What follows belongs to an exercise in optimizing a design on an open flow for small area and a short achievable clock period; a production flow would make more cautious choices.
At most, simulation tests tie the RTL to the original design; equivalence was not proved.
Some runs may be left out. An edit can pass the tests and still lose a function that they never use.
The RTL of runs 3 to 5 was laid out without a check of its function.
Power figures rest on the tool's default switching activity, not on a simulated workload.

### design/flow/run.sh
#!/bin/bash
# synth_recipe.tcl (not shown) runs the flow's synth.tcl, then flattens the netlist and writes it again
# the make line also repeats each setting of config.mk as NAME=value (left out here)
make -C /OpenROAD-flow-scripts/flow DESIGN_CONFIG=/design/flow/config.mk WORK_HOME=/design/flow/orfs CLKGATE_MAP_FILE= SYNTH_SCRIPT=/design/flow/synth_recipe.tcl finish
### design/flow/design.v
module ALU_with_power_gating(
    input  wire clk,
    input  wire reset,
    input  wire [3:0] A,
    input  wire [3:0] B,
    input  wire [2:0] opcode,
    output reg  [3:0] result,
    output reg  idle_detect,
    output wire power_gated,       
    output wire clk_en           
);
    parameter IDLE_THRESHOLD = 5;
    parameter POWER_GATE_DELAY = 2;  
    reg [3:0] prev_A, prev_B;
    reg [2:0] prev_opcode;
    reg [3:0] idle_counter;
    reg [3:0] alu_out;
    reg [3:0] result_retention;     
    reg enable_clock;                
    reg power_domain_on;             
    reg [2:0] power_gate_counter;    
    wire activity_detected;
    assign activity_detected = (A != prev_A) 
    || (B != prev_B) || (opcode != prev_opcode);
    assign clk_en = enable_clock;
    assign power_gated = ~power_domain_on;
    always @(*) begin
        case (opcode)
            3'b000: alu_out = A + B;               
            3'b001: alu_out = A - B;               
            3'b010: alu_out = A & B;               
            3'b011: alu_out = A | B;               
            3'b100: alu_out = A ^ B;               
            3'b101: alu_out = ~A;                  
            3'b110: alu_out = A << 1;              
            3'b111: alu_out = A >> 1;              
            default: alu_out = 4'b0000;
        endcase
    end
    always @(posedge clk or posedge reset) begin
        if (reset) begin
            prev_A              <= 4'b0000;
            prev_B              <= 4'b0000;
            prev_opcode         <= 3'b000;
            idle_counter        <= 4'b0000;
            idle_detect         <= 1'b0;
            result              <= 4'b0000;
            result_retention    <= 4'b0000;
            enable_clock        <= 1'b1;
            power_domain_on     <= 1'b1;
            power_gate_counter  <= 3'b000;
        end 
        else begin
            if (activity_detected) begin
                idle_counter        <= 4'b0000;
                idle_detect         <= 1'b0;
                enable_clock        <= 1'b1;
                power_domain_on     <= 1'b1;
                power_gate_counter  <= 3'b000;
                result              <= alu_out;
                result_retention    <= alu_out;
            end 
            else begin
                if (idle_counter < IDLE_THRESHOLD + POWER_GATE_DELAY) begin
                    idle_counter <= idle_counter + 1;
                end
                if (idle_counter >= IDLE_THRESHOLD) begin
                    idle_detect <= 1'b1;
                    if (power_gate_counter < POWER_GATE_DELAY) begin
                        power_gate_counter <= power_gate_counter + 1;
                    end 
                    else begin
                        enable_clock    <= 1'b0;   
                        power_domain_on <= 1'b0;   
                    end
                end
            end
            prev_A      <= A;
            prev_B      <= B;
            prev_opcode <= opcode;
        end
    end
endmodule
module Memory_with_power_gating(
    input  wire clk,
    input  wire reset,
    input  wire [3:0] addr,
    input  wire [7:0] data_in,
    input  wire write_en,
    input  wire req_valid,
    output reg  [7:0] data_out,
    output reg  idle_detect,
    output wire power_gated,
    output wire clk_en
);
    parameter IDLE_THRESHOLD = 5;
    parameter POWER_GATE_DELAY = 2;
    reg [7:0] mem [0:15];
    reg [3:0] prev_addr;
    reg [7:0] prev_data_in;
    reg prev_write_en;
    reg prev_req_valid;
    reg [3:0] idle_counter;
    reg enable_clock;
    reg power_domain_on;
    reg [2:0] power_gate_counter;
    reg [7:0] data_retention;
    wire activity_detected;
    assign activity_detected = req_valid || 
                               (addr != prev_addr) || 
                               (data_in != prev_data_in) || 
                               (write_en != prev_write_en);
    assign clk_en = enable_clock;
    assign power_gated = ~power_domain_on;
    integer i;
    always @(posedge clk or posedge reset) begin
        if (reset) begin
            data_out            <= 8'b00000000;
            prev_addr           <= 4'b0000;
            prev_data_in        <= 8'b00000000;
            prev_write_en       <= 1'b0;
            prev_req_valid      <= 1'b0;
            idle_counter        <= 4'b0000;
            idle_detect         <= 1'b0;
            enable_clock        <= 1'b1;
            power_domain_on     <= 1'b1;
            power_gate_counter  <= 3'b000;
            data_retention      <= 8'b00000000;
            for (i = 0; i < 16; i = i + 1) begin
                mem[i] <= 8'b00000000;
            end
        end 
        else begin
            if (activity_detected) begin
                if (req_valid) begin
                    if (write_en) begin
                        mem[addr]       <= data_in;
                        data_out        <= data_in;
                        data_retention  <= data_in;
                    end 
                    else begin
                        data_out        <= mem[addr];
                        data_retention  <= mem[addr];
                    end
                end
                idle_counter        <= 4'b0000;
                idle_detect         <= 1'b0;
                enable_clock        <= 1'b1;
                power_domain_on     <= 1'b1;
                power_gate_counter  <= 3'b000;
            end 
            else begin
                if (idle_counter < IDLE_THRESHOLD + POWER_GATE_DELAY) begin
                    idle_counter <= idle_counter + 1;
                end
                if (idle_counter >= IDLE_THRESHOLD) begin
                    idle_detect <= 1'b1;
                    if (power_gate_counter < POWER_GATE_DELAY) begin
                        power_gate_counter <= power_gate_counter + 1;
                    end 
                    else begin
                        enable_clock    <= 1'b0;
                        power_domain_on <= 1'b0;
                    end
                end
                data_out <= data_retention;
            end
            prev_addr       <= addr;
            prev_data_in    <= data_in;
            prev_write_en   <= write_en;
            prev_req_valid  <= req_valid;
        end
    end
endmodule
module IO_with_power_gating(
    input  wire clk,
    input  wire reset,
    input  wire [7:0] io_in,
    input  wire write_en,
    input  wire read_request,
    output reg  [7:0] io_out,
    output reg  idle_detect,
    output wire power_gated,
    output wire clk_en
);
    parameter IDLE_THRESHOLD = 5;
    parameter POWER_GATE_DELAY = 2;
    reg [7:0] prev_io_in;
    reg [7:0] retained_out;
    reg [3:0] idle_counter;
    reg prev_write_en;
    reg prev_read_request;
    reg enable_clock;
    reg power_domain_on;
    reg [2:0] power_gate_counter;
    wire activity_detected;
    assign activity_detected = write_en ||
     read_request || (io_in != prev_io_in);
    assign clk_en = enable_clock;
    assign power_gated = ~power_domain_on;
    always @(posedge clk or posedge reset) begin
        if (reset) begin
            io_out              <= 8'b00000000;
            retained_out        <= 8'b00000000;
            prev_io_in          <= 8'b00000000;
            prev_write_en       <= 1'b0;
            prev_read_request   <= 1'b0;
            idle_counter        <= 4'b0000;
            idle_detect         <= 1'b0;
            enable_clock        <= 1'b1;
            power_domain_on     <= 1'b1;
            power_gate_counter  <= 3'b000;
        end 
        else begin
            if (activity_detected) begin
                if (write_en) begin
                    retained_out <= io_in;
                    io_out       <= io_in;
                end 
                else if (read_request) begin
                    io_out <= retained_out;
                end
                idle_counter        <= 4'b0000;
                idle_detect         <= 1'b0;
                enable_clock        <= 1'b1;
                power_domain_on     <= 1'b1;
                power_gate_counter  <= 3'b000;
            end 
            else begin
                if (idle_counter < IDLE_THRESHOLD +
                 POWER_GATE_DELAY) begin
                    idle_counter <= idle_counter + 1;
                end
                if (idle_counter >= IDLE_THRESHOLD) begin
                    idle_detect <= 1'b1;
                  if (power_gate_counter < POWER_GATE_DELAY) begin
                     power_gate_counter <= power_gate_counter + 1;
                    end 
                    else begin
                        enable_clock    <= 1'b0;
                        power_domain_on <= 1'b0;
                    end
                end
                io_out <= retained_out;
            end
            prev_io_in          <= io_in;
            prev_write_en       <= write_en;
            prev_read_request   <= read_request;
        end
    end
endmodule
module Power_Management_Controller(
    input  wire clk,
    input  wire reset,
    input  wire alu_idle,
    input  wire mem_idle,
    input  wire io_idle,
    input  wire alu_power_gated,
    input  wire mem_power_gated,
    input  wire io_power_gated,
    output reg  system_power_save_mode,
    output reg  [1:0] active_modules_count,
    output reg  [7:0] power_efficiency_metric
);
    reg [7:0] total_cycles;
    reg [7:0] gated_cycles;
    always @(posedge clk or posedge reset) begin
        if (reset) begin
            system_power_save_mode  <= 1'b0;
            active_modules_count    <= 2'b11;
            power_efficiency_metric <= 8'd0;
            total_cycles            <= 8'd0;
            gated_cycles            <= 8'd0;
        end 
        else begin
            if (total_cycles < 8'd255)
                total_cycles <= total_cycles + 1;
            active_modules_count <= {1'b0, ~alu_power_gated} + {1'b0, ~mem_power_gated} + {1'b0, ~io_power_gated};
            system_power_save_mode <= alu_power_gated & mem_power_gated & io_power_gated;
            if (system_power_save_mode && gated_cycles < 8'd255)
                gated_cycles <= gated_cycles + 1;
            if (total_cycles > 0)
                power_efficiency_metric <= (gated_cycles * 100) / total_cycles;
        end
    end
endmodule
module Processor_with_Power_Gating(
    input  wire clk,
    input  wire reset,
    input  wire [3:0] alu_a,
    input  wire [3:0] alu_b,
    input  wire [2:0] alu_opcode,
    output wire [3:0] alu_result,
    input  wire [3:0] mem_addr,
    input  wire [7:0] mem_data_in,
    input  wire mem_write_en,
    input  wire mem_req_valid,
    output wire [7:0] mem_data_out,
    input  wire [7:0] io_in,
    input  wire io_write_en,
    input  wire io_read_request,
    output wire [7:0] io_out,
    output wire alu_idle,
    output wire mem_idle,
    output wire io_idle,
    output wire alu_power_gated,
    output wire mem_power_gated,
    output wire io_power_gated,
    output wire system_power_save_mode,
    output wire [1:0] active_modules_count,
    output wire [7:0] power_efficiency_metric,
    output wire alu_clk_en,
    output wire mem_clk_en,
    output wire io_clk_en
);
    ALU_with_power_gating alu_inst (
        .clk(clk),
        .reset(reset),
        .A(alu_a),
        .B(alu_b),
        .opcode(alu_opcode),
        .result(alu_result),
        .idle_detect(alu_idle),
        .power_gated(alu_power_gated),
        .clk_en(alu_clk_en)
    );
    Memory_with_power_gating mem_inst (
        .clk(clk),
        .reset(reset),
        .addr(mem_addr),
        .data_in(mem_data_in),
        .write_en(mem_write_en),
        .req_valid(mem_req_valid),
        .data_out(mem_data_out),
        .idle_detect(mem_idle),
        .power_gated(mem_power_gated),
        .clk_en(mem_clk_en)
    );
    IO_with_power_gating io_inst (
        .clk(clk),
        .reset(reset),
        .io_in(io_in),
        .write_en(io_write_en),
        .read_request(io_read_request),
        .io_out(io_out),
        .idle_detect(io_idle),
        .power_gated(io_power_gated),
        .clk_en(io_clk_en)
    );
    Power_Management_Controller pmc_inst (
        .clk(clk),
        .reset(reset),
        .alu_idle(alu_idle),
        .mem_idle(mem_idle),
        .io_idle(io_idle),
        .alu_power_gated(alu_power_gated),
        .mem_power_gated(mem_power_gated),
        .io_power_gated(io_power_gated),
        .system_power_save_mode(system_power_save_mode),
        .active_modules_count(active_modules_count),
        .power_efficiency_metric(power_efficiency_metric)
    );
endmodule
### design/flow/config.mk
export PLATFORM = sky130hd
export DESIGN_NAME = Processor_with_Power_Gating
export DESIGN_NICKNAME = Processor_with_Power_Gating
export VERILOG_FILES = /design/flow/design.v
export SDC_FILE = /design/flow/constraint.sdc
export NUM_CORES = 4
export LEC_CHECK = 0
export CAP_MARGIN = 20
export CORE_MARGIN = 2
export CORE_UTILIZATION = 40
export SLEW_MARGIN = 20
### design/flow/constraint.sdc
create_clock -name core_clock -period 90.0 [get_ports {clk}]
set_input_delay 18.0000 -clock core_clock [delete_from_list [all_inputs] [get_ports {clk}]]
set_output_delay 18.0000 -clock core_clock [all_outputs]
set_load 0.01 [all_outputs]
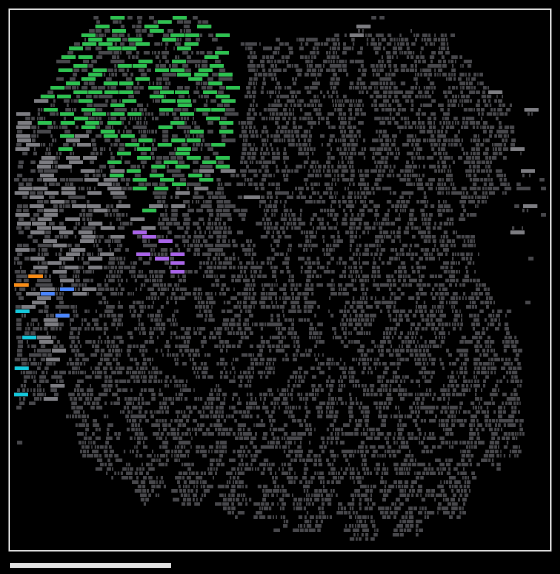
*Register map, names as in the netlist, run 1*
The bar under the picture is 100 µm long.
legend:
  alu_inst.result:
    color: cyan
    flops: 4
  pmc_inst.active_modules_count:
    color: orange
    flops: 2
  alu_inst.power_gate_counter:
    color: blue
    flops: 3
  pmc_inst.total_cycles:
    color: purple
    flops: 8
  mem_inst.mem:
    color: green
    flops: 128
    where: north-west
not colored: 105

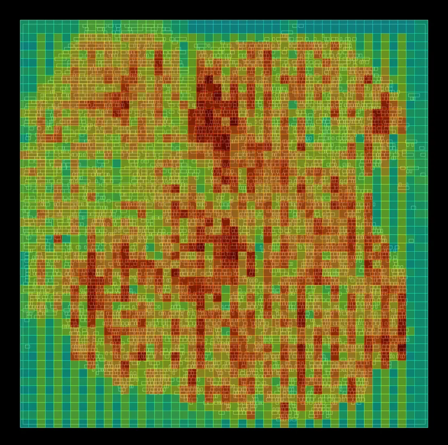
*Track usage over the die, run 1*
fin util: 0.442
routed len/inst: 21.7 µm
GRT Util Overall: 0.268

==> metrics.cfg, run 1 <==
[worst_setup_path]
critPathLaunchType=register
slowest_delay_ns=0.57
end_kind=register
cpMaxStageDelayCell=or4_1
r2r_cells=422
crit_required_ns=90.43
worstPathMaxFanout=18

[timing]
max_freq_mhz=11.9
clock_skew_ns=0.0143
tightest_slew_ns=1.14
drv_slew=0
setup_slack_ns=6.12
fin_crit_sh=0.932
maxSlewHeadroom=0.238

[final_layout]
final_common_cell=nor2_1
final_cell_mix=nor2_1 (582), nand2_1 (443), a21oi_1 (435)
drive_above_1_share=0.140
area_delta_synth_final_pct=9.58
design_area_mm2=0.0481
nets=6154

[yosys]
syn_area_per_cell_um2=7.66
synth_cells=5729
synth-edff-count=0
seq_area_frac_synth=0.143
synth_ff_type=dfrtp_1
yosysWarnings=5
synth-seq-cells=250
yosysTopAreaCell=dfrtp_1
syn-num-nets=6058
synth_cell_types=173

[worst_hold_path]
holdPathStages=1
hold_class=reg2reg

[run]
maxCapViolCount=0

[floorplan]
fp-row-count=121
die_h_um=335
initial_core_util=0.403
die-area_mm2=0.112
ios=77
die_w_um=335
coreArea_mm2=0.109

[outcome]
status=complete, no violations

[clock_network]
cts_buffers=28
cts.path.max_buffers=3
root_buffer=clkbuf_16
clk_pin_slew_ns=0.07
postCtsHoldBufs=0
clk_latency_ns=0.58

[drt]
wirelength_mm=158
vias_per_cell=6.37
drtPass1Iterations=7
first_iter_violations=4661
drc=0

[power]
ir_drop_mv=0.0141
power_density_mw_per_mm2=6.01

[placed_design]
placed_area_mm2=0.0463
dp_hpwl_mm=121
placedCellCount=7165
gp_congestion=0.970
portBuffers=76

[global_route]
first_global_vias=43100
grt_pass1_wl_mm=247
grt_antenna_before_repair=2
overflow=0
grt_max_degree=127

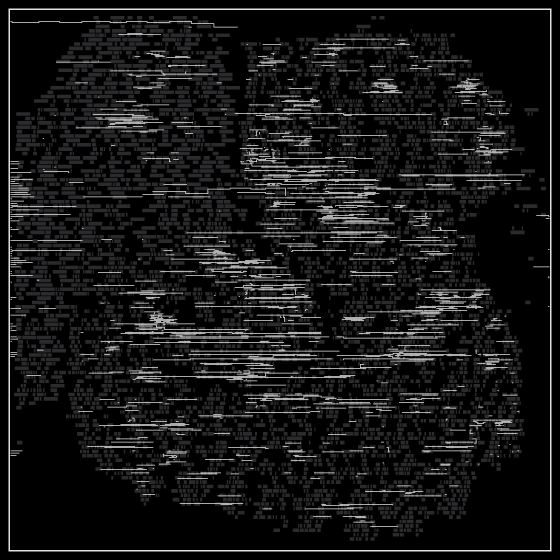
*Met3 routing, run 1*
share of all routed wire: 7.3%
longest straight run: 118 µm
main direction: horizontal
wire length on this layer: 11500 µm
nets with wire on the layer: 699

## run 1: where the power goes
part | internal, µW | total [µW] | leakage (µW) | switching [µW]
clock | 69.6 | 120 | 0.000480 | 50.2
combinational | 18.7 | 36.2 | 0.0178 | 17.5
sequential | 126 | 133 | 0.00316 | 6.77
total | 215 | 289 | 0.0214 | 74.5
## run 1: repair_timing
| item | CTS | global route |
|---|---|---|
| setup endpoints to repair | 1 | 3 |
| gates cloned | 0 | 1 |
| pin swaps | 0 | 26 |
| resized for setup | 7 | 106 |
| setup buffers | 1 | 42 |
## run 1: per-stage QoR
stage	setup TNS, ns	hold slack (ns)
2_1_floorplan	0	0.454
3_3_place_gp	0	0.466
3_5_place_dp	-1.53	0.474
4_1_cts	0	0.488
5_1_grt	-0.257	0.513
6_report	0	0.485
## run 1: metal layers
layer / vias to the layer above / GRT usage / routed length [µm]
li1: 22000 / - / -
met1: 22100 / 0.385 / 73400
met2: 1868 / 0.425 / 68800
met3: 277 / 0.0340 / 11500
met4: 2 / 0.0620 / 4020
met5: - / 0 / 13
## run 1: flip-flops by register name (all words and copies together), names as in the netlist, 2 cells and up
| register | flops |
|---|---|
| mem_inst.mem | 128 |
| mem_inst.data_out | 8 |
| alu_inst.idle_counter | 4 |
| alu_inst.prev_B | 4 |
| alu_inst.prev_opcode | 3 |
| mem_inst.prev_addr | 4 |
| io_inst.io_out | 8 |
| io_inst.idle_counter | 4 |
| alu_inst.result | 4 |
| pmc_inst.gated_cycles | 8 |
| mem_inst.idle_counter | 4 |
| alu_inst.prev_A | 4 |
| pmc_inst.power_efficiency_metric | 8 |
| mem_inst.data_retention | 8 |
| io_inst.retained_out | 8 |
| pmc_inst.active_modules_count | 2 |
| io_inst.power_gate_counter | 3 |
| io_inst.prev_io_in | 8 |
| mem_inst.prev_data_in | 8 |
| pmc_inst.total_cycles | 8 |
| mem_inst.power_gate_counter | 3 |
| alu_inst.power_gate_counter | 3 |
## run 1: layout make-up
type                       instances  area (µm²)
antenna                            1        2.50
clock buffer                      37         815
clock inverter                    15         153
fill                           11000       60800
inverter                         153         586
multi-input combinational       5109       36200
sequential                       250        6270
tap                             1414        1770
timing repair buffer             283        2320
## run 1: cells by family after synthesis
kind of cell	share of synthesized area
flip-flops	0.143
AO/OA/AOI/OAI	0.291
buffers and inverters	0.0445
AND/OR/NAND/NOR	0.270
adder cells (fa/ha/maj)	0.0847
multiplexers	0.0701
XOR/XNOR	0.0965
## run 1: cell usage after synthesis (147+ instances only)
| library cell | number |
|---|---|
| nor2_1 | 590 |
| a21oi_1 | 450 |
| nand2_1 | 450 |
| ha_1 | 286 |
| xnor2_1 | 279 |
| o21ai_0 | 272 |
| dfrtp_1 | 245 |
| mux2_2 | 188 |
| xor2_1 | 188 |
| nor3_1 | 178 |
| nand3_1 | 173 |
| a21o_1 | 172 |
| inv_1 | 147 |
## run 1: path summary, 6_finish.rpt
path	startpoint	to	slack (ns)
min in group asynchronous	reset	alu_inst.idle_detect	17.97
worst max-delay path	pmc_inst.gated_cycles[2]	pmc_inst.power_efficiency_metric[0]	6.12
max in group asynchronous	reset	mem_inst.mem[5][1]	70.48
worst max register to register	pmc_inst.gated_cycles[2]	pmc_inst.power_efficiency_metric[0]	6.12
worst min register to register	mem_inst.data_retention[4]	mem_inst.data_retention[4]	0.48
worst min-delay path	mem_inst.data_retention[4]	mem_inst.data_retention[4]	0.48
## run 1: critical path: cells and delay by family, from the launching register on
family | cells | cell delay (ns)
DFF | 1 | 0.51
xor gates and xnor gates | 1 | 0.10
muxes | 5 | 1.57
adders and majority gates | 36 | 11.59
buffers and inverters | 25 | 3.79
and+or+nand+nor | 160 | 28.95
AOI/OAI and AO/OA | 195 | 37.01
### I/O nets highlighted, run 1

The bar under the picture is 100 µm long.
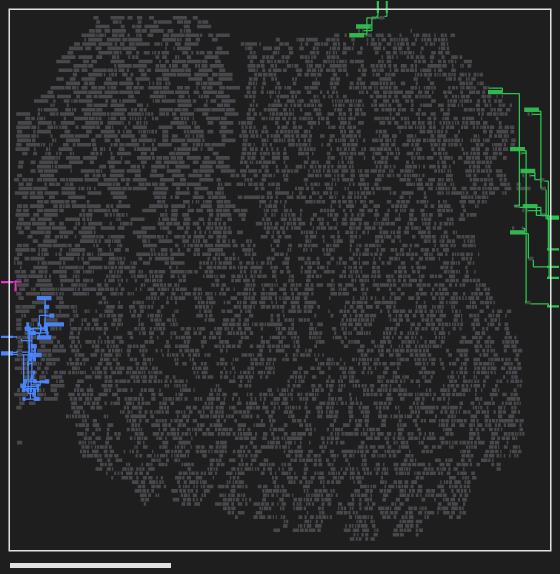

==> run 2: a larger rewrite; changed files in full <==
==> design/flow/design.v <==
module pg_ctrl(
    input  wire clk,
    input  wire reset,
    input  wire active,
    output wire idle_detect,
    output wire power_gated,
    output wire clk_en
);
    reg [3:0] s;
    always @(posedge clk or posedge reset) begin
        if (reset)
            s <= 4'd0;
        else if (active)
            s <= 4'd0;
        else if (!s[3])
            s <= s + 4'd1;
    end
    assign idle_detect = s[3] | (s[2] & s[1]);
    assign power_gated = s[3];
    assign clk_en      = ~s[3];
endmodule
module ALU_with_power_gating(
    input  wire clk,
    input  wire reset,
    input  wire [3:0] A,
    input  wire [3:0] B,
    input  wire [2:0] opcode,
    output reg  [3:0] result,
    output wire idle_detect,
    output wire power_gated,
    output wire clk_en
);
    reg [3:0] prev_A, prev_B;
    reg [2:0] prev_opcode;
    wire activity_detected = (A != prev_A) || (B != prev_B) || (opcode != prev_opcode);
    always @(*) begin
        case (prev_opcode)
            3'b000: result = prev_A + prev_B;
            3'b001: result = prev_A - prev_B;
            3'b010: result = prev_A & prev_B;
            3'b011: result = prev_A | prev_B;
            3'b100: result = prev_A ^ prev_B;
            3'b101: result = ~prev_A;
            3'b110: result = prev_A << 1;
            default: result = prev_A >> 1;
        endcase
    end
    always @(posedge clk or posedge reset) begin
        if (reset) begin
            prev_A      <= 4'b0000;
            prev_B      <= 4'b0000;
            prev_opcode <= 3'b000;
        end else begin
            prev_A      <= A;
            prev_B      <= B;
            prev_opcode <= opcode;
        end
    end
    pg_ctrl ctrl (
        .clk(clk), .reset(reset), .active(activity_detected),
        .idle_detect(idle_detect), .power_gated(power_gated), .clk_en(clk_en)
    );
endmodule
module Memory_with_power_gating(
    input  wire clk,
    input  wire reset,
    input  wire [3:0] addr,
    input  wire [7:0] data_in,
    input  wire write_en,
    input  wire req_valid,
    output wire [7:0] data_out,
    output wire idle_detect,
    output wire power_gated,
    output wire clk_en
);
    reg [7:0] mem [0:15];
    reg [15:0] valid;
    reg [3:0] prev_addr;
    reg [7:0] prev_data_in;
    reg       prev_write_en;
    reg [3:0] rd_addr;
    wire activity_detected = req_valid || (addr != prev_addr) ||
                             (data_in != prev_data_in) || (write_en != prev_write_en);
    always @(posedge clk) begin
        if (req_valid && write_en)
            mem[addr] <= data_in;
    end
    always @(posedge clk or posedge reset) begin
        if (reset) begin
            valid         <= 16'd0;
            rd_addr       <= 4'd0;
            prev_addr     <= 4'd0;
            prev_data_in  <= 8'd0;
            prev_write_en <= 1'b0;
        end else begin
            if (req_valid && write_en)
                valid[addr] <= 1'b1;
            if (req_valid)
                rd_addr <= addr;
            prev_addr     <= addr;
            prev_data_in  <= data_in;
            prev_write_en <= write_en;
        end
    end
    assign data_out = valid[rd_addr] ? mem[rd_addr] : 8'd0;
    pg_ctrl ctrl (
        .clk(clk), .reset(reset), .active(activity_detected),
        .idle_detect(idle_detect), .power_gated(power_gated), .clk_en(clk_en)
    );
endmodule
module IO_with_power_gating(
    input  wire clk,
    input  wire reset,
    input  wire [7:0] io_in,
    input  wire write_en,
    input  wire read_request,
    output reg  [7:0] io_out,
    output wire idle_detect,
    output wire power_gated,
    output wire clk_en
);
    reg [7:0] prev_io_in;
    wire activity_detected = write_en || read_request || (io_in != prev_io_in);
    always @(posedge clk or posedge reset) begin
        if (reset) begin
            io_out     <= 8'b00000000;
            prev_io_in <= 8'b00000000;
        end else begin
            if (write_en)
                io_out <= io_in;
            prev_io_in <= io_in;
        end
    end
    pg_ctrl ctrl (
        .clk(clk), .reset(reset), .active(activity_detected),
        .idle_detect(idle_detect), .power_gated(power_gated), .clk_en(clk_en)
    );
endmodule
module Power_Management_Controller(
    input  wire clk,
    input  wire reset,
    input  wire alu_idle,
    input  wire mem_idle,
    input  wire io_idle,
    input  wire alu_power_gated,
    input  wire mem_power_gated,
    input  wire io_power_gated,
    output reg  system_power_save_mode,
    output reg  [1:0] active_modules_count,
    output wire [7:0] power_efficiency_metric
);
    reg [7:0] total_cycles;
    reg [7:0] gated_cycles;
    reg [6:0] metric;
    assign power_efficiency_metric = {1'b0, metric};
    wire [7:0]  d   = (total_cycles == 8'd0) ? 8'd1 : total_cycles;
    wire [14:0] num = gated_cycles * 7'd100;
    reg  [8:0]  p;
    reg  [9:0]  diff;
    reg  [6:0]  q;
    integer k;
    always @(*) begin
        p = num[14:6];
        for (k = 6; k >= 0; k = k - 1) begin
            diff = {1'b0, p} - {2'b00, d};
            q[k] = ~diff[9];
            if (k > 0)
                p = {(q[k] ? diff[7:0] : p[7:0]), num[k-1]};
        end
    end
    always @(posedge clk or posedge reset) begin
        if (reset) begin
            system_power_save_mode <= 1'b0;
            active_modules_count   <= 2'b11;
            metric                 <= 7'd0;
            total_cycles           <= 8'd0;
            gated_cycles           <= 8'd0;
        end else begin
            if (total_cycles != 8'd255)
                total_cycles <= total_cycles + 8'd1;
            active_modules_count <= {1'b0, ~alu_power_gated} + {1'b0, ~mem_power_gated} + {1'b0, ~io_power_gated};
            system_power_save_mode <= alu_power_gated & mem_power_gated & io_power_gated;
            if (system_power_save_mode && gated_cycles != 8'd255)
                gated_cycles <= gated_cycles + 8'd1;
            metric <= q;
        end
    end
endmodule
module Processor_with_Power_Gating(
    input  wire clk,
    input  wire reset,
    input  wire [3:0] alu_a,
    input  wire [3:0] alu_b,
    input  wire [2:0] alu_opcode,
    output wire [3:0] alu_result,
    input  wire [3:0] mem_addr,
    input  wire [7:0] mem_data_in,
    input  wire mem_write_en,
    input  wire mem_req_valid,
    output wire [7:0] mem_data_out,
    input  wire [7:0] io_in,
    input  wire io_write_en,
    input  wire io_read_request,
    output wire [7:0] io_out,
    output wire alu_idle,
    output wire mem_idle,
    output wire io_idle,
    output wire alu_power_gated,
    output wire mem_power_gated,
    output wire io_power_gated,
    output wire system_power_save_mode,
    output wire [1:0] active_modules_count,
    output wire [7:0] power_efficiency_metric,
    output wire alu_clk_en,
    output wire mem_clk_en,
    output wire io_clk_en
);
    ALU_with_power_gating alu_inst (
        .clk(clk),
        .reset(reset),
        .A(alu_a),
        .B(alu_b),
        .opcode(alu_opcode),
        .result(alu_result),
        .idle_detect(alu_idle),
        .power_gated(alu_power_gated),
        .clk_en(alu_clk_en)
    );
    Memory_with_power_gating mem_inst (
        .clk(clk),
        .reset(reset),
        .addr(mem_addr),
        .data_in(mem_data_in),
        .write_en(mem_write_en),
        .req_valid(mem_req_valid),
        .data_out(mem_data_out),
        .idle_detect(mem_idle),
        .power_gated(mem_power_gated),
        .clk_en(mem_clk_en)
    );
    IO_with_power_gating io_inst (
        .clk(clk),
        .reset(reset),
        .io_in(io_in),
        .write_en(io_write_en),
        .read_request(io_read_request),
        .io_out(io_out),
        .idle_detect(io_idle),
        .power_gated(io_power_gated),
        .clk_en(io_clk_en)
    );
    Power_Management_Controller pmc_inst (
        .clk(clk),
        .reset(reset),
        .alu_idle(alu_idle),
        .mem_idle(mem_idle),
        .io_idle(io_idle),
        .alu_power_gated(alu_power_gated),
        .mem_power_gated(mem_power_gated),
        .io_power_gated(io_power_gated),
        .system_power_save_mode(system_power_save_mode),
        .active_modules_count(active_modules_count),
        .power_efficiency_metric(power_efficiency_metric)
    );
endmodule
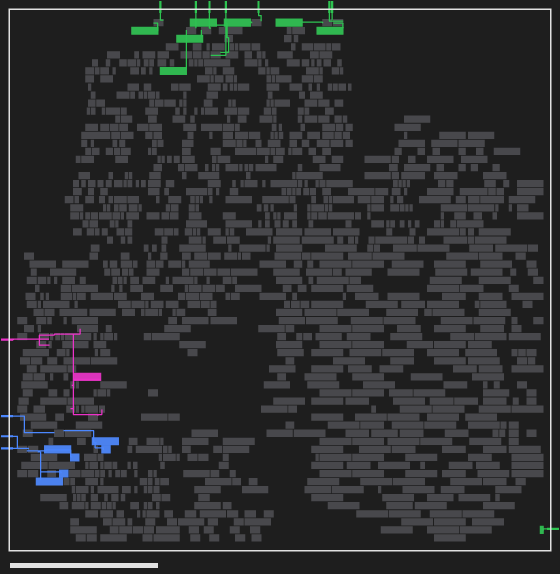
*I/O nets highlighted, run 2*
The bar under the picture is 50 µm long.
legend:
  power_efficiency_metric:
    color: green
    bits: 8
    direction: output
    edge: 7 north, 1 east
    end_cells: 8
    buffers: 7
    wire: 103 µm
  alu_opcode:
    color: blue
    bits: 3
    direction: input
    edge: west
    end_cells: 6
    buffers: 3
    wire: 88.2 µm
  alu_power_gated:
    color: magenta
    bits: 1
    direction: output
    edge: west
    end_cells: 1
    buffers: 1
    wire: 84.9 µm

==> metrics.cfg, run 2 <==
[outcome]
status=complete, no violations

[yosys]
synth.most_common_cell=edfxtp_1
seq_area_frac_synth=0.495  ; +0.352
synth_ff_type=edfxtp_1
yosysWarnings=5  ; unchanged
yosysTopAreaCell=edfxtp_1
synth-edff-count=128  ; +128
synth_cell_types=63  ; -64%
syn_area_mm2=0.0127
syn_area_per_cell_um2=12.7  ; +66%
synth-seq-cells=226  ; -9.6%
syn-num-nets=1154  ; -81%
synth_cells=1001  ; -83%
synth_common_cells=edfxtp_1 (128), ha_1 (105), dfrtp_1 (96)

[run]
maxCapViolCount=0  ; unchanged

[power]
power_density_mw_per_mm2=16.5  ; +170%
p_leak_uw=0.00613
p_sw_uw=57.8  ; -22%
ir_drop_mv=0.0153  ; +8.6%
seq_power_share=0.479  ; +0.019
pwr-share-clk=0.424  ; +0.009
switching_share=0.237  ; -0.0206
share_comb_of_total_power=0.097  ; -0.028
p_int_uw=186  ; -13%

[floorplan]
die_w_um=182  ; -46%
initial_core_util=0.405  ; +0.00134
die-area_mm2=0.0333  ; -70%
ios=77  ; unchanged
fp-row-count=65  ; -46%
coreArea_mm2=0.0315  ; -71%
die_h_um=182  ; -46%

[global_route]
first_global_vias=8107  ; -81%
grt_antenna_before_repair=0  ; -2
grt_pass1_wl_mm=43.3  ; -82%
grt_max_degree=70  ; -45%
overflow=0  ; unchanged

[timing]
setup_slack_ns=68.57  ; +62.44 ns
tightest_slew_ns=0.928  ; -0.211 ns
holdWs_ns=0.453  ; -0.0320 ns
max_freq_mhz=46.7  ; +290%
maxSlewHeadroom=0.375  ; +0.137
clock_skew_ns=0.0180  ; +0.00365 ns
fin_tns_setup_ns=0  ; unchanged
drv_slew=0  ; unchanged
fin_crit_sh=0.238  ; -0.694

[final_layout]
regMostFlops=mem_inst.mem
nets=1241  ; -80%
num_antenna_cells=0  ; -1
nFillCells=2788  ; -75%
area_delta_synth_final_pct=16.1
reg_top3=mem_inst.mem (128), mem_inst.valid (16)
final_cell_mix=edfxtp_1 (128), ha_1 (105), dfrtp_1 (95)
largest_reg_flops=128  ; unchanged
drive_above_1_share=0.129  ; -0.0110
final_common_cell=edfxtp_1

[worst_setup_path]
crit_required_ns=72.00  ; -18.43 ns
end_kind=output pin
worstPathMaxFanout=13  ; -5
r2r_slack_ns=71.60  ; +65.48 ns
critPathLaunchType=register

[clock_network]
cts.path.max_buffers=3  ; unchanged
root_buffer=clkbuf_16
clk_latency_ns=0.55  ; -0.03 ns
post_cts_buffers=0  ; -1
clk_pin_slew_ns=0.06  ; about the same
ctsResizeCount=0  ; -7
postCtsHoldBufs=0  ; unchanged
cts_buffers=27  ; -3.6%

[drt]
wirelength_mm=26.1  ; -83%
wl_met3_mm=1.04  ; -91%
drc=0  ; unchanged
drtPass1Iterations=4  ; -3
wl_met2_mm=12.2  ; -82%
first_iter_violations=412  ; -91%
top_layer_used=met4
vias_per_cell=5.20  ; -18%
wl_met1_mm=12.3  ; -83%

[worst_hold_path]
hold_class=reg2reg

[placed_design]
gp_congestion=0.795  ; -18%
dp_hpwl_mm=18.9  ; -84%
portBuffers=75  ; -1.3%

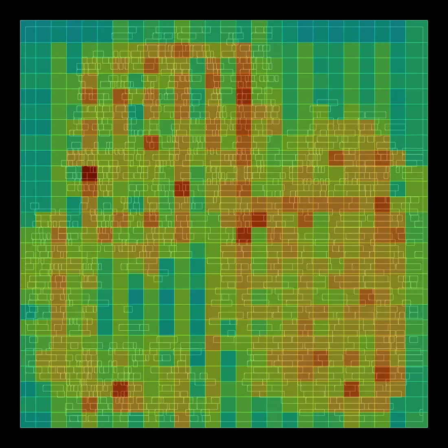
*Track usage over the die, run 2*
GRT Util Overall: 0.161
routed len/inst: 17.2 µm
fin util: 0.470
busiest grt layer: met2
met3 GRT Util: 0.0289

-- run 2: kinds of logic after synthesis --
| family | Yosys count | share of synthesized area |
|---|---|---|
| AND/OR/NAND/NOR | 204 | 0.0794 |
| adder cells (fa/ha/maj) | 116 | 0.120 |
| buffers and inverters | 90 | 0.0274 |
| multiplexers | 96 | 0.126 |
| AO/OA/AOI/OAI | 177 | 0.0893 |
| XOR/XNOR | 91 | 0.0626 |
| other | 1 | 0.000294 |
| flip-flops | 226 | 0.495 |
-- run 2: layer usage --
metal / vias to the layer above / GRT usage
li1: 3833 / -
met1: 3865 / 0.222
met2: 128 / 0.268
met3: 27 / 0.0289
met4: 0 / 0.0342
met5: - / 0
-- run 2: stage by stage --
step                      total power (µW)  area (µm²)  std cells   util
after CTS                              248       14800       1511  0.470
after detailed placement               143       13900       1461  0.443
after floorplan                        133       12700       1001      -
after global routing                   255       14800       1511  0.470
after global placement                 143       13900       1461  0.443
final                                  244       14800       1511  0.470
-- run 2: worst max-delay path: stages, from the launching register on --
cell             delay (ns)
dfrtp_1                0.61
nor2_1                 0.14
nand2_1                0.13
mux2i_1                0.31
ha_1                   0.29
a21o_1                 0.18
a21oi_1                0.20
xnor2_1                0.09
mux4_2                 0.45
clkdlybuf4s50_1        0.49
-- run 2: power by group through the flow --
stage	clock, µW	combinational, µW	sequential, µW
floorplan	0	15.6	117
global placement	0	23.6	119
detailed placement	0	24.1	119
CTS	107	24.2	117
global route	111	26.1	117
finish	103	23.6	117
-- run 2: path summary, 6_finish.rpt --
kind | startpoint | endpoint | depth (start not counted)
worst max register to register | pmc_inst.gated_cycles[3] | pmc_inst.metric[0] | 74
worst min register to register | mem_inst.valid[5] | mem_inst.valid[5] | 1
max in group asynchronous | reset | mem_inst.rd_addr[0] | 3
worst min-delay path | mem_inst.valid[5] | mem_inst.valid[5] | 1
worst max-delay path | alu_inst.prev_opcode[2] | alu_result[3] | 9
min in group asynchronous | reset | io_inst.ctrl.s[2] | 2
-- run 2: cell type report --
type	instances	area [µm²]	area share
flip-flops and latches	226	6300	0.426
multi-input cells	685	6090	0.412
repair buffers	81	796	0.0538
clock buffers	33	698	0.0472
well taps	402	503	0.0340
inverters	67	254	0.0172
clock inverters	17	146	0.00990
### Register map, names as in the netlist, run 2

The bar under the picture is 50 µm long.
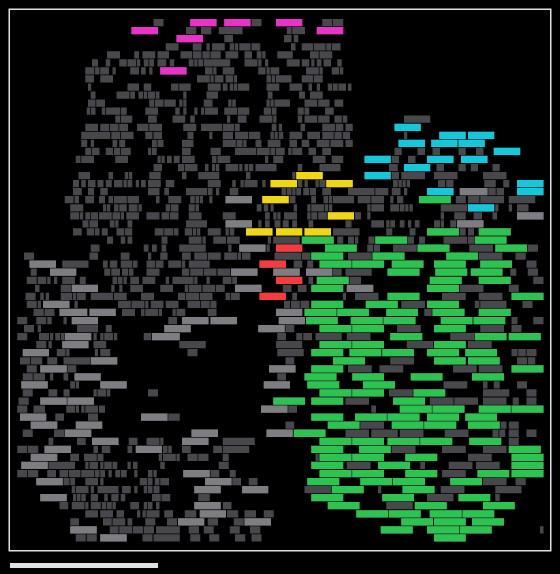

--- run 3 (changed files replaced; the others as in run 2) ---
==> design/flow/design.v <==
module pg_ctrl(
    input  wire clk,
    input  wire reset,
    input  wire active,
    output reg  idle_detect,
    output reg  power_gated,
    output reg  clk_en
);
    reg [2:0] idle_counter;
    always @(posedge clk or posedge reset) begin
        if (reset) begin
            idle_counter <= 3'd0;
            idle_detect  <= 1'b0;
            power_gated  <= 1'b0;
            clk_en       <= 1'b1;
        end else if (active) begin
            idle_counter <= 3'd0;
            idle_detect  <= 1'b0;
            power_gated  <= 1'b0;
            clk_en       <= 1'b1;
        end else begin
            if (idle_counter != 3'd7)
                idle_counter <= idle_counter + 3'd1;
            if (idle_counter >= 3'd5)
                idle_detect <= 1'b1;
            if (idle_counter == 3'd7) begin
                power_gated <= 1'b1;
                clk_en      <= 1'b0;
            end
        end
    end
endmodule
module ALU_with_power_gating(
    input  wire clk,
    input  wire reset,
    input  wire [3:0] A,
    input  wire [3:0] B,
    input  wire [2:0] opcode,
    output reg  [3:0] result,
    output wire idle_detect,
    output wire power_gated,
    output wire clk_en
);
    reg [3:0] prev_A, prev_B;
    reg [2:0] prev_opcode;
    reg [3:0] alu_out;
    wire activity_detected = (A != prev_A) || (B != prev_B) || (opcode != prev_opcode);
    always @(*) begin
        case (opcode)
            3'b000: alu_out = A + B;
            3'b001: alu_out = A - B;
            3'b010: alu_out = A & B;
            3'b011: alu_out = A | B;
            3'b100: alu_out = A ^ B;
            3'b101: alu_out = ~A;
            3'b110: alu_out = A << 1;
            default: alu_out = A >> 1;
        endcase
    end
    always @(posedge clk or posedge reset) begin
        if (reset) begin
            prev_A      <= 4'b0000;
            prev_B      <= 4'b0000;
            prev_opcode <= 3'b000;
            result      <= 4'b0000;
        end else begin
            prev_A      <= A;
            prev_B      <= B;
            prev_opcode <= opcode;
            result      <= alu_out;
        end
    end
    pg_ctrl ctrl (
        .clk(clk), .reset(reset), .active(activity_detected),
        .idle_detect(idle_detect), .power_gated(power_gated), .clk_en(clk_en)
    );
endmodule
module Memory_with_power_gating(
    input  wire clk,
    input  wire reset,
    input  wire [3:0] addr,
    input  wire [7:0] data_in,
    input  wire write_en,
    input  wire req_valid,
    output reg  [7:0] data_out,
    output wire idle_detect,
    output wire power_gated,
    output wire clk_en
);
    reg [7:0]  mem [0:15];
    reg [15:0] valid;
    reg [3:0] prev_addr;
    reg [7:0] prev_data_in;
    reg       prev_write_en;
    wire activity_detected = req_valid || (addr != prev_addr) ||
                             (data_in != prev_data_in) || (write_en != prev_write_en);
    wire [15:0] sel = 16'd1 << addr;
    wire        wr  = req_valid & write_en;
    wire [15:0] rd_sel = valid & sel;
    reg  [7:0]  rd_data;
    integer j;
    always @(*) begin
        rd_data = 8'd0;
        for (j = 0; j < 16; j = j + 1)
            rd_data = rd_data | (mem[j] & {8{rd_sel[j]}});
    end
    always @(posedge clk) begin
        if (wr)
            mem[addr] <= data_in;
    end
    always @(posedge clk or posedge reset) begin
        if (reset) begin
            data_out      <= 8'd0;
            valid         <= 16'd0;
            prev_addr     <= 4'd0;
            prev_data_in  <= 8'd0;
            prev_write_en <= 1'b0;
        end else begin
            if (req_valid)
                data_out <= write_en ? data_in : rd_data;
            if (wr)
                valid <= valid | sel;
            prev_addr     <= addr;
            prev_data_in  <= data_in;
            prev_write_en <= write_en;
        end
    end
    pg_ctrl ctrl (
        .clk(clk), .reset(reset), .active(activity_detected),
        .idle_detect(idle_detect), .power_gated(power_gated), .clk_en(clk_en)
    );
endmodule
module IO_with_power_gating(
    input  wire clk,
    input  wire reset,
    input  wire [7:0] io_in,
    input  wire write_en,
    input  wire read_request,
    output reg  [7:0] io_out,
    output wire idle_detect,
    output wire power_gated,
    output wire clk_en
);
    reg [7:0] prev_io_in;
    wire activity_detected = write_en || read_request || (io_in != prev_io_in);
    always @(posedge clk or posedge reset) begin
        if (reset) begin
            io_out     <= 8'b00000000;
            prev_io_in <= 8'b00000000;
        end else begin
            if (write_en)
                io_out <= io_in;
            prev_io_in <= io_in;
        end
    end
    pg_ctrl ctrl (
        .clk(clk), .reset(reset), .active(activity_detected),
        .idle_detect(idle_detect), .power_gated(power_gated), .clk_en(clk_en)
    );
endmodule
module pmc_rca #(parameter W = 8) (
    input  wire [W-1:0] a,
    input  wire [W-1:0] b,
    input  wire         ci,
    output wire [W-1:0] s,
    output wire         co
);
    wire [W:0] c;
    assign c[0] = ci;
    genvar i;
    generate
        for (i = 0; i < W; i = i + 1) begin : bit_
            assign s[i]   = a[i] ^ b[i] ^ c[i];
            assign c[i+1] = (a[i] & b[i]) | (a[i] & c[i]) | (b[i] & c[i]);
        end
    endgenerate
    assign co = c[W];
endmodule
module Power_Management_Controller(
    input  wire clk,
    input  wire reset,
    input  wire alu_idle,
    input  wire mem_idle,
    input  wire io_idle,
    input  wire alu_power_gated,
    input  wire mem_power_gated,
    input  wire io_power_gated,
    output reg  system_power_save_mode,
    output reg  [1:0] active_modules_count,
    output wire [7:0] power_efficiency_metric
);
    reg [7:0] total_neg;
    reg [7:0] gated_cycles;
    reg [6:0] metric;
    assign power_efficiency_metric = {1'b0, metric};
    wire [11:0] g9;
    wire [12:0] g25;
    wire        co9, co25;
    assign g9[2:0] = gated_cycles[2:0];
    pmc_rca #(8) add9  (.a({3'b000, gated_cycles[7:3]}), .b(gated_cycles), .ci(1'b0),
                        .s(g9[10:3]), .co(co9));
    assign g9[11] = co9;
    assign g25[3:0] = g9[3:0];
    pmc_rca #(8) add25 (.a(g9[11:4]), .b(gated_cycles), .ci(1'b0),
                        .s(g25[11:4]), .co(co25));
    assign g25[12] = co25;
    wire [14:0] num = {g25, 2'b00};
    wire [8:0] p   [0:6];
    wire [7:0] s   [0:6];
    wire [6:0] co;
    wire [6:0] q;
    assign p[6] = num[14:6];
    genvar k;
    generate
        for (k = 6; k >= 0; k = k - 1) begin : step
            pmc_rca #(8) sub (.a(p[k][7:0]), .b(total_neg), .ci(1'b0), .s(s[k]), .co(co[k]));
            assign q[k] = p[k][8] | co[k];
            if (k > 0) begin : next
                assign p[k-1] = {(q[k] ? s[k] : p[k][7:0]), num[k-1]};
            end
        end
    endgenerate
    always @(posedge clk or posedge reset) begin
        if (reset) begin
            system_power_save_mode <= 1'b0;
            active_modules_count   <= 2'b11;
            metric                 <= 7'd0;
            total_neg              <= 8'h00;
            gated_cycles           <= 8'd0;
        end else begin
            if (total_neg != 8'd1)
                total_neg <= total_neg - 8'd1;
            active_modules_count <= {1'b0, ~alu_power_gated} + {1'b0, ~mem_power_gated} + {1'b0, ~io_power_gated};
            system_power_save_mode <= alu_power_gated & mem_power_gated & io_power_gated;
            if (system_power_save_mode && gated_cycles != 8'd255)
                gated_cycles <= gated_cycles + 8'd1;
            metric <= q;
        end
    end
endmodule
module Processor_with_Power_Gating(
    input  wire clk,
    input  wire reset,
    input  wire [3:0] alu_a,
    input  wire [3:0] alu_b,
    input  wire [2:0] alu_opcode,
    output wire [3:0] alu_result,
    input  wire [3:0] mem_addr,
    input  wire [7:0] mem_data_in,
    input  wire mem_write_en,
    input  wire mem_req_valid,
    output wire [7:0] mem_data_out,
    input  wire [7:0] io_in,
    input  wire io_write_en,
    input  wire io_read_request,
    output wire [7:0] io_out,
    output wire alu_idle,
    output wire mem_idle,
    output wire io_idle,
    output wire alu_power_gated,
    output wire mem_power_gated,
    output wire io_power_gated,
    output wire system_power_save_mode,
    output wire [1:0] active_modules_count,
    output wire [7:0] power_efficiency_metric,
    output wire alu_clk_en,
    output wire mem_clk_en,
    output wire io_clk_en
);
    ALU_with_power_gating alu_inst (
        .clk(clk),
        .reset(reset),
        .A(alu_a),
        .B(alu_b),
        .opcode(alu_opcode),
        .result(alu_result),
        .idle_detect(alu_idle),
        .power_gated(alu_power_gated),
        .clk_en(alu_clk_en)
    );
    Memory_with_power_gating mem_inst (
        .clk(clk),
        .reset(reset),
        .addr(mem_addr),
        .data_in(mem_data_in),
        .write_en(mem_write_en),
        .req_valid(mem_req_valid),
        .data_out(mem_data_out),
        .idle_detect(mem_idle),
        .power_gated(mem_power_gated),
        .clk_en(mem_clk_en)
    );
    IO_with_power_gating io_inst (
        .clk(clk),
        .reset(reset),
        .io_in(io_in),
        .write_en(io_write_en),
        .read_request(io_read_request),
        .io_out(io_out),
        .idle_detect(io_idle),
        .power_gated(io_power_gated),
        .clk_en(io_clk_en)
    );
    Power_Management_Controller pmc_inst (
        .clk(clk),
        .reset(reset),
        .alu_idle(alu_idle),
        .mem_idle(mem_idle),
        .io_idle(io_idle),
        .alu_power_gated(alu_power_gated),
        .mem_power_gated(mem_power_gated),
        .io_power_gated(io_power_gated),
        .system_power_save_mode(system_power_save_mode),
        .active_modules_count(active_modules_count),
        .power_efficiency_metric(power_efficiency_metric)
    );
endmodule
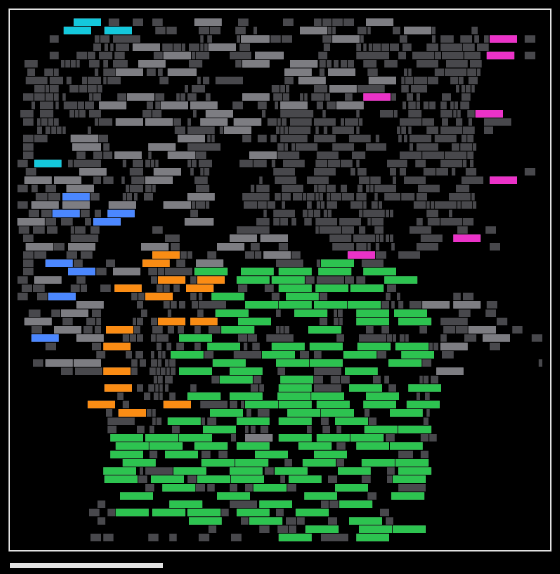
*Register map, names as in the netlist, run 3*
The bar under the picture is 50 µm long.
legend:
  mem_inst.mem:
    color: green
    flops: 128
  io_inst.prev_io_in:
    color: blue
    flops: 8
    where: west
  alu_inst.result:
    color: cyan
    flops: 4
    where: north-west
  mem_inst.valid:
    color: orange
    flops: 16
    where: west
  pmc_inst.metric:
    color: magenta
    flops: 7
    where: north-east
not colored: 77

==> metrics.cfg, run 3 <==
[worst_setup_path]
critPathLaunchType=register
r2r_cells=88  ; +19%
criticalPathCategory=reg2reg
end_kind=register
crit_top_cell=fa_1
crit_family=adder cells
cp.buffers_inverters=16  ; +15
critPathArrivalTime_ns=26.58
slowest_delay_ns=0.63  ; +0.02 ns
worstPathMaxFanout=12  ; -1
crit_required_ns=90.46  ; +18.46 ns
path_depth=88  ; +79
cpMaxStageDelayCell=fa_1

[timing]
max_freq_mhz=38.3  ; -18%
period_minus_slack_ns=26.11
clock_skew_ns=0.0201  ; +0.00211 ns
fin_crit_sh=0.290  ; +0.0520
tightest_slew_ns=1.13  ; +0.201 ns
setup_viol=0
rsz0062_at_grt=false
hold_viol=0
maxSlewHeadroom=0.242  ; -0.133
drv_slew=0  ; unchanged
fin_tns_setup_ns=0  ; unchanged
holdWs_ns=0.457  ; +0.00410 ns

[global_route]
grt_pass1_wl_mm=44.9  ; +3.7%
first_global_vias=7860  ; -3.0%
grt_max_degree=59  ; -16%
grt_antenna_before_repair=0  ; unchanged
overflow=0  ; unchanged
globalRouteTotalUtil=0.186  ; +0.0251

[clock_network]
cts_tree=done
cts_max_level=1
clk_pin_slew_ns=0.06  ; about the same
root_buffer=clkbuf_16
clk_latency_ns=0.55  ; about the same
post_cts_buffers=0  ; unchanged
ctsResizeCount=0  ; unchanged
cts_sinks=240
cts_buffers=26  ; -3.7%
cts.path.max_buffers=3  ; unchanged
postCtsHoldBufs=0  ; unchanged

[yosys]
syn_area_per_cell_um2=13.0  ; +2.0%
yosysWarnings=5  ; unchanged
syn_area_mm2=0.0119  ; -6.3%
yosysTopAreaCell=edfxtp_1
syn-num-nets=1046  ; -9.4%
synth.most_common_cell=edfxtp_1
synthTopCellsByArea=edfxtp_1 (32%), dfrtp_1 (22%), fa_1 (8.9%)
synth_cell_types=71  ; +13%
synth_common_cells=edfxtp_1 (128), dfrtp_1 (107), nor2_1 (61)
seq_area_frac_synth=0.557  ; +0.0628
synth-seq-cells=240  ; +6.2%
synth-edff-count=128  ; unchanged
synth_top_cell_area_share=0.322
synth_ff_type=edfxtp_1
async_reset_ff_frac=0.467
synth_cells=920  ; -8.1%

[placed_design]
dp_hpwl_mm=19.0  ; +0.79%
gp_congestion=0.878  ; +10%
placed_area_mm2=0.0132  ; -5.5%
portBuffers=75  ; unchanged
placedCellCount=1368  ; -6.4%

[floorplan]
die_w_um=177  ; -3.1%
die_h_um=177  ; -3.1%
initial_core_util=0.405  ; about the same
coreArea_mm2=0.0295  ; -6.3%
fp-row-count=63  ; -3.1%
die-area_mm2=0.0312  ; -6.1%
ios=77  ; unchanged

[power]
power_density_mw_per_mm2=17.8  ; +8.2%
ir_drop_mv=0.0117  ; -23%
p_leak_uw=0.00571  ; -6.8%
fin_total_pwr_uw=251  ; +3.0%

[final_layout]
largest_reg_flops=128  ; unchanged
num_antenna_cells=0  ; unchanged
reg_top3=mem_inst.mem (128), mem_inst.valid (16)
design_area_mm2=0.0141  ; -4.8%
area_delta_synth_final_pct=17.9
final_common_cell=edfxtp_1
final_cell_mix=edfxtp_1 (128), dfrtp_1 (107), clkdlybuf4s50_1 (75)
nets=1132  ; -8.8%
regMostFlops=mem_inst.mem
drive_above_1_share=0.135  ; +0.00556
final_cells=1416  ; -6.3%

[drt]
drc=0  ; unchanged
vias_per_cell=5.37  ; +3.3%
first_iter_violations=717  ; +74%
final_antenna_net_count=0
wl_per_cell_um=19.8  ; +15%
drtPass1Iterations=5  ; +1

[worst_hold_path]
hold_class=reg2reg
holdPathStages=1  ; unchanged

[outcome]
status=complete, no violations

[run]
maxCapViolCount=0  ; unchanged

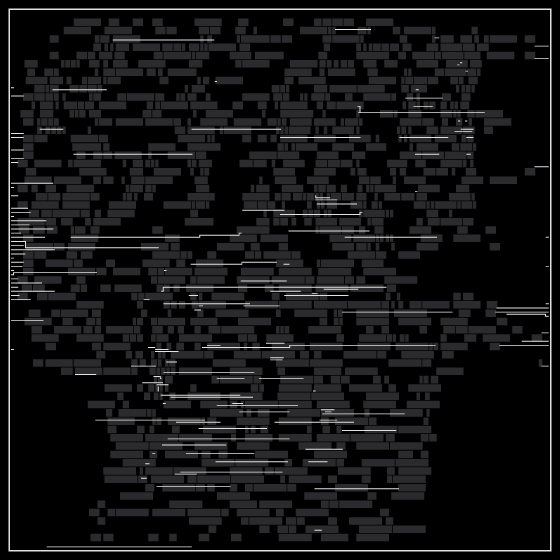
*Met3 routing, run 3*
final WL: 28.0 mm
Vias: 7601
met3 GRT Util: 0.0346

[run 3: cell types whose count changed after synthesis, sizes merged, moves of 15 or more]
| cell | before | now |
|---|---|---|
| a22o | 1 | 19 |
| a21o | 29 | 7 |
| a221oi | 1 | 19 |
| a22oi | 1 | 35 |
| xnor2 | 49 | 25 |
| ha | 105 | 36 |
| o21ai | 43 | 23 |
| fa | 11 | 53 |
| or2 | 1 | 17 |
| a21oi | 50 | 23 |
| xor2 | 42 | 27 |
| mux4 | 45 | 0 |
[run 3: worst paths after layout]
path                            slack [ns]                  to                      from
min in group asynchronous            17.95   io_inst.io_out[6]                     reset
worst max-delay path                 63.89  pmc_inst.metric[0]  pmc_inst.gated_cycles[3]
worst min-delay path                  0.46   mem_inst.valid[5]         mem_inst.valid[5]
max in group asynchronous            70.82  pmc_inst.metric[5]                     reset
worst min register to register        0.46   mem_inst.valid[5]         mem_inst.valid[5]
worst max register to register       63.89  pmc_inst.metric[0]  pmc_inst.gated_cycles[3]
[run 3: logic make-up (layout without fill, tap and decap cells)]
family	after synthesis	in the layout	synth area share
flip-flops	240	240	0.557
XOR/XNOR	52	52	0.0382
adder cells (fa/ha/maj)	90	90	0.127
other	1	1	0.000314
buffers and inverters	100	206	0.0343
AO/OA/AOI/OAI	159	159	0.0990
multiplexers	52	52	0.0477
AND/OR/NAND/NOR	226	226	0.0957
[run 3: metrics by stage]
step | setup WS, ns | utilization
final | 63.89 | 0.477
after global placement | 64.56 | 0.446
after CTS | 63.80 | 0.477
after detailed placement | 63.88 | 0.447
after floorplan | 66.24 | -
after global routing | 62.32 | 0.477
[run 3: final cells by class]
type                       count  area (µm²)
inverter                      62         240
clock buffer                  39         744
timing repair buffer          96         916
clock inverter                 9         154
sequential                   240        6650
tap                          390         488
fill                        2646       15400
multi-input combinational    580        4880
[run 3: layer usage]
| layer | global-route usage | up-vias | wire length [µm] |
|---|---|---|---|
| met5 | 0 | - | 0 |
| met2 | 0.288 | 223 | 12700 |
| met3 | 0.0346 | 43 | 1750 |
| met1 | 0.269 | 3853 | 12900 |
| met4 | 0.0530 | 0 | 617 |
| li1 | - | 3482 | - |
[run 3: power breakdown]
part | switching, µW | internal [µW] | total [µW]
Sequential | 1.66 | 120 | 122
Combinational | 9.57 | 8.54 | 18.1
Clock | 44.9 | 66.5 | 111
Total | 56.1 | 195 | 251
### Track usage over the die, run 3

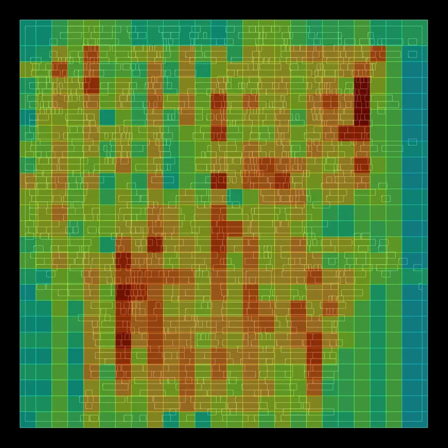

==> run 4: changes to the inputs <==
--- a/design/flow/design.v
+++ b/design/flow/design.v
@@ -176,6 +176,18 @@
     endgenerate
     assign co = c[W];
 endmodule
+module pmc_div_step(
+    input  wire [8:0] p,
+    input  wire [7:0] tneg,
+    output wire       q,
+    output wire [7:0] r
+);
+    wire [7:0] s;
+    wire       co;
+    pmc_rca #(8) sub (.a(p[7:0]), .b(tneg), .ci(1'b0), .s(s), .co(co));
+    assign q = p[8] | co;
+    assign r = q ? s : p[7:0];
+endmodule
 module Power_Management_Controller(
     input  wire clk,
     input  wire reset,
@@ -189,52 +201,46 @@
     output reg  [1:0] active_modules_count,
     output wire [7:0] power_efficiency_metric
 );
-    reg [7:0] total_neg;
-    reg [7:0] gated_cycles;
-    reg [6:0] metric;
+    reg  [7:0]  total_neg;
+    reg  [12:0] gated25;
+    reg  [6:0]  metric;
     assign power_efficiency_metric = {1'b0, metric};
-    wire [11:0] g9;
-    wire [12:0] g25;
-    wire        co9, co25;
-    assign g9[2:0] = gated_cycles[2:0];
-    pmc_rca #(8) add9  (.a({3'b000, gated_cycles[7:3]}), .b(gated_cycles), .ci(1'b0),
-                        .s(g9[10:3]), .co(co9));
-    assign g9[11] = co9;
-    assign g25[3:0] = g9[3:0];
-    pmc_rca #(8) add25 (.a(g9[11:4]), .b(gated_cycles), .ci(1'b0),
-                        .s(g25[11:4]), .co(co25));
-    assign g25[12] = co25;
-    wire [14:0] num = {g25, 2'b00};
-    wire [8:0] p   [0:6];
-    wire [7:0] s   [0:6];
-    wire [6:0] co;
-    wire [6:0] q;
-    assign p[6] = num[14:6];
-    genvar k;
-    generate
-        for (k = 6; k >= 0; k = k - 1) begin : step
-            pmc_rca #(8) sub (.a(p[k][7:0]), .b(total_neg), .ci(1'b0), .s(s[k]), .co(co[k]));
-            assign q[k] = p[k][8] | co[k];
-            if (k > 0) begin : next
-                assign p[k-1] = {(q[k] ? s[k] : p[k][7:0]), num[k-1]};
-            end
-        end
-    endgenerate
+    wire [7:0]  total_neg_next = (total_neg != 8'd1) ? total_neg - 8'd1 : total_neg;
+    wire [12:0] gated25_next   = (system_power_save_mode && gated25 != 13'd6375) ?
+                                 gated25 + 13'd25 : gated25;
+    reg  [7:0]  div_r;
+    reg  [2:0]  div_q;
+    wire [14:0] num_next = {gated25_next, 2'b00};
+    wire [8:0]  p6 = num_next[14:6];
+    wire        q6, q5, q4;
+    wire [7:0]  r6, r5, r4;
+    pmc_div_step st6 (.p(p6),                 .tneg(total_neg_next), .q(q6), .r(r6));
+    pmc_div_step st5 (.p({r6, num_next[5]}),  .tneg(total_neg_next), .q(q5), .r(r5));
+    pmc_div_step st4 (.p({r5, num_next[4]}),  .tneg(total_neg_next), .q(q4), .r(r4));
+    wire [14:0] num = {gated25, 2'b00};
+    wire        q3, q2, q1, q0;
+    wire [7:0]  r3, r2, r1, r0;
+    pmc_div_step st3 (.p({div_r, num[3]}), .tneg(total_neg), .q(q3), .r(r3));
+    pmc_div_step st2 (.p({r3, num[2]}),    .tneg(total_neg), .q(q2), .r(r2));
+    pmc_div_step st1 (.p({r2, num[1]}),    .tneg(total_neg), .q(q1), .r(r1));
+    pmc_div_step st0 (.p({r1, num[0]}),    .tneg(total_neg), .q(q0), .r(r0));
     always @(posedge clk or posedge reset) begin
         if (reset) begin
             system_power_save_mode <= 1'b0;
             active_modules_count   <= 2'b11;
             metric                 <= 7'd0;
             total_neg              <= 8'h00;
-            gated_cycles           <= 8'd0;
+            gated25                <= 13'd0;
+            div_r                  <= 8'd0;
+            div_q                  <= 3'd0;
         end else begin
-            if (total_neg != 8'd1)
-                total_neg <= total_neg - 8'd1;
+            total_neg <= total_neg_next;
+            gated25   <= gated25_next;
             active_modules_count <= {1'b0, ~alu_power_gated} + {1'b0, ~mem_power_gated} + {1'b0, ~io_power_gated};
             system_power_save_mode <= alu_power_gated & mem_power_gated & io_power_gated;
-            if (system_power_save_mode && gated_cycles != 8'd255)
-                gated_cycles <= gated_cycles + 8'd1;
-            metric <= q;
+            div_r  <= r4;
+            div_q  <= {q6, q5, q4};
+            metric <= {div_q, q3, q2, q1, q0};
         end
     end
 endmodule
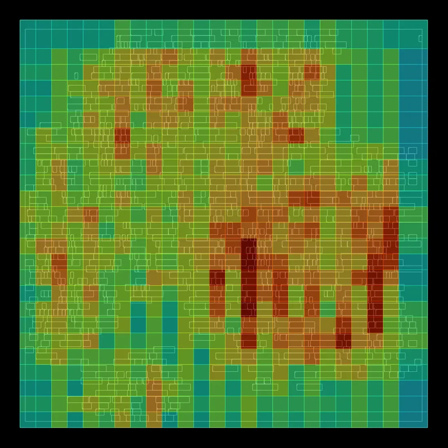
*Track usage over the die, run 4*
GRT Util Overall: 0.181
M1 GR Usage: 0.263
routed len/inst: 19.1 µm
GRT met2 Usage: 0.276
fin util: 0.482

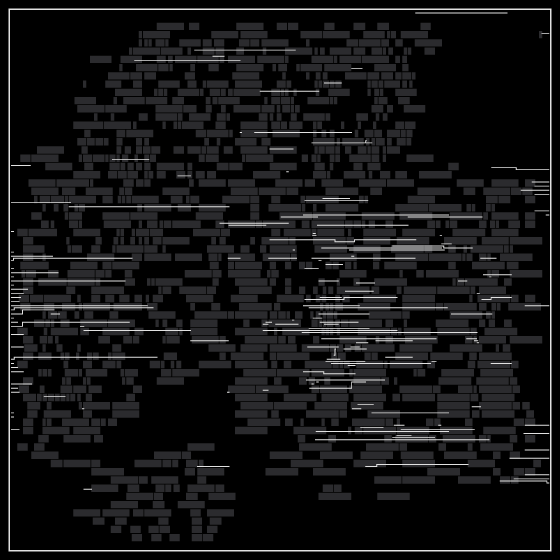
*Met3 routing, run 4*
Vias: 7668
met3 GRT Util: 0.0347
final WL: 27.7 mm

==> metrics.cfg, run 4 <==
[worst_setup_path]
crit_top_cell=nor2_1
r2r-end=pmc_inst.div_r[6]
cpMaxStageDelayCell=clkdlybuf4s50_1
crit_required_ns=90.41  ; -0.05 ns
crit_family=buffers and inverters
r2r_slack_ns=76.73  ; +12.84 ns
end_kind=register
critPathLaunchType=input port
crit_chain=clkdlybuf4s50_1, inv_1, nor3_1, mux2_2, fa_1, xor2_1, nor2_1, a31oi_1, nor2_1, a221oi_1, a41oi_1
cp.buffers_inverters=2  ; -14
r2r_cells=42  ; -52%
slowest_delay_ns=0.74  ; +0.11 ns
criticalPathCategory=in2reg
critPathArrivalTime_ns=20.79  ; -5.79 ns
worstPathMaxFanout=13  ; +1
rr_startpoint=pmc_inst.total_neg[2]

[placed_design]
dp_hpwl_mm=19.2  ; +0.75%
gp_congestion=0.832  ; -5.3%
portBuffers=75  ; unchanged
placed_area_mm2=0.0133  ; +0.92%
post-place-ws_ns=69.06  ; +5.18 ns

[yosys]
seq_area_frac_synth=0.582  ; +0.0242
synth-seq-cells=256  ; +6.7%
synth_xor_area_frac=0.0404  ; +0.00228
yosysTopAreaCell=edfxtp_1
syn_area_mm2=0.0121  ; +1.6%
synthSimpleGateAreaFrac=0.107  ; +0.0113
synth_cell_types=65  ; -8.5%
synth_cells=956  ; +3.9%
synth_top_cell_area_share=0.317  ; -0.00512
synth-edff-count=128  ; unchanged
syn_area_per_cell_um2=12.7  ; -2.2%
synth.most_common_cell=edfxtp_1
synth_common_cells=edfxtp_1 (128), dfrtp_1 (123), inv_1 (70)
synth_fa_ha_area_frac=0.102  ; -0.0253
yosysWarnings=5  ; unchanged
synth_compound_area_frac=0.0924  ; -0.00652
synthTopCellsByArea=edfxtp_1 (32%), dfrtp_1 (25%), fa_1 (6.9%)
synth_top_family_by_area=simple AND/OR/NAND/NOR gates
synth_ff_type=edfxtp_1
syn-num-nets=1066  ; +1.9%
async_reset_ff_frac=0.500  ; +0.0333
synth.area.mux_share=0.0390  ; -0.00870

[power]
ir_drop_mv=0.0158  ; +35%
power_density_mw_per_mm2=18.9  ; +6.1%
p_leak_uw=0.00583  ; +2.1%
fin_total_pwr_uw=271  ; +7.9%

[clock_network]
cts_sinks=256  ; +6.7%
cts_max_level=1  ; unchanged
postCtsHoldBufs=0  ; unchanged
cts_buffers=28  ; +7.7%
cts.path.max_buffers=3  ; unchanged
cts_tree=done
clk_latency_ns=0.56  ; about the same
clk_pin_slew_ns=0.06  ; about the same
post_cts_buffers=0  ; unchanged
ctsResizeCount=0  ; unchanged
root_buffer=clkbuf_16

[worst_hold_path]
hold_end=pmc_inst.metric[4]
worstHoldStart=pmc_inst.div_q[0]
hold_class=reg2reg
holdPathStages=0  ; -1

[final_layout]
area_delta_synth_final_pct=18.1
nFillCells=2636  ; -0.38%
nets=1146  ; +1.2%
design_area_mm2=0.0143  ; +1.7%
drive_above_1_share=0.118  ; -0.0164
final_cell_mix=edfxtp_1 (128), dfrtp_1 (123), clkdlybuf4s50_1 (75)
largest_reg_flops=128  ; unchanged
reg_top3=mem_inst.mem (128), mem_inst.valid (16), pmc_inst.gated25 (13)
final_common_cell=edfxtp_1
regMostFlops=mem_inst.mem

[floorplan]
die_h_um=178  ; +0.79%
ios=77  ; unchanged
die-area_mm2=0.0317  ; +1.6%
fp-row-count=63  ; unchanged
coreArea_mm2=0.0297  ; +0.80%
initial_core_util=0.408  ; +0.00326
die_w_um=178  ; +0.79%

[drt]
vias_per_cell=5.29  ; -1.4%
first_iter_violations=619  ; -14%
drtPass1Iterations=7  ; +2
final_antenna_net_count=0  ; unchanged
drc=0  ; unchanged

[timing]
maxSlewHeadroom=0.234  ; -0.00760
fin_tns_setup_ns=0  ; unchanged
setup_viol=0  ; unchanged
hold_viol=0  ; unchanged
setup_slack_ns=69.62  ; +5.73 ns
max_freq_mhz=49.1  ; +28%
clock_skew_ns=0.0118  ; -0.00831 ns
drv_slew=0  ; unchanged
rsz0062_at_grt=false
tightest_slew_ns=1.14  ; +0.0159 ns
fin_crit_sh=0.226  ; -0.0637
period_minus_slack_ns=20.38  ; -5.73 ns
holdWs_ns=0.349  ; -0.108 ns

[global_route]
overflow=0  ; unchanged
grt_antenna_before_repair=0  ; unchanged
grt_pass1_wl_mm=44.4  ; -1.0%
grt_max_degree=73  ; +24%
first_global_vias=7892  ; +0.41%

[run]
maxCapViolCount=0  ; unchanged

[outcome]
status=complete, no violations

[run 4: cell count changes in the layout (fill, tap and decap cells not counted), moves of 5 or more]
cell	previous run	this run
nor4_1	6	13
nand3_1	25	18
fa_1	53	42
dfrtp_1	107	123
a22oi_1	35	66
ha_1	36	31
mux2_2	35	30
inv_1	59	69
nand2_1	47	53
a22o_1	19	3
nor3_1	9	26
o21ai_0	21	32
a221oi_1	18	5
nand4_1	6	13
[run 4: worst max path at each step]
stage / from / endpoint / depth (start not counted)
final: alu_opcode[0] / alu_inst.result[2] / 11
after global routing: alu_opcode[0] / alu_inst.result[2] / 11
after CTS: alu_opcode[0] / alu_inst.result[2] / 11
after detailed placement: alu_opcode[0] / alu_inst.result[2] / 11
after global placement: alu_opcode[0] / alu_inst.result[2] / 11
after floorplan: reset / alu_inst.ctrl.idle_counter[0] / 1
[run 4: power breakdown]
| part | internal, µW | leakage, µW | switching (µW) |
|---|---|---|---|
| logic | 8.34 | 0.00260 | 9.95 |
| registers | 127 | 0.00274 | 1.78 |
| clock network | 75.8 | 0.000495 | 47.9 |
| total | 211 | 0.00583 | 59.6 |
[run 4: metal layers]
metal | share of wire | wire [µm] | GRT usage | up-vias
met5 | 0 | 0 | 0 | -
met4 | 0.025 | 687 | 0.0567 | 0
met3 | 0.072 | 2010 | 0.0347 | 46
met2 | 0.44 | 12100 | 0.276 | 252
met1 | 0.46 | 12900 | 0.263 | 3788
li1 | - | - | - | 3582
[run 4: kinds of logic (layout without fill, tap and decap cells)]
group | count (synthesis) | in the layout
compound gates | 160 | 160
xor+xnor | 56 | 56
fa+ha+maj | 74 | 74
buf+inv | 112 | 214
flops | 256 | 256
mux | 43 | 43
other cells | 1 | 2
simple gates | 254 | 254
[run 4: through the flow]
stage | utilization | cells
after floorplan | - | 956
after global placement | 0.447 | 1395
after detailed placement | 0.447 | 1395
after CTS | 0.482 | 1447
after global routing | 0.482 | 1448
final | 0.482 | 1449
[run 4: final cells by class]
class / instances / area [µm²] / share of cell area
Sequential cell: 256 / 7050 / 0.493
Multi-Input combinational cell: 588 / 4620 / 0.323
Timing Repair Buffer: 90 / 863 / 0.0603
Clock buffer: 33 / 729 / 0.0509
Tap cell: 390 / 488 / 0.0341
Clock inverter: 19 / 284 / 0.0198
Inverter: 72 / 275 / 0.0192
Antenna cell: 1 / 2.50 / 0.000175
### Register map, names as in the netlist, run 4

The bar under the picture is 50 µm long.
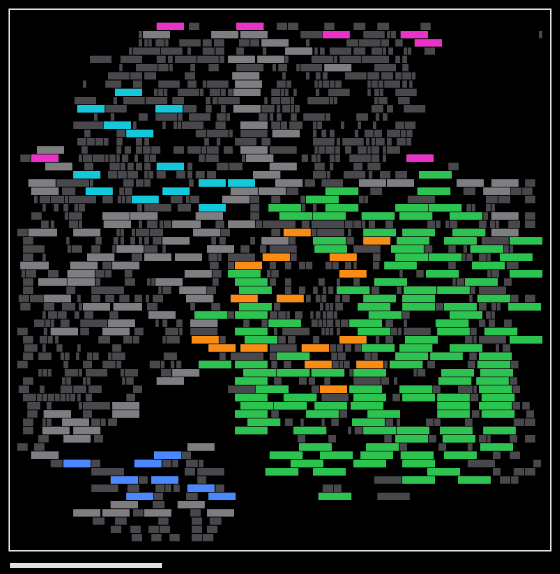

==> run 5: changes to the inputs <==
==> design/flow/flow/run.sh (new file) <==
#!/bin/bash
# The standard layout (standard.sh, unchanged synthesis and steps),
# with one change: the port buffers that global placement inserts on every
# input and output are sky130_fd_sc_hd__buf_2 instead of the cell
# buffer_ports picks by default (a clkdlybuf4s50_1 delay cell).
set -euo pipefail
export BUFFER_PORTS_ARGS="-buffer_cell sky130_fd_sc_hd__buf_2"
bash standard.sh > standard.log 2>&1
==> design/flow/standard.sh (new file) <==
#!/bin/bash
# synth_recipe.tcl (not shown) runs the flow's synth.tcl, then flattens the netlist and writes it again
# the make line also repeats each setting of config.mk as NAME=value (left out here)
make -C /OpenROAD-flow-scripts/flow DESIGN_CONFIG=/design/flow/config.mk WORK_HOME=/design/flow/orfs CLKGATE_MAP_FILE= SYNTH_SCRIPT=/design/flow/synth_recipe.tcl "${@:-finish}"
removed: design/flow/run.sh
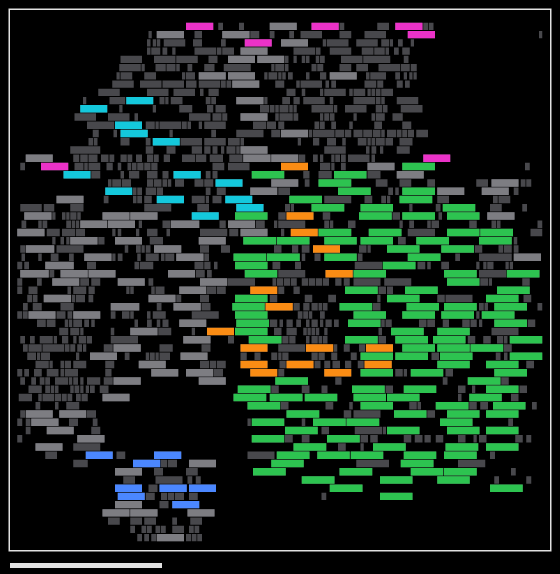
*Register map, names as in the netlist, run 5*
The bar under the picture is 50 µm long.
legend:
  io_inst.prev_io_in:
    color: blue
    flops: 8
    where: south-west
  mem_inst.valid:
    color: orange
    flops: 16
  mem_inst.mem:
    color: green
    flops: 128
  pmc_inst.metric:
    color: magenta
    flops: 7
  pmc_inst.gated25:
    color: cyan
    flops: 13

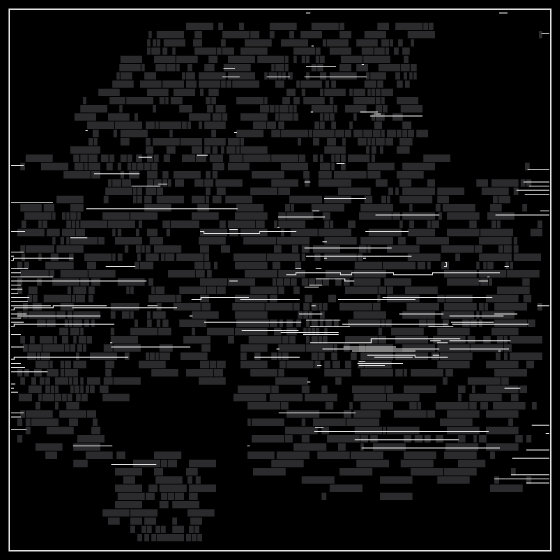
*Met3 routing, run 5*
Vias: 7652
final WL: 27.7 mm

==> metrics.cfg, run 5 <==
[outcome]
status=complete, no violations

[yosys]
yosysTopAreaCell=edfxtp_1
synth_top_cell_area_share=0.317  ; unchanged
synth_fa_ha_area_frac=0.102  ; unchanged
syn_area_per_cell_um2=12.7  ; unchanged
synth.area.mux_share=0.0390  ; unchanged
synth_cells=956  ; unchanged
async_reset_ff_frac=0.500  ; unchanged
yosysWarnings=5  ; unchanged
synth-edff-count=128  ; unchanged
synthTopCellsByArea=edfxtp_1 (32%), dfrtp_1 (25%), fa_1 (6.9%)
synth_ff_type=edfxtp_1
syn_area_mm2=0.0121  ; unchanged
synth_common_cells=edfxtp_1 (128), dfrtp_1 (123), inv_1 (70)
synth_cell_types=65  ; unchanged
synth_compound_area_frac=0.0924  ; unchanged
synthSimpleGateAreaFrac=0.107  ; unchanged
synth_xor_area_frac=0.0404  ; unchanged
synth.most_common_cell=edfxtp_1
synth_top_family_by_area=simple AND/OR/NAND/NOR gates
synth-seq-cells=256  ; unchanged
syn-num-nets=1066  ; unchanged
seq_area_frac_synth=0.582  ; unchanged

[timing]
holdWs_ns=0.346  ; -0.00310 ns
fin_crit_sh=0.220  ; -0.00662
tightest_slew_ns=1.08  ; -0.0686 ns
max_freq_mhz=50.5  ; +3.0%
period_minus_slack_ns=19.78  ; -0.596 ns
maxSlewHeadroom=0.280  ; +0.0459
clock_skew_ns=0.0154  ; +0.00357 ns
hold_viol=0  ; unchanged
fin_tns_setup_ns=0  ; unchanged
rsz0062_at_grt=false
drv_slew=0  ; unchanged
setup_viol=0  ; unchanged

[worst_setup_path]
r2r_slack_ns=76.64  ; -0.09 ns
slowest_delay_ns=0.40  ; -0.34 ns
crit_family=simple AND/OR/NAND/NOR gates
crit_chain=buf_2, inv_1, nor3_1, mux2_2, fa_1, xor2_1, nor2_1, a31oi_1, nor2_1, a221oi_1, a41oi_1
critPathLaunchType=input port
path_depth=11  ; unchanged
criticalPathCategory=in2reg
cp.buffers_inverters=2  ; unchanged
worstPathMaxFanout=13  ; unchanged
critPathArrivalTime_ns=20.18  ; -0.61 ns
critPathCapture=alu_inst.result[2]
end_kind=register
r2r-end=pmc_inst.div_r[0]
r2r_cells=42  ; unchanged
crit_required_ns=90.40  ; about the same
crit_top_cell=nor2_1
crit_start=alu_opcode[0]
cpMaxStageDelayCell=mux2_2
rr_startpoint=pmc_inst.total_neg[2]

[final_layout]
reg_top3=mem_inst.mem (128), mem_inst.valid (16), pmc_inst.gated25 (13)
area_delta_synth_final_pct=13.1
final_common_cell=edfxtp_1
nets=1135  ; -0.96%
final_cell_mix=edfxtp_1 (128), dfrtp_1 (123), buf_2 (75)
largest_reg_flops=128  ; unchanged
drive_above_1_share=0.176  ; +0.0579
regMostFlops=mem_inst.mem

[floorplan]
die_h_um=178  ; unchanged
coreArea_mm2=0.0297  ; unchanged
fp-row-count=63  ; unchanged
die-area_mm2=0.0317  ; unchanged
initial_core_util=0.408  ; unchanged
ios=77  ; unchanged
die_w_um=178  ; unchanged

[drt]
final_antenna_net_count=0  ; unchanged
drtPass1Iterations=5  ; -2
drc=0  ; unchanged
wl_per_cell_um=19.3  ; +0.75%
vias_per_cell=5.32  ; +0.62%
first_iter_violations=506  ; -18%

[clock_network]
cts.path.max_buffers=3  ; unchanged
clk_latency_ns=0.54  ; -0.02 ns
cts_max_level=1  ; unchanged
post_cts_buffers=0  ; unchanged
cts_sinks=256  ; unchanged
ctsResizeCount=0  ; unchanged
clk_pin_slew_ns=0.06  ; about the same
cts_buffers=27  ; -3.6%
postCtsHoldBufs=0  ; unchanged
root_buffer=clkbuf_16
cts_tree=done

[global_route]
first_global_vias=7771  ; -1.5%
grt_antenna_before_repair=5  ; +5
grt_max_degree=67  ; -8.2%
globalRouteTotalUtil=0.182  ; +0.000797
grt_pass1_wl_mm=44.3  ; -0.30%
overflow=0  ; unchanged

[power]
p_leak_uw=0.00573  ; -1.7%
ir_drop_mv=0.0146  ; -7.7%
power_density_mw_per_mm2=18.4  ; -3.0%
fin_total_pwr_uw=252  ; -7.1%

[run]
maxCapViolCount=0  ; unchanged

[worst_hold_path]
hold_class=reg2reg

[placed_design]
gp_congestion=0.871  ; +4.7%
portBuffers=75  ; unchanged
dp_hpwl_mm=19.2  ; +0.30%

run 5: cell types whose count changed in the layout (fill, tap and decap cells not counted), sizes merged:
cell / delta
diode: +1
buf: +65
clkbuf: +5
bufinv: -4
clkinvlp: -1
clkinv: -3
clkdlybuf4s50: -75
run 5: metrics by stage:
step                      setup WS [ns]   util  area (µm²)  std cells
after floorplan                   68.60      -       12100        956
after global placement            69.73  0.433       12900       1386
after detailed placement          69.68  0.433       12900       1386
after CTS                         70.27  0.461       13700       1435
after global routing              70.00  0.461       13700       1436
final                             70.22  0.461       13700       1437
run 5: worst min-delay path by stage:
stage / depth (start not counted) / from / endpoint / slack (ns)
floorplan: 0 / pmc_inst.div_q[0] / pmc_inst.metric[4] / 0.33
global placement: 0 / pmc_inst.div_q[0] / pmc_inst.metric[4] / 0.33
detailed placement: 0 / pmc_inst.div_q[0] / pmc_inst.metric[4] / 0.34
CTS: 0 / pmc_inst.div_q[0] / pmc_inst.metric[4] / 0.35
global route: 0 / pmc_inst.div_q[0] / pmc_inst.metric[4] / 0.35
finish: 0 / pmc_inst.div_q[0] / pmc_inst.metric[4] / 0.35
run 5: power by group:
part           internal (µW)  leakage, µW  total [µW]  switching, µW
Sequential               127      0.00274         129           1.77
Clock                   62.2     0.000413         107           44.5
Combinational           6.18      0.00258        15.9           9.76
run 5: kinds of logic after synthesis:
logic type	count (synthesis)
AND/OR/NAND/NOR	254
other	1
buffers and inverters	112
multiplexers	43
XOR/XNOR	56
adder cells (fa/ha/maj)	74
flip-flops	256
AO/OA/AOI/OAI	160
run 5: area by class of cell:
cell class	instances	area, µm²
Timing Repair Buffer	80	413
Inverter	72	275
Antenna cell	2	5.00
Clock buffer	38	727
Multi-Input combinational cell	588	4630
Sequential cell	256	7050
Fill cell	2655	16000
Clock inverter	11	116
Tap cell	390	488
run 5: per-layer routing:
layer	vias to the layer above	routed length, µm	GRT usage
li1	3558	-	-
met1	3819	12600	0.261
met2	214	12500	0.284
met3	55	1760	0.0347
met4	6	796	0.0509
met5	-	32	0
### Placement density heat map, run 5

The die is cut into 18 by 18 equal tiles; dark purple is low, yellow is high, 0 to 100% covered.
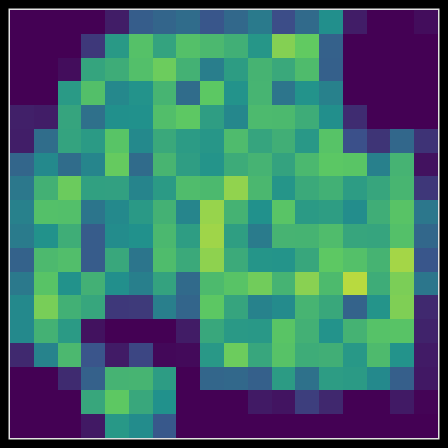

==> run 6: changes to the inputs <==
--- a/design/flow/design.v
+++ b/design/flow/design.v
@@ -45,16 +45,30 @@
     reg [2:0] prev_opcode;
     reg [3:0] alu_out;
     wire activity_detected = (A != prev_A) || (B != prev_B) || (opcode != prev_opcode);
+    wire [3:0] g  = A & B;           
+    wire [3:0] t  = A | B;           
+    wire [3:0] gb = ~A & B;          
+    wire [3:0] tb = ~A | B;          
+    wire [3:0] x  = A ^ B;
+    wire [3:0] c, bw;
+    assign c[0]  = 1'b0;
+    assign c[1]  = g[0];
+    assign c[2]  = g[1] | (t[1] & g[0]);
+    assign c[3]  = g[2] | (t[2] & g[1]) | (t[2] & t[1] & g[0]);
+    assign bw[0] = 1'b0;
+    assign bw[1] = gb[0];
+    assign bw[2] = gb[1] | (tb[1] & gb[0]);
+    assign bw[3] = gb[2] | (tb[2] & gb[1]) | (tb[2] & tb[1] & gb[0]);
     always @(*) begin
         case (opcode)
-            3'b000: alu_out = A + B;
-            3'b001: alu_out = A - B;
-            3'b010: alu_out = A & B;
-            3'b011: alu_out = A | B;
-            3'b100: alu_out = A ^ B;
+            3'b000: alu_out = x ^ c;               
+            3'b001: alu_out = x ^ bw;              
+            3'b010: alu_out = g;
+            3'b011: alu_out = t;
+            3'b100: alu_out = x;
             3'b101: alu_out = ~A;
-            3'b110: alu_out = A << 1;
-            default: alu_out = A >> 1;
+            3'b110: alu_out = {A[2:0], 1'b0};
+            default: alu_out = {1'b0, A[3:1]};
         endcase
     end
     always @(posedge clk or posedge reset) begin
@@ -96,13 +110,14 @@
                              (data_in != prev_data_in) || (write_en != prev_write_en);
     wire [15:0] sel = 16'd1 << addr;
     wire        wr  = req_valid & write_en;
-    wire [15:0] rd_sel = valid & sel;
-    reg  [7:0]  rd_data;
+    wire        rd  = req_valid & ~write_en;
+    wire [15:0] rd_sel = valid & sel & {16{rd}};
+    reg  [7:0]  data_out_next;
     integer j;
     always @(*) begin
-        rd_data = 8'd0;
+        data_out_next = ({8{wr}} & data_in) | ({8{~req_valid}} & data_out);
         for (j = 0; j < 16; j = j + 1)
-            rd_data = rd_data | (mem[j] & {8{rd_sel[j]}});
+            data_out_next = data_out_next | (mem[j] & {8{rd_sel[j]}});
     end
     always @(posedge clk) begin
         if (wr)
@@ -116,8 +131,7 @@
             prev_data_in  <= 8'd0;
             prev_write_en <= 1'b0;
         end else begin
-            if (req_valid)
-                data_out <= write_en ? data_in : rd_data;
+            data_out <= data_out_next;
             if (wr)
                 valid <= valid | sel;
             prev_addr     <= addr;
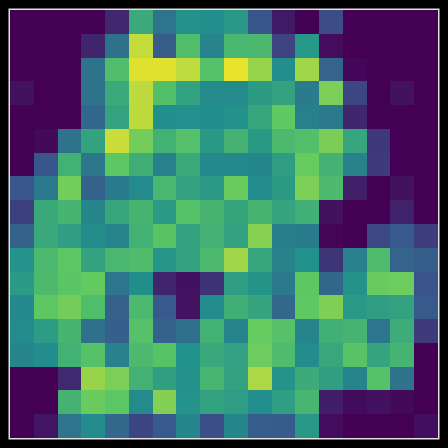
*Placement density heat map, run 6*
The die is cut into 18 by 18 equal tiles; dark purple is low, yellow is high, 0 to 100% covered.
fullest tile: 97%
emptiest ninth of the die: north-east
mean over tiles: 42%
tiles over 75% full: 9.9%

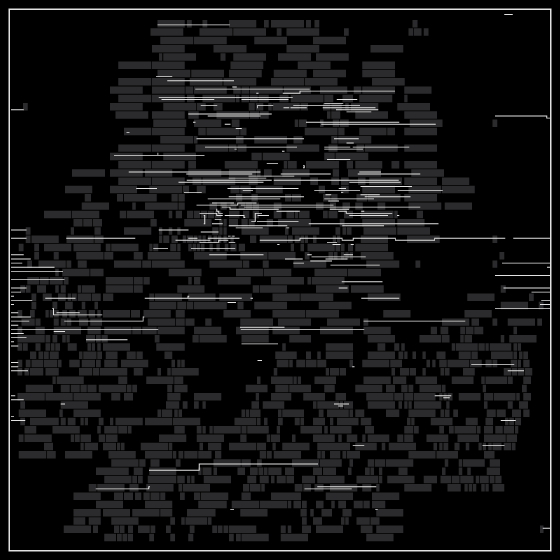
*Met3 routing, run 6*
Vias: 7799
met3 GRT Util: 0.0344
final WL: 29.0 mm

==> metrics.cfg, run 6 <==
[drt]
wl_per_cell_um=20.4  ; +5.6%
final_antenna_net_count=0  ; unchanged
drc=0  ; unchanged

[worst_setup_path]
critPathLaunchType=input port
crit_chain=buf_2, nor2b_1, nor3b_1, and3_1, a221oi_1, and3_1, nand4_1
criticalPathCategory=in2reg
slowest_delay_ns=0.55  ; +0.15 ns
crit_top_cell=and3_1

[yosys]
synth-seq-cells=256  ; unchanged
synth_top_cell_area_share=0.320  ; +0.00317
synth_fa_ha_area_frac=0.102  ; -0.000437
syn_area_mm2=0.0120  ; -0.99%
synthTopCellsByArea=edfxtp_1 (32%), dfrtp_1 (26%), fa_1 (6.8%)
synth_ff_type=edfxtp_1
synth.most_common_cell=edfxtp_1
syn-num-nets=1047  ; -1.8%
synth_cells=937  ; -2.0%
yosysWarnings=5  ; unchanged
seq_area_frac_synth=0.587  ; +0.00582
async_reset_ff_frac=0.500  ; unchanged
synth_compound_area_frac=0.101  ; +0.00843
synth_top_family_by_area=simple AND/OR/NAND/NOR gates
synth_cell_types=67  ; +3.1%
synthSimpleGateAreaFrac=0.102  ; -0.00466
synth.area.mux_share=0.0321  ; -0.00690

[global_route]
first_global_vias=7874  ; +1.3%
grt_pass1_wl_mm=45.8  ; +3.4%
grt_antenna_before_repair=0  ; -5

[final_layout]
final_cells=1423  ; -0.97%
final_cell_mix=edfxtp_1 (128), dfrtp_1 (123), nor2_1 (75), buf_2 (75), inv_1 (67)
num_antenna_cells=0  ; -2
nets=1121  ; -1.2%
area_delta_synth_final_pct=14.4
final_util=0.463  ; +0.00195
largest_reg_flops=128  ; unchanged
regMostFlops=mem_inst.mem
nFillCells=2684  ; +1.1%

[clock_network]
root_buffer=clkbuf_16
cts_tree=done
ctsResizeCount=0  ; unchanged
post_cts_buffers=0  ; unchanged
clk_latency_ns=0.54  ; about the same
cts_buffers=28  ; +3.7%
postCtsHoldBufs=0  ; unchanged

[timing]
max_freq_mhz=50.9  ; +0.61%
tightest_slew_ns=1.09  ; +0.0172 ns
hold_viol=0  ; unchanged
setup_slack_ns=70.34  ; +0.120 ns
setup_viol=0  ; unchanged

[floorplan]
ios=77  ; unchanged
initial_core_util=0.405  ; -0.00297
die_h_um=177  ; -0.49%
fp-row-count=63  ; unchanged

[power]
switching_share=0.215  ; -0.00808
seq_power_share=0.496  ; -0.017
p_sw_uw=56.2  ; +0.18%
p_leak_uw=0.00564  ; -1.6%
power_density_mw_per_mm2=19.1  ; +3.8%
share_comb_of_total_power=0.052  ; -0.011

[placed_design]
placedCellCount=1371  ; -1.1%
post-place-ws_ns=69.92  ; +0.241 ns
gp_congestion=0.916  ; +5.2%

[outcome]
status=complete, no violations

[run]
maxCapViolCount=0  ; unchanged

[worst_hold_path]
hold_class=reg2reg

-- run 6: metal layers --
layer,share of wire,GRT usage,wire [µm]
met3,0.078,0.0344,2260
met5,0,0,0
met1,0.44,0.272,12800
met2,0.45,0.296,13000
met4,0.030,0.0605,860
-- run 6: final timing paths --
check	slack, ns	endpoint	from	cells past startpoint
setup reg to reg	76.24	pmc_inst.div_r[1]	pmc_inst.gated25[8]	42
max in group asynchronous	71.10	mem_inst.valid[15]	reset	3
setup / recovery	70.34	mem_inst.data_out[4]	mem_req_valid	7
min in group asynchronous	17.52	alu_inst.result[0]	reset	2
hold / removal	0.35	pmc_inst.metric[5]	pmc_inst.div_q[1]	0
hold reg to reg	0.35	pmc_inst.metric[5]	pmc_inst.div_q[1]	0
-- run 6: kinds of logic after synthesis --
logic type / after synthesis
multiplexers: 36
XOR/XNOR: 56
AO/OA/AOI/OAI: 165
buffers and inverters: 107
other: 1
AND/OR/NAND/NOR: 243
flip-flops: 256
adder cells (fa/ha/maj): 73
-- run 6: worst max-delay path, delay by kind of cell --
kind,cells,cell delay [ns]
simple gates,5,1.56
compound gates,1,0.25
buf+inv,1,0.32
-- run 6: power groups by stage --
stage	sequential (µW)	combinational [µW]	clock (µW)
floorplan	131	7.50	0
global placement	132	13.4	0
detailed placement	132	13.6	0
CTS	130	13.7	121
global route	130	15.0	125
finish	130	13.5	118
-- run 6: stage by stage --
stage	total power (µW)	instance area (µm²)
floorplan	139	12000
global placement	145	12800
detailed placement	145	12800
CTS	264	13700
global route	270	13700
finish	262	13700
-- run 6: area by class of cell --
type	count	area share
clock buffer	41	0.0584
tap	390	0.0355
inverter	70	0.0195
multi-input combinational	574	0.331
clock inverter	11	0.0118
timing repair buffer	81	0.0306
sequential	256	0.514
### I/O nets highlighted, run 6

The bar under the picture is 50 µm long.
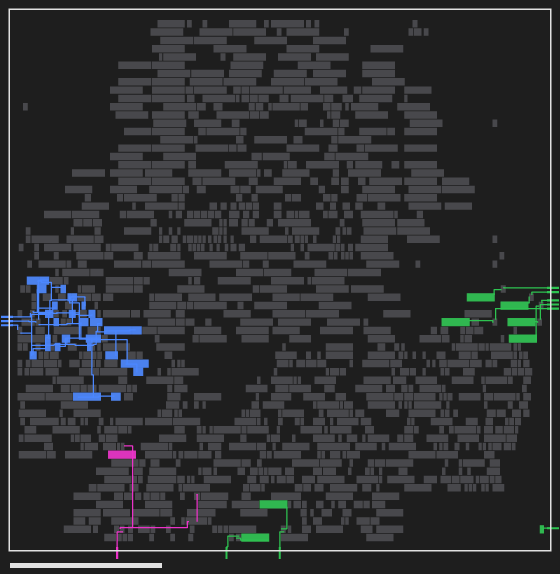

==> run 7: changes to the inputs <==
--- a/design/flow/config.mk
+++ b/design/flow/config.mk
@@ -5,7 +5,7 @@
 export SDC_FILE = /design/flow/constraint.sdc
 export NUM_CORES = 4
 export LEC_CHECK = 0
-export CAP_MARGIN = 20
+export CAP_MARGIN = 80
 export CORE_MARGIN = 2
 export CORE_UTILIZATION = 40
-export SLEW_MARGIN = 20
+export SLEW_MARGIN = 80
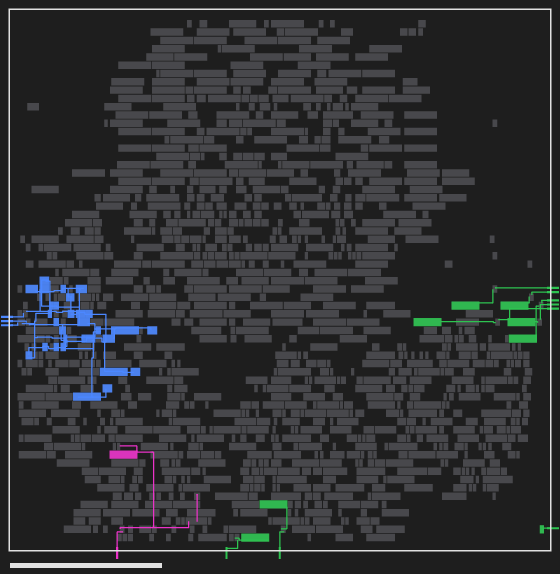
*I/O nets highlighted, run 7*
The bar under the picture is 50 µm long.
legend:
  alu_opcode:
    color: blue
    bits: 3
    direction: input
    edge: west
    end_cells: 31
    buffers: 3
    wire: 339 µm
  alu_power_gated:
    color: magenta
    bits: 1
    direction: output
    edge: south
    end_cells: 1
    buffers: 1
    wire: 79.2 µm
  power_efficiency_metric:
    color: green
    bits: 8
    direction: output
    edge: 6 east, 2 south
    end_cells: 8
    buffers: 7
    wire: 137 µm

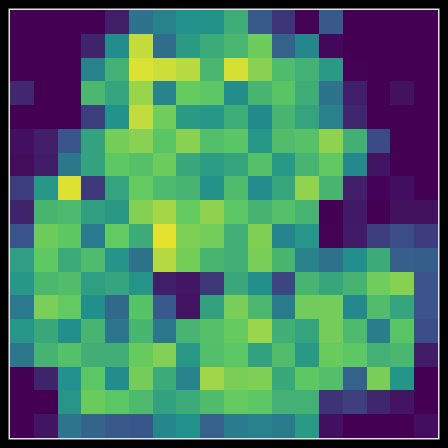
*Placement density heat map, run 7*
The die is cut into 18 by 18 equal tiles; dark purple is low, yellow is high, 0 to 100% covered.
Core ar.: 0.0296 mm²
Initial Util: 0.405
fin util: 0.499

==> metrics.cfg, run 7 <==
[clock_network]
cts.path.max_buffers=3
postCtsHoldBufs=0  ; unchanged
cts_buffers=28  ; unchanged
ctsResizeCount=0  ; unchanged
cts_tree=done
clk_pin_slew_ns=0.06
cts_sinks=256
root_buffer=clkbuf_16
clk_latency_ns=0.54  ; about the same
post_cts_buffers=0  ; unchanged
cts_max_level=1

[worst_hold_path]
worstHoldStart=pmc_inst.div_q[1]
hold_end=pmc_inst.metric[5]
holdPathStages=0  ; unchanged
hold_class=reg2reg

[global_route]
grt_antenna_before_repair=0  ; unchanged
grt-busiest-layer=met2
use_met3=0.0326  ; -0.00172
grtUsageMet1=0.274  ; +0.00215
grtUsageMet2=0.306  ; +0.00989
first_global_vias=8217  ; +4.4%
grt_max_degree=62
overflow=0
globalRouteTotalUtil=0.195
grt_pass1_wl_mm=46.9  ; +2.5%

[floorplan]
fp-row-count=63  ; unchanged
die_h_um=177  ; unchanged
die-area_mm2=0.0314
die_w_um=177
ios=77  ; unchanged

[yosys]
synth_top_cell_area_share=0.320  ; unchanged
synth_ff_type=edfxtp_1
synth_cell_types=67  ; unchanged
async_reset_ff_frac=0.500  ; unchanged
syn_area_mm2=0.0120  ; unchanged
yosysWarnings=5  ; unchanged
synth_xor_area_frac=0.0408
syn_area_per_cell_um2=12.8
synthTopCellsByArea=edfxtp_1 (32%), dfrtp_1 (26%), fa_1 (6.8%)
synth.most_common_cell=edfxtp_1
synth_compound_area_frac=0.101  ; unchanged
synth_common_cells=edfxtp_1 (128), dfrtp_1 (123), nor2_1 (75)
synthSimpleGateAreaFrac=0.102  ; unchanged
seq_area_frac_synth=0.587  ; unchanged
synth-edff-count=128
syn-num-nets=1047  ; unchanged
synth.area.mux_share=0.0321  ; unchanged
synth_cells=937  ; unchanged
synth-seq-cells=256  ; unchanged
synth_top_family_by_area=simple AND/OR/NAND/NOR gates
synth_fa_ha_area_frac=0.102  ; unchanged
yosysTopAreaCell=edfxtp_1

[placed_design]
portBuffers=75
dp_hpwl_mm=21.6
gp_congestion=0.916  ; unchanged
placedCellCount=1413  ; +3.1%

[worst_setup_path]
critPathArrivalTime_ns=20.16
critPathLaunchType=input port
r2r_cells=46  ; +9.5%
crit_required_ns=90.43
criticalPathCategory=in2reg
worstPathMaxFanout=20
r2r-end=pmc_inst.div_r[1]
end_kind=register
r2r_slack_ns=76.02  ; -0.22 ns
rr_startpoint=pmc_inst.total_neg[2]

[drt]
first_iter_violations=807
wirelength_mm=30.0  ; +3.7%
drtPass1Iterations=6
num_vias=8102  ; +3.9%
drc=0  ; unchanged
wl_per_cell_um=20.4  ; +0.18%
vias_per_cell=5.50
final_antenna_net_count=0  ; unchanged

[timing]
hold_viol=0  ; unchanged
fin_crit_sh=0.219
max_freq_mhz=50.7  ; -0.37%
rsz0062_at_grt=false
drv_slew=0
period_minus_slack_ns=19.74
fin_tns_setup_ns=0
setup_viol=0  ; unchanged
holdWs_ns=0.348
clock_skew_ns=0.00970

[final_layout]
final_cell_mix=edfxtp_1 (128), dfrtp_1 (112), buf_2 (81)
final_common_cell=edfxtp_1
drive_above_1_share=0.284
final_cells=1473  ; +3.5%
nets=1171  ; +4.5%
num_antenna_cells=0  ; unchanged
reg_top3=mem_inst.mem (128), mem_inst.valid (16), pmc_inst.gated25 (13)
largest_reg_flops=128  ; unchanged
regMostFlops=mem_inst.mem
area_delta_synth_final_pct=23.1

[power]
ir_drop_mv=0.0166
p_leak_uw=0.00594  ; +5.4%
power_density_mw_per_mm2=17.8  ; -6.6%

[outcome]
status=complete, no violations

[run]
maxCapViolCount=0  ; unchanged

-- run 7: kinds of logic after synthesis --
| family | Yosys count |
|---|---|
| and+or+nand+nor | 243 |
| xor gates and xnor gates | 56 |
| buffers and inverters | 107 |
| muxes | 36 |
| other | 1 |
| adders and majority gates | 73 |
| DFF | 256 |
| AOI/OAI and AO/OA | 165 |
-- run 7: worst max-delay path, stage by stage --
cell and delay, ns:
buf_4 0.19, nor2b_1 0.18, and3_1 0.23, and3_2 0.30
a22oi_1 0.21, clkdlybuf4s50_1 0.57, nand4_1 0.15, a2111oi_2 0.23
nand2_1 0.09
-- run 7: per-layer routing --
| layer | vias to the layer above | share of wire |
|---|---|---|
| met5 | - | 0 |
| met4 | 0 | 0.037 |
| met3 | 79 | 0.074 |
| met2 | 337 | 0.46 |
| met1 | 4062 | 0.43 |
| li1 | 3624 | - |
-- run 7: cell type report --
| cell class | instances | area [µm²] |
|---|---|---|
| clock buffers | 35 | 758 |
| clock inverters | 17 | 195 |
| fillers | 2600 | 14900 |
| inverters | 70 | 289 |
| multi-input cells | 574 | 5150 |
| flip-flops and latches | 256 | 7070 |
| well taps | 390 | 488 |
| repair buffers | 131 | 838 |
-- run 7: power breakdown --
part,leakage [µW],switching (µW),internal (µW),total [µW]
sequential,0.00272,2.54,127,130
clock,0.000460,46.6,71.2,118
combinational,0.00276,9.27,6.33,15.6
-- run 7: stage by stage --
stage	worst slack (ns)	total power [µW]	area, µm²
final	70.26	263	14800
after global routing	70.19	272	14800
after CTS	70.31	265	14500
after detailed placement	69.74	147	13600
after global placement	69.94	145	12800
after floorplan	68.60	139	12000
-- run 7: worst max-delay path by stage --
| stage | startpoint | cells past startpoint | endpoint | slack (ns) |
|---|---|---|---|---|
| 5_1_grt | mem_req_valid | 9 | mem_inst.data_out[6] | 70.19 |
| 2_1_floorplan | reset | 1 | alu_inst.ctrl.idle_counter[0] | 68.60 |
| 6_report | mem_req_valid | 9 | mem_inst.data_out[6] | 70.26 |
| 3_3_place_gp | mem_req_valid | 8 | mem_inst.data_out[3] | 69.94 |
| 4_1_cts | mem_write_en | 10 | mem_inst.data_out[7] | 70.31 |
| 3_5_place_dp | mem_write_en | 10 | mem_inst.data_out[7] | 69.74 |
### Met3 routing, run 7

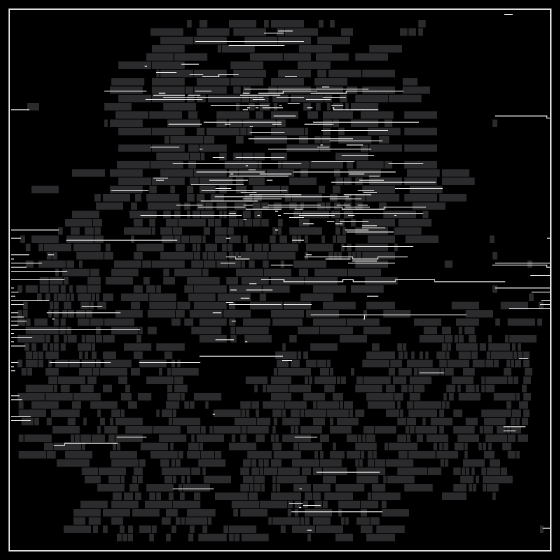

==> run 8: changes to the inputs <==
--- a/design/flow/config.mk
+++ b/design/flow/config.mk
@@ -5,7 +5,7 @@
 export SDC_FILE = /design/flow/constraint.sdc
 export NUM_CORES = 4
 export LEC_CHECK = 0
-export CAP_MARGIN = 80
+export CAP_MARGIN = 50
 export CORE_MARGIN = 2
 export CORE_UTILIZATION = 40
-export SLEW_MARGIN = 80
+export SLEW_MARGIN = 50
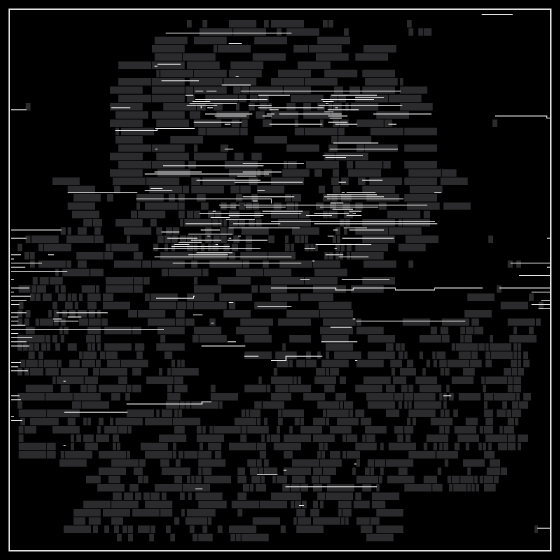
*Met3 routing, run 8*
final WL: 28.9 mm
Vias: 7759
met3 GRT Util: 0.0307

==> metrics.cfg, run 8 <==
[global_route]
globalRouteTotalUtil=0.191  ; -0.00389
grt_pass1_wl_mm=45.9  ; -2.2%
grt_antenna_before_repair=0  ; unchanged
first_global_vias=7844  ; -4.5%
overflow=0  ; unchanged
grt_max_degree=69  ; +11%

[outcome]
status=complete, no violations

[worst_setup_path]
end_kind=register
criticalPathCategory=in2reg
r2r_cells=42  ; -8.7%
crit_required_ns=90.46  ; +0.03 ns
worstPathMaxFanout=20  ; unchanged
critPathArrivalTime_ns=20.10  ; -0.06 ns
critPathLaunchType=input port

[floorplan]
initial_core_util=0.405  ; unchanged
die-area_mm2=0.0314  ; unchanged
fp-row-count=63  ; unchanged
ios=77  ; unchanged
coreArea_mm2=0.0296  ; unchanged
die_h_um=177  ; unchanged
die_w_um=177  ; unchanged

[yosys]
yosysTopAreaCell=edfxtp_1
synthTopCellsByArea=edfxtp_1 (32%), dfrtp_1 (26%), fa_1 (6.8%)
yosysWarnings=5  ; unchanged
synth-edff-count=128  ; unchanged
synth.most_common_cell=edfxtp_1
synth_common_cells=edfxtp_1 (128), dfrtp_1 (123), nor2_1 (75)
synth-seq-cells=256  ; unchanged
syn_area_per_cell_um2=12.8  ; unchanged
syn-num-nets=1047  ; unchanged
seq_area_frac_synth=0.587  ; unchanged
synth_cell_types=67  ; unchanged
async_reset_ff_frac=0.500  ; unchanged
synth_top_cell_area_share=0.320  ; unchanged
synth_ff_type=edfxtp_1
synth_cells=937  ; unchanged
syn_area_mm2=0.0120  ; unchanged

[placed_design]
dp_hpwl_mm=20.2  ; -6.2%
portBuffers=75  ; unchanged
placed_area_mm2=0.0128  ; -5.4%
post-place-ws_ns=69.93  ; +0.194 ns
gp_congestion=0.916  ; unchanged

[power]
ir_drop_mv=0.0145  ; -12%
power_density_mw_per_mm2=18.7  ; +5.0%
p_leak_uw=0.00563  ; -5.3%

[clock_network]
root_buffer=clkbuf_16
ctsResizeCount=0  ; unchanged
post_cts_buffers=0  ; unchanged
cts_sinks=256  ; unchanged
cts_tree=done
postCtsHoldBufs=0  ; unchanged
cts_buffers=28  ; unchanged
clk_latency_ns=0.55  ; about the same
cts_max_level=1  ; unchanged
cts.path.max_buffers=3  ; unchanged
clk_pin_slew_ns=0.06  ; about the same

[worst_hold_path]
hold_class=reg2reg
holdPathStages=0  ; unchanged

[timing]
maxSlewHeadroom=0.553
hold_viol=0  ; unchanged
setup_slack_ns=70.36  ; +0.0935 ns
drv_slew=0  ; unchanged
fin_crit_sh=0.218  ; -0.00104
rsz0062_at_grt=false
period_minus_slack_ns=19.64  ; -0.0935 ns
setup_viol=0  ; unchanged
max_freq_mhz=50.9  ; +0.48%
clock_skew_ns=0.0234  ; +0.0137 ns
fin_tns_setup_ns=0  ; unchanged
tightest_slew_ns=0.664

[drt]
final_antenna_net_count=0  ; unchanged
drtPass1Iterations=6  ; unchanged
vias_per_cell=5.45  ; -0.87%
first_iter_violations=753  ; -6.7%
wl_per_cell_um=20.3  ; -0.40%
drc=0  ; unchanged

[final_layout]
largest_reg_flops=128  ; unchanged
final_common_cell=edfxtp_1
drive_above_1_share=0.187  ; -0.0976
reg_top3=mem_inst.mem (128), mem_inst.valid (16), pmc_inst.gated25 (13)
area_delta_synth_final_pct=14.7
nets=1121  ; -4.3%
final_cell_mix=edfxtp_1 (128), dfrtp_1 (123), buf_2 (75)
num_antenna_cells=0  ; unchanged
regMostFlops=mem_inst.mem
design_area_mm2=0.0138  ; -6.9%

[run]
maxCapViolCount=0  ; unchanged

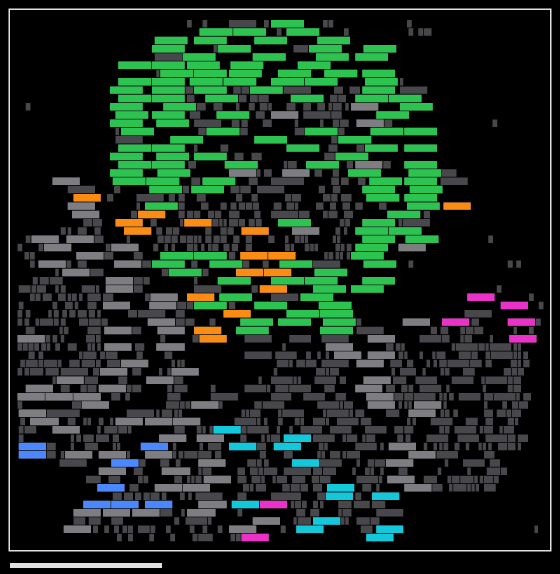
*Register map, names as in the netlist, run 8*
The bar under the picture is 50 µm long.
legend:
  mem_inst.mem:
    color: green
    flops: 128
  pmc_inst.gated25:
    color: cyan
    flops: 13
    where: south
  io_inst.prev_io_in:
    color: blue
    flops: 8
    where: south-west
  pmc_inst.metric:
    color: magenta
    flops: 7
  mem_inst.valid:
    color: orange
    flops: 16
not colored: 84

[run 8: cell types whose count changed in the layout (fill, tap and decap cells not counted), moves of 8 or more]
cell             before  now
dfrtp_2              11    0
buf_1                10    0
nor2_2                4   16
clkdlybuf4s50_1       8    0
and3_2               17    0
and3_1                5   22
dfrtp_1             112  123
nor2_4               16    0
buf_4                18    5
[run 8: power by group]
part / total, µW / switching [µW] / internal, µW
logic: 13.7 / 8.48 / 5.17
clock network: 114 / 44.8 / 69.3
registers: 130 / 2.49 / 127
[run 8: worst paths after layout]
check,end,slack [ns],from
setup / recovery,mem_inst.data_out[4],70.36,mem_req_valid
max in group asynchronous,pmc_inst.div_q[0],71.42,reset
setup reg to reg,pmc_inst.div_r[1],76.46,pmc_inst.gated25[8]
min in group asynchronous,alu_inst.result[0],17.52,reset
hold reg to reg,pmc_inst.metric[5],0.35,pmc_inst.div_q[1]
hold / removal,pmc_inst.metric[5],0.35,pmc_inst.div_q[1]
[run 8: worst max-delay path, stage by stage]
cell,delay (ns)
buf_2,0.31
nor2b_1,0.31
nor3b_1,0.37
and3_1,0.47
a22o_1,0.21
a221oi_1,0.07
and3_1,0.23
nand4_1,0.13
[run 8: cell type report]
class / count / area [µm²]
tap: 390 / 488
inverter: 70 / 268
clock inverter: 6 / 86.3
multi-input combinational: 574 / 4600
sequential: 256 / 7050
timing repair buffer: 81 / 427
clock buffer: 46 / 841
fill: 2707 / 15900
[run 8: per-layer routing]
layer | up-vias | GRT usage | share of wire
li1 | 3535 | - | -
met1 | 3841 | 0.275 | 0.44
met2 | 322 | 0.294 | 0.45
met3 | 61 | 0.0307 | 0.075
met4 | 0 | 0.0663 | 0.034
met5 | - | 0 | 0
[run 8: through the flow]
stage,power (µW),cells,hold WS [ns],utilization
2_1_floorplan,139,937,0.331,-
3_3_place_gp,145,1371,0.335,0.431
3_5_place_dp,146,1371,0.340,0.433
4_1_cts,260,1423,0.350,0.464
5_1_grt,266,1423,0.361,0.464
6_report,257,1423,0.349,0.464
[run 8: kinds of logic after synthesis]
logic type,Yosys count,share of synthesized area
AO/OA/AOI/OAI,165,0.101
AND/OR/NAND/NOR,243,0.102
XOR/XNOR,56,0.0408
multiplexers,36,0.0321
flip-flops,256,0.587
buffers and inverters,107,0.0345
other,1,0.000312
adder cells (fa/ha/maj),73,0.102
### Track usage over the die, run 8

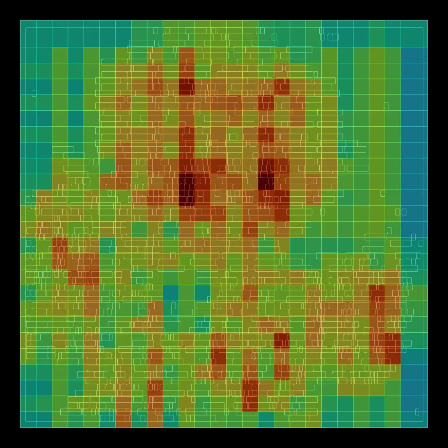

==> run 9: changes to the inputs <==
==> design/flow/flow/run.sh (replaced) <==
#!/bin/bash
# The standard layout (standard.sh, unchanged synthesis and steps),
# with two changes:
#  - the port buffers that global placement inserts on every input and output
#    are sky130_fd_sc_hd__buf_2 instead of the default clkdlybuf4s50_1 delay
#    cell;
#  - clock tree synthesis inserts no dummy load cells, and builds the tree
#    from small clock buffers.
set -euo pipefail
export BUFFER_PORTS_ARGS="-buffer_cell sky130_fd_sc_hd__buf_2"
export CTS_ARGS="-sink_clustering_enable -repair_clock_nets -dont_use_dummy_load -buf_list {sky130_fd_sc_hd__clkbuf_8}"
bash standard.sh > standard.log 2>&1
--- a/design/flow/config.mk
+++ b/design/flow/config.mk
@@ -5,7 +5,7 @@
 export SDC_FILE = /design/flow/constraint.sdc
 export NUM_CORES = 4
 export LEC_CHECK = 0
-export CAP_MARGIN = 50
+export CAP_MARGIN = 20
 export CORE_MARGIN = 2
 export CORE_UTILIZATION = 40
-export SLEW_MARGIN = 50
+export SLEW_MARGIN = 20
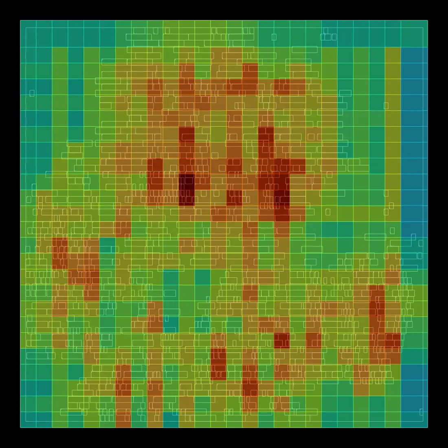
*Track usage over the die, run 9*
routed len/inst: 20.6 µm
M1 GR Usage: 0.273
met3 GRT Util: 0.0374

==> metrics.cfg, run 9 <==
[worst_setup_path]
crit_required_ns=90.39  ; -0.07 ns
r2r_cells=42  ; unchanged
slowest_delay_ns=0.39  ; -0.08 ns
end_kind=register
cp.buffers_inverters=1  ; unchanged
criticalPathCategory=in2reg
crit_top_cell=and3_1
critPathArrivalTime_ns=20.03  ; -0.07 ns
crit_family=compound AO/OA/AOI/OAI gates
worstPathMaxFanout=20  ; unchanged
critPathLaunchType=input port
path_depth=8  ; unchanged
cpMaxStageDelayCell=a2111oi_0
crit_chain=buf_2, nor2b_1, and3_1, and3_1, a22o_1, a221o_1, a2111oi_0, nand2_1

[drt]
drc=0  ; unchanged
final_antenna_net_count=0  ; unchanged
first_iter_violations=761  ; +1.1%
vias_per_cell=5.53  ; +1.5%
drtPass1Iterations=6  ; unchanged

[power]
p_leak_uw=0.00549  ; -2.5%
power_density_mw_per_mm2=16.9  ; -9.7%
ir_drop_mv=0.00999  ; -31%

[clock_network]
cts_buffers=43  ; +54%
cts_tree=done
clk_pin_slew_ns=0.05  ; about the same
cts_max_level=2  ; +1
cts.path.max_buffers=3  ; unchanged
post_cts_buffers=0  ; unchanged
postCtsHoldBufs=0  ; unchanged
cts_sinks=256  ; unchanged
ctsResizeCount=0  ; unchanged
clk_latency_ns=0.53  ; -0.02 ns
root_buffer=clkbuf_8

[yosys]
synthSimpleGateAreaFrac=0.102  ; unchanged
synth-seq-cells=256  ; unchanged
synth_common_cells=edfxtp_1 (128), dfrtp_1 (123), nor2_1 (75)
synth_ff_type=edfxtp_1
async_reset_ff_frac=0.500  ; unchanged
synthTopCellsByArea=edfxtp_1 (32%), dfrtp_1 (26%), fa_1 (6.8%)
synth_fa_ha_area_frac=0.102  ; unchanged
yosysTopAreaCell=edfxtp_1
synth_cells=937  ; unchanged
syn_area_mm2=0.0120  ; unchanged
syn-num-nets=1047  ; unchanged
synth_compound_area_frac=0.101  ; unchanged
synth_top_family_by_area=simple AND/OR/NAND/NOR gates
synth_top_cell_area_share=0.320  ; unchanged
seq_area_frac_synth=0.587  ; unchanged
synth_cell_types=67  ; unchanged
yosysWarnings=5  ; unchanged
synth_xor_area_frac=0.0408  ; unchanged
syn_area_per_cell_um2=12.8  ; unchanged
synth-edff-count=128  ; unchanged
synth.most_common_cell=edfxtp_1
synth.area.mux_share=0.0321  ; unchanged

[global_route]
grt_antenna_before_repair=0  ; unchanged
grt_max_degree=69  ; unchanged
globalRouteTotalUtil=0.192  ; +0.000784
grt_pass1_wl_mm=46.0  ; +0.24%
first_global_vias=7919  ; +0.96%
overflow=0  ; unchanged

[timing]
max_freq_mhz=50.9  ; about the same
maxSlewHeadroom=0.248  ; -0.306
drv_slew=0  ; unchanged
rsz0062_at_grt=false
hold_viol=0  ; unchanged
fin_crit_sh=0.218  ; about the same
fin_tns_setup_ns=0  ; unchanged
clock_skew_ns=0.0256  ; +0.00217 ns
tightest_slew_ns=1.12  ; +0.460 ns
period_minus_slack_ns=19.64  ; -0.00420 ns
setup_viol=0  ; unchanged

[worst_hold_path]
hold_class=reg2reg
holdPathStages=0  ; unchanged

[final_layout]
nFillCells=2715  ; +0.30%
drive_above_1_share=0.173  ; -0.0140
regArea_mm2=0.00705  ; unchanged
nets=1136  ; +1.3%
num_antenna_cells=0  ; unchanged
regMostFlops=mem_inst.mem
reg_top3=mem_inst.mem (128), mem_inst.valid (16), pmc_inst.gated25 (13)
final_cell_mix=edfxtp_1 (128), dfrtp_1 (123), nor2_1 (75), buf_2 (75), inv_1 (67)
design_area_mm2=0.0134  ; -2.9%
area_delta_synth_final_pct=11.3
final_common_cell=edfxtp_1
multiInputGateArea_mm2=0.00454  ; -1.4%
largest_reg_flops=128  ; unchanged

[placed_design]
gp_congestion=0.916  ; unchanged
portBuffers=75  ; unchanged
placed_area_mm2=0.0128  ; -0.43%
dp_hpwl_mm=20.3  ; +0.16%

[floorplan]
initial_core_util=0.405  ; unchanged
die_h_um=177  ; unchanged
ios=77  ; unchanged
die-area_mm2=0.0314  ; unchanged
fp-row-count=63  ; unchanged
coreArea_mm2=0.0296  ; unchanged
die_w_um=177  ; unchanged

[run]
maxCapViolCount=0  ; unchanged

[outcome]
status=complete, no violations

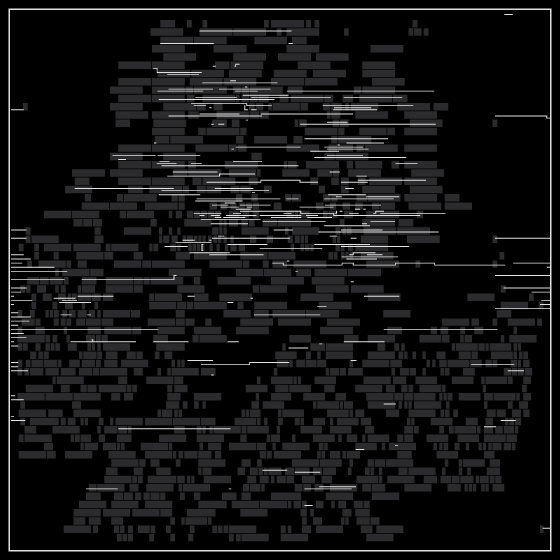
*Met3 routing, run 9*
final WL: 29.1 mm
Vias: 7823

[run 9: cell count changes in the layout (fill, tap and decap cells not counted), moves of 2 or more]
cell,before,now
clkbuf_1,13,0
clkinv_2,2,0
clkbuf_8,4,43
clkbuf_16,30,0
nor2_2,16,0
nor2_1,59,75
bufinv_16,2,0
[run 9: area by class of cell]
cell class	instances	share of cell area
multi-input combinational	574	0.340
timing repair buffer	81	0.0315
tap	390	0.0365
clock buffer	43	0.0443
sequential	256	0.528
inverter	70	0.0200
[run 9: layer usage]
metal / global-route usage / vias up / wire, µm
met5: 0 / - / 0
met4: 0.0652 / 0 / 957
met3: 0.0374 / 72 / 2380
met2: 0.294 / 354 / 13000
met1: 0.273 / 3868 / 12800
li1: - / 3529 / -
[run 9: per-stage QoR]
stage	util	hold slack (ns)	worst slack [ns]	total power, µW	cells
3_5_place_dp	0.431	0.337	69.92	145	1371
2_1_floorplan	-	0.331	68.60	139	937
4_1_cts	0.451	0.350	70.47	228	1414
6_report	0.451	0.347	70.36	226	1414
3_3_place_gp	0.431	0.335	69.94	145	1371
5_1_grt	0.451	0.370	70.29	235	1414
[run 9: power by group]
part | leakage, µW | internal [µW] | total [µW] | switching (µW)
clock network | 0.000309 | 42.0 | 82.2 | 40.2
registers | 0.00274 | 127 | 130 | 2.52
logic | 0.00244 | 5.13 | 13.5 | 8.41
[run 9: final timing paths]
kind	startpoint	endpoint	slack, ns
max in group asynchronous	reset	pmc_inst.metric[0]	71.06
min in group asynchronous	reset	alu_inst.result[0]	17.54
setup reg to reg	pmc_inst.gated25[8]	pmc_inst.div_r[1]	76.31
hold / removal	pmc_inst.div_q[1]	pmc_inst.metric[5]	0.35
setup / recovery	mem_req_valid	mem_inst.data_out[3]	70.36
hold reg to reg	pmc_inst.div_q[1]	pmc_inst.metric[5]	0.35
[run 9: kinds of logic after synthesis]
family | after synthesis
compound gates | 165
xor+xnor | 56
fa+ha+maj | 73
buf+inv | 107
flops | 256
mux | 36
other cells | 1
simple gates | 243
### I/O nets highlighted, run 9

The bar under the picture is 50 µm long.
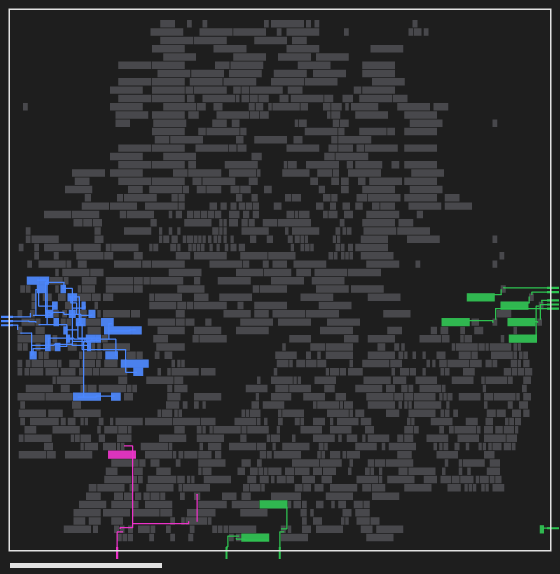

==> run 10: changes to the inputs <==
--- a/design/flow/flow/run.sh
+++ b/design/flow/flow/run.sh
@@ -9,4 +9,5 @@
 set -euo pipefail
 export BUFFER_PORTS_ARGS="-buffer_cell sky130_fd_sc_hd__buf_2"
 export CTS_ARGS="-sink_clustering_enable -repair_clock_nets -dont_use_dummy_load -buf_list {sky130_fd_sc_hd__clkbuf_8}"
+export SETUP_SLACK_MARGIN=70.8
 bash standard.sh > standard.log 2>&1
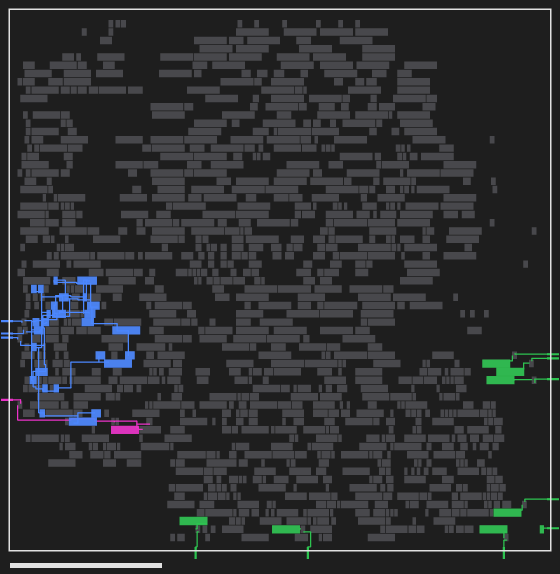
*I/O nets highlighted, run 10*
The bar under the picture is 50 µm long.
I/O pin count: 77
I/O Buffers: 75

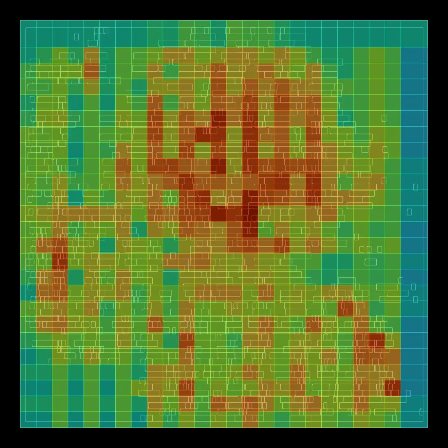
*Track usage over the die, run 10*
GRT met2 Usage: 0.290
fin util: 0.460
GRT Util Overall: 0.187
routed len/inst: 20.2 µm
met3 GRT Util: 0.0402

==> metrics.cfg, run 10 <==
[floorplan]
die-area_mm2=0.0314  ; unchanged
coreArea_mm2=0.0296  ; unchanged
die_w_um=177  ; unchanged
initial_core_util=0.405  ; unchanged
die_h_um=177  ; unchanged
fp-row-count=63  ; unchanged

[yosys]
synth.most_common_cell=edfxtp_1
synthTopCellsByArea=edfxtp_1 (32%), dfrtp_1 (26%), fa_1 (6.8%)
synth_top_cell_area_share=0.320  ; unchanged
yosysTopAreaCell=edfxtp_1
synth_common_cells=edfxtp_1 (128), dfrtp_1 (123), nor2_1 (75)
syn_area_per_cell_um2=12.8  ; unchanged
synth-seq-cells=256  ; unchanged
async_reset_ff_frac=0.500  ; unchanged
synth_ff_type=edfxtp_1
synth_cells=937  ; unchanged
synth_cell_types=67  ; unchanged
syn-num-nets=1047  ; unchanged
seq_area_frac_synth=0.587  ; unchanged
synth-edff-count=128  ; unchanged

[timing]
fin_crit_sh=0.213  ; -0.00517
clock_skew_ns=0.0527  ; +0.0271 ns
drv_slew=0  ; unchanged
hold_viol=0  ; unchanged
tightest_slew_ns=0.771  ; -0.353 ns
fin_tns_setup_ns=0  ; unchanged
maxSlewHeadroom=0.485  ; +0.237
max_freq_mhz=52.2  ; +2.4%
rsz0062_at_grt=true
period_minus_slack_ns=19.17  ; -0.466 ns
setup_viol=0  ; unchanged

[clock_network]
cts_tree=done
postCtsHoldBufs=0  ; unchanged
clk_pin_slew_ns=0.05  ; about the same
root_buffer=clkbuf_8
cts_buffers=43  ; unchanged
cts_sinks=256  ; unchanged
cts_max_level=2  ; unchanged

[worst_setup_path]
critPathLaunchType=register
crit_family=flip-flops
cpMaxStageDelayCell=dfstp_2
crit_required_ns=72.00  ; -18.39 ns
critPathArrivalTime_ns=1.17  ; -18.86 ns
slowest_delay_ns=0.53  ; +0.14 ns
r2r_cells=43  ; +2.4%
path_depth=1  ; -7
end_kind=output pin
worstPathMaxFanout=2  ; -90%
critPathCapture=io_clk_en
crit_start=io_inst.ctrl.clk_en
cp.buffers_inverters=1  ; unchanged
rr_startpoint=pmc_inst.gated25[8]
crit_chain=buf_6
r2r_slack_ns=76.24  ; -0.07 ns

[placed_design]
dp_hpwl_mm=19.8  ; -2.6%
placedCellCount=1371  ; unchanged
gp_congestion=0.860  ; -6.1%

[worst_hold_path]
hold_class=reg2reg

[final_layout]
final_cell_mix=edfxtp_1 (128), dfrtp_1 (122), buf_2 (70)
drive_above_1_share=0.227  ; +0.0545
reg_top3=mem_inst.mem (128), mem_inst.valid (16), pmc_inst.gated25 (13)
final_common_cell=edfxtp_1
nets=1137  ; +0.088%
area_delta_synth_final_pct=13.5
largest_reg_flops=128  ; unchanged
regMostFlops=mem_inst.mem

[power]
power_density_mw_per_mm2=16.6  ; -1.7%
ir_drop_mv=0.0105  ; +4.6%
p_leak_uw=0.00550  ; +0.28%
fin_total_pwr_uw=226  ; +0.30%

[global_route]
grt_max_degree=51  ; -26%
grt_antenna_before_repair=1  ; +1
grt_pass1_wl_mm=44.6  ; -3.0%
first_global_vias=7841  ; -0.98%
overflow=0  ; unchanged

[drt]
first_iter_violations=585  ; -23%
wirelength_mm=28.5  ; -1.9%
final_antenna_net_count=0  ; unchanged
drtPass1Iterations=5  ; -1
drc=0  ; unchanged

[outcome]
status=complete, no violations

[run]
maxCapViolCount=0  ; unchanged

-- run 10: cell counts after synthesis --
Identical to the previous run, type by type.
-- run 10: worst min path at each step --
stage / from / to / cells after the start
after global placement: pmc_inst.div_q[1] / pmc_inst.metric[5] / 0
after global routing: pmc_inst.div_q[1] / pmc_inst.metric[5] / 0
final: pmc_inst.div_q[1] / pmc_inst.metric[5] / 0
after CTS: pmc_inst.div_q[1] / pmc_inst.metric[5] / 0
after detailed placement: pmc_inst.div_q[1] / pmc_inst.metric[5] / 0
after floorplan: pmc_inst.div_q[0] / pmc_inst.metric[4] / 0
-- run 10: stage by stage --
step	utilization	instance area, µm²	setup WS (ns)	hold slack (ns)
floorplan	-	12400	70.42	0.331
global placement	0.438	13000	70.04	0.332
detailed placement	0.438	13000	69.99	0.340
CTS	0.459	13600	70.78	0.343
global route	0.460	13600	70.77	0.338
finish	0.460	13600	70.83	0.340
-- run 10: area by class of cell --
class / instances / area [µm²] / area share
inverter: 70 / 267 / 0.0196
timing repair buffer: 81 / 455 / 0.0334
tap: 390 / 488 / 0.0358
timing repair inverter: 1 / 5.00 / 0.000367
clock buffer: 43 / 592 / 0.0434
sequential: 256 / 7050 / 0.517
multi-input combinational: 574 / 4770 / 0.350
-- run 10: metal layers --
layer,vias to the layer above,part of all wire,global-route usage
met4,2,0.019,0.0492
met3,47,0.072,0.0402
met2,276,0.45,0.290
met5,-,0.00046,0
met1,3775,0.46,0.266
li1,3526,-,-
-- run 10: repair_timing --
action | CTS | global route
setup endpoints to repair | 61 | 22
cloned | 0 | 1
gates resized for setup | 16 | 8
-- run 10: power breakdown --
group          total, µW  internal [µW]  switching (µW)  leakage (µW)
clock               82.7           42.0            40.7      0.000309
sequential           130            127            2.20       0.00273
combinational       14.1           5.54            8.50       0.00246
-- run 10: kinds of logic (layout without fill, tap and decap cells) --
group | Yosys count | count (layout) | share of synthesized area
buffers and inverters | 107 | 195 | 0.0345
adders and majority gates | 73 | 73 | 0.102
and+or+nand+nor | 243 | 243 | 0.102
AOI/OAI and AO/OA | 165 | 165 | 0.101
DFF | 256 | 256 | 0.587
muxes | 36 | 36 | 0.0321
other | 1 | 1 | 0.000312
xor gates and xnor gates | 56 | 56 | 0.0408

[afterwards: timing with drivers on the ports]
The results above use ideal ports. As a check the final layouts listed here were re-extracted and re-timed, cells and wires unchanged. Step 1: set_driving_cell puts a clkbuf_16 on clk and a buf_2 on each other input, an assumption about the parent block. Step 2 moves the port delays by t, midway between the first and last clock arrival at a register: inputs arrive t later, outputs are due t later. That takes back most of the time a late clock gives input paths. a / b / c = ideal / step 1 / step 2; a / b = the first two.
run	t, ns	setup WS [ns]	slew at the worst register clock pin (ns)	cell pins on the clock port's net
run 1	0.635	6.122 / 6.122 / 6.122	0.07 / 0.07	1
run 2	0.590	68.565 / 68.512 / 69.102	0.06 / 0.06	1
run 3	0.591	63.886 / 63.886 / 63.886	0.07 / 0.07	1
run 4	0.601	69.620 / 69.642 / 69.041	0.06 / 0.06	1
run 5	0.579	70.215 / 70.240 / 69.661	0.06 / 0.06	1
run 6	0.585	70.335 / 70.349 / 69.764	0.06 / 0.06	1
run 7	0.587	70.262 / 70.280 / 69.692	0.07 / 0.07	1
run 8	0.583	70.356 / 70.369 / 69.786	0.06 / 0.06	1
run 9	0.560	70.360 / 70.369 / 69.809	0.07 / 0.07	1
run 10	0.566	70.826 / 70.781 / 70.276	0.06 / 0.06	1
After both steps setup and hold are still met in every run listed. The setup slack of run 4, which loses most, moves by +0.022 ns with the drivers and by -0.579 ns with both steps.
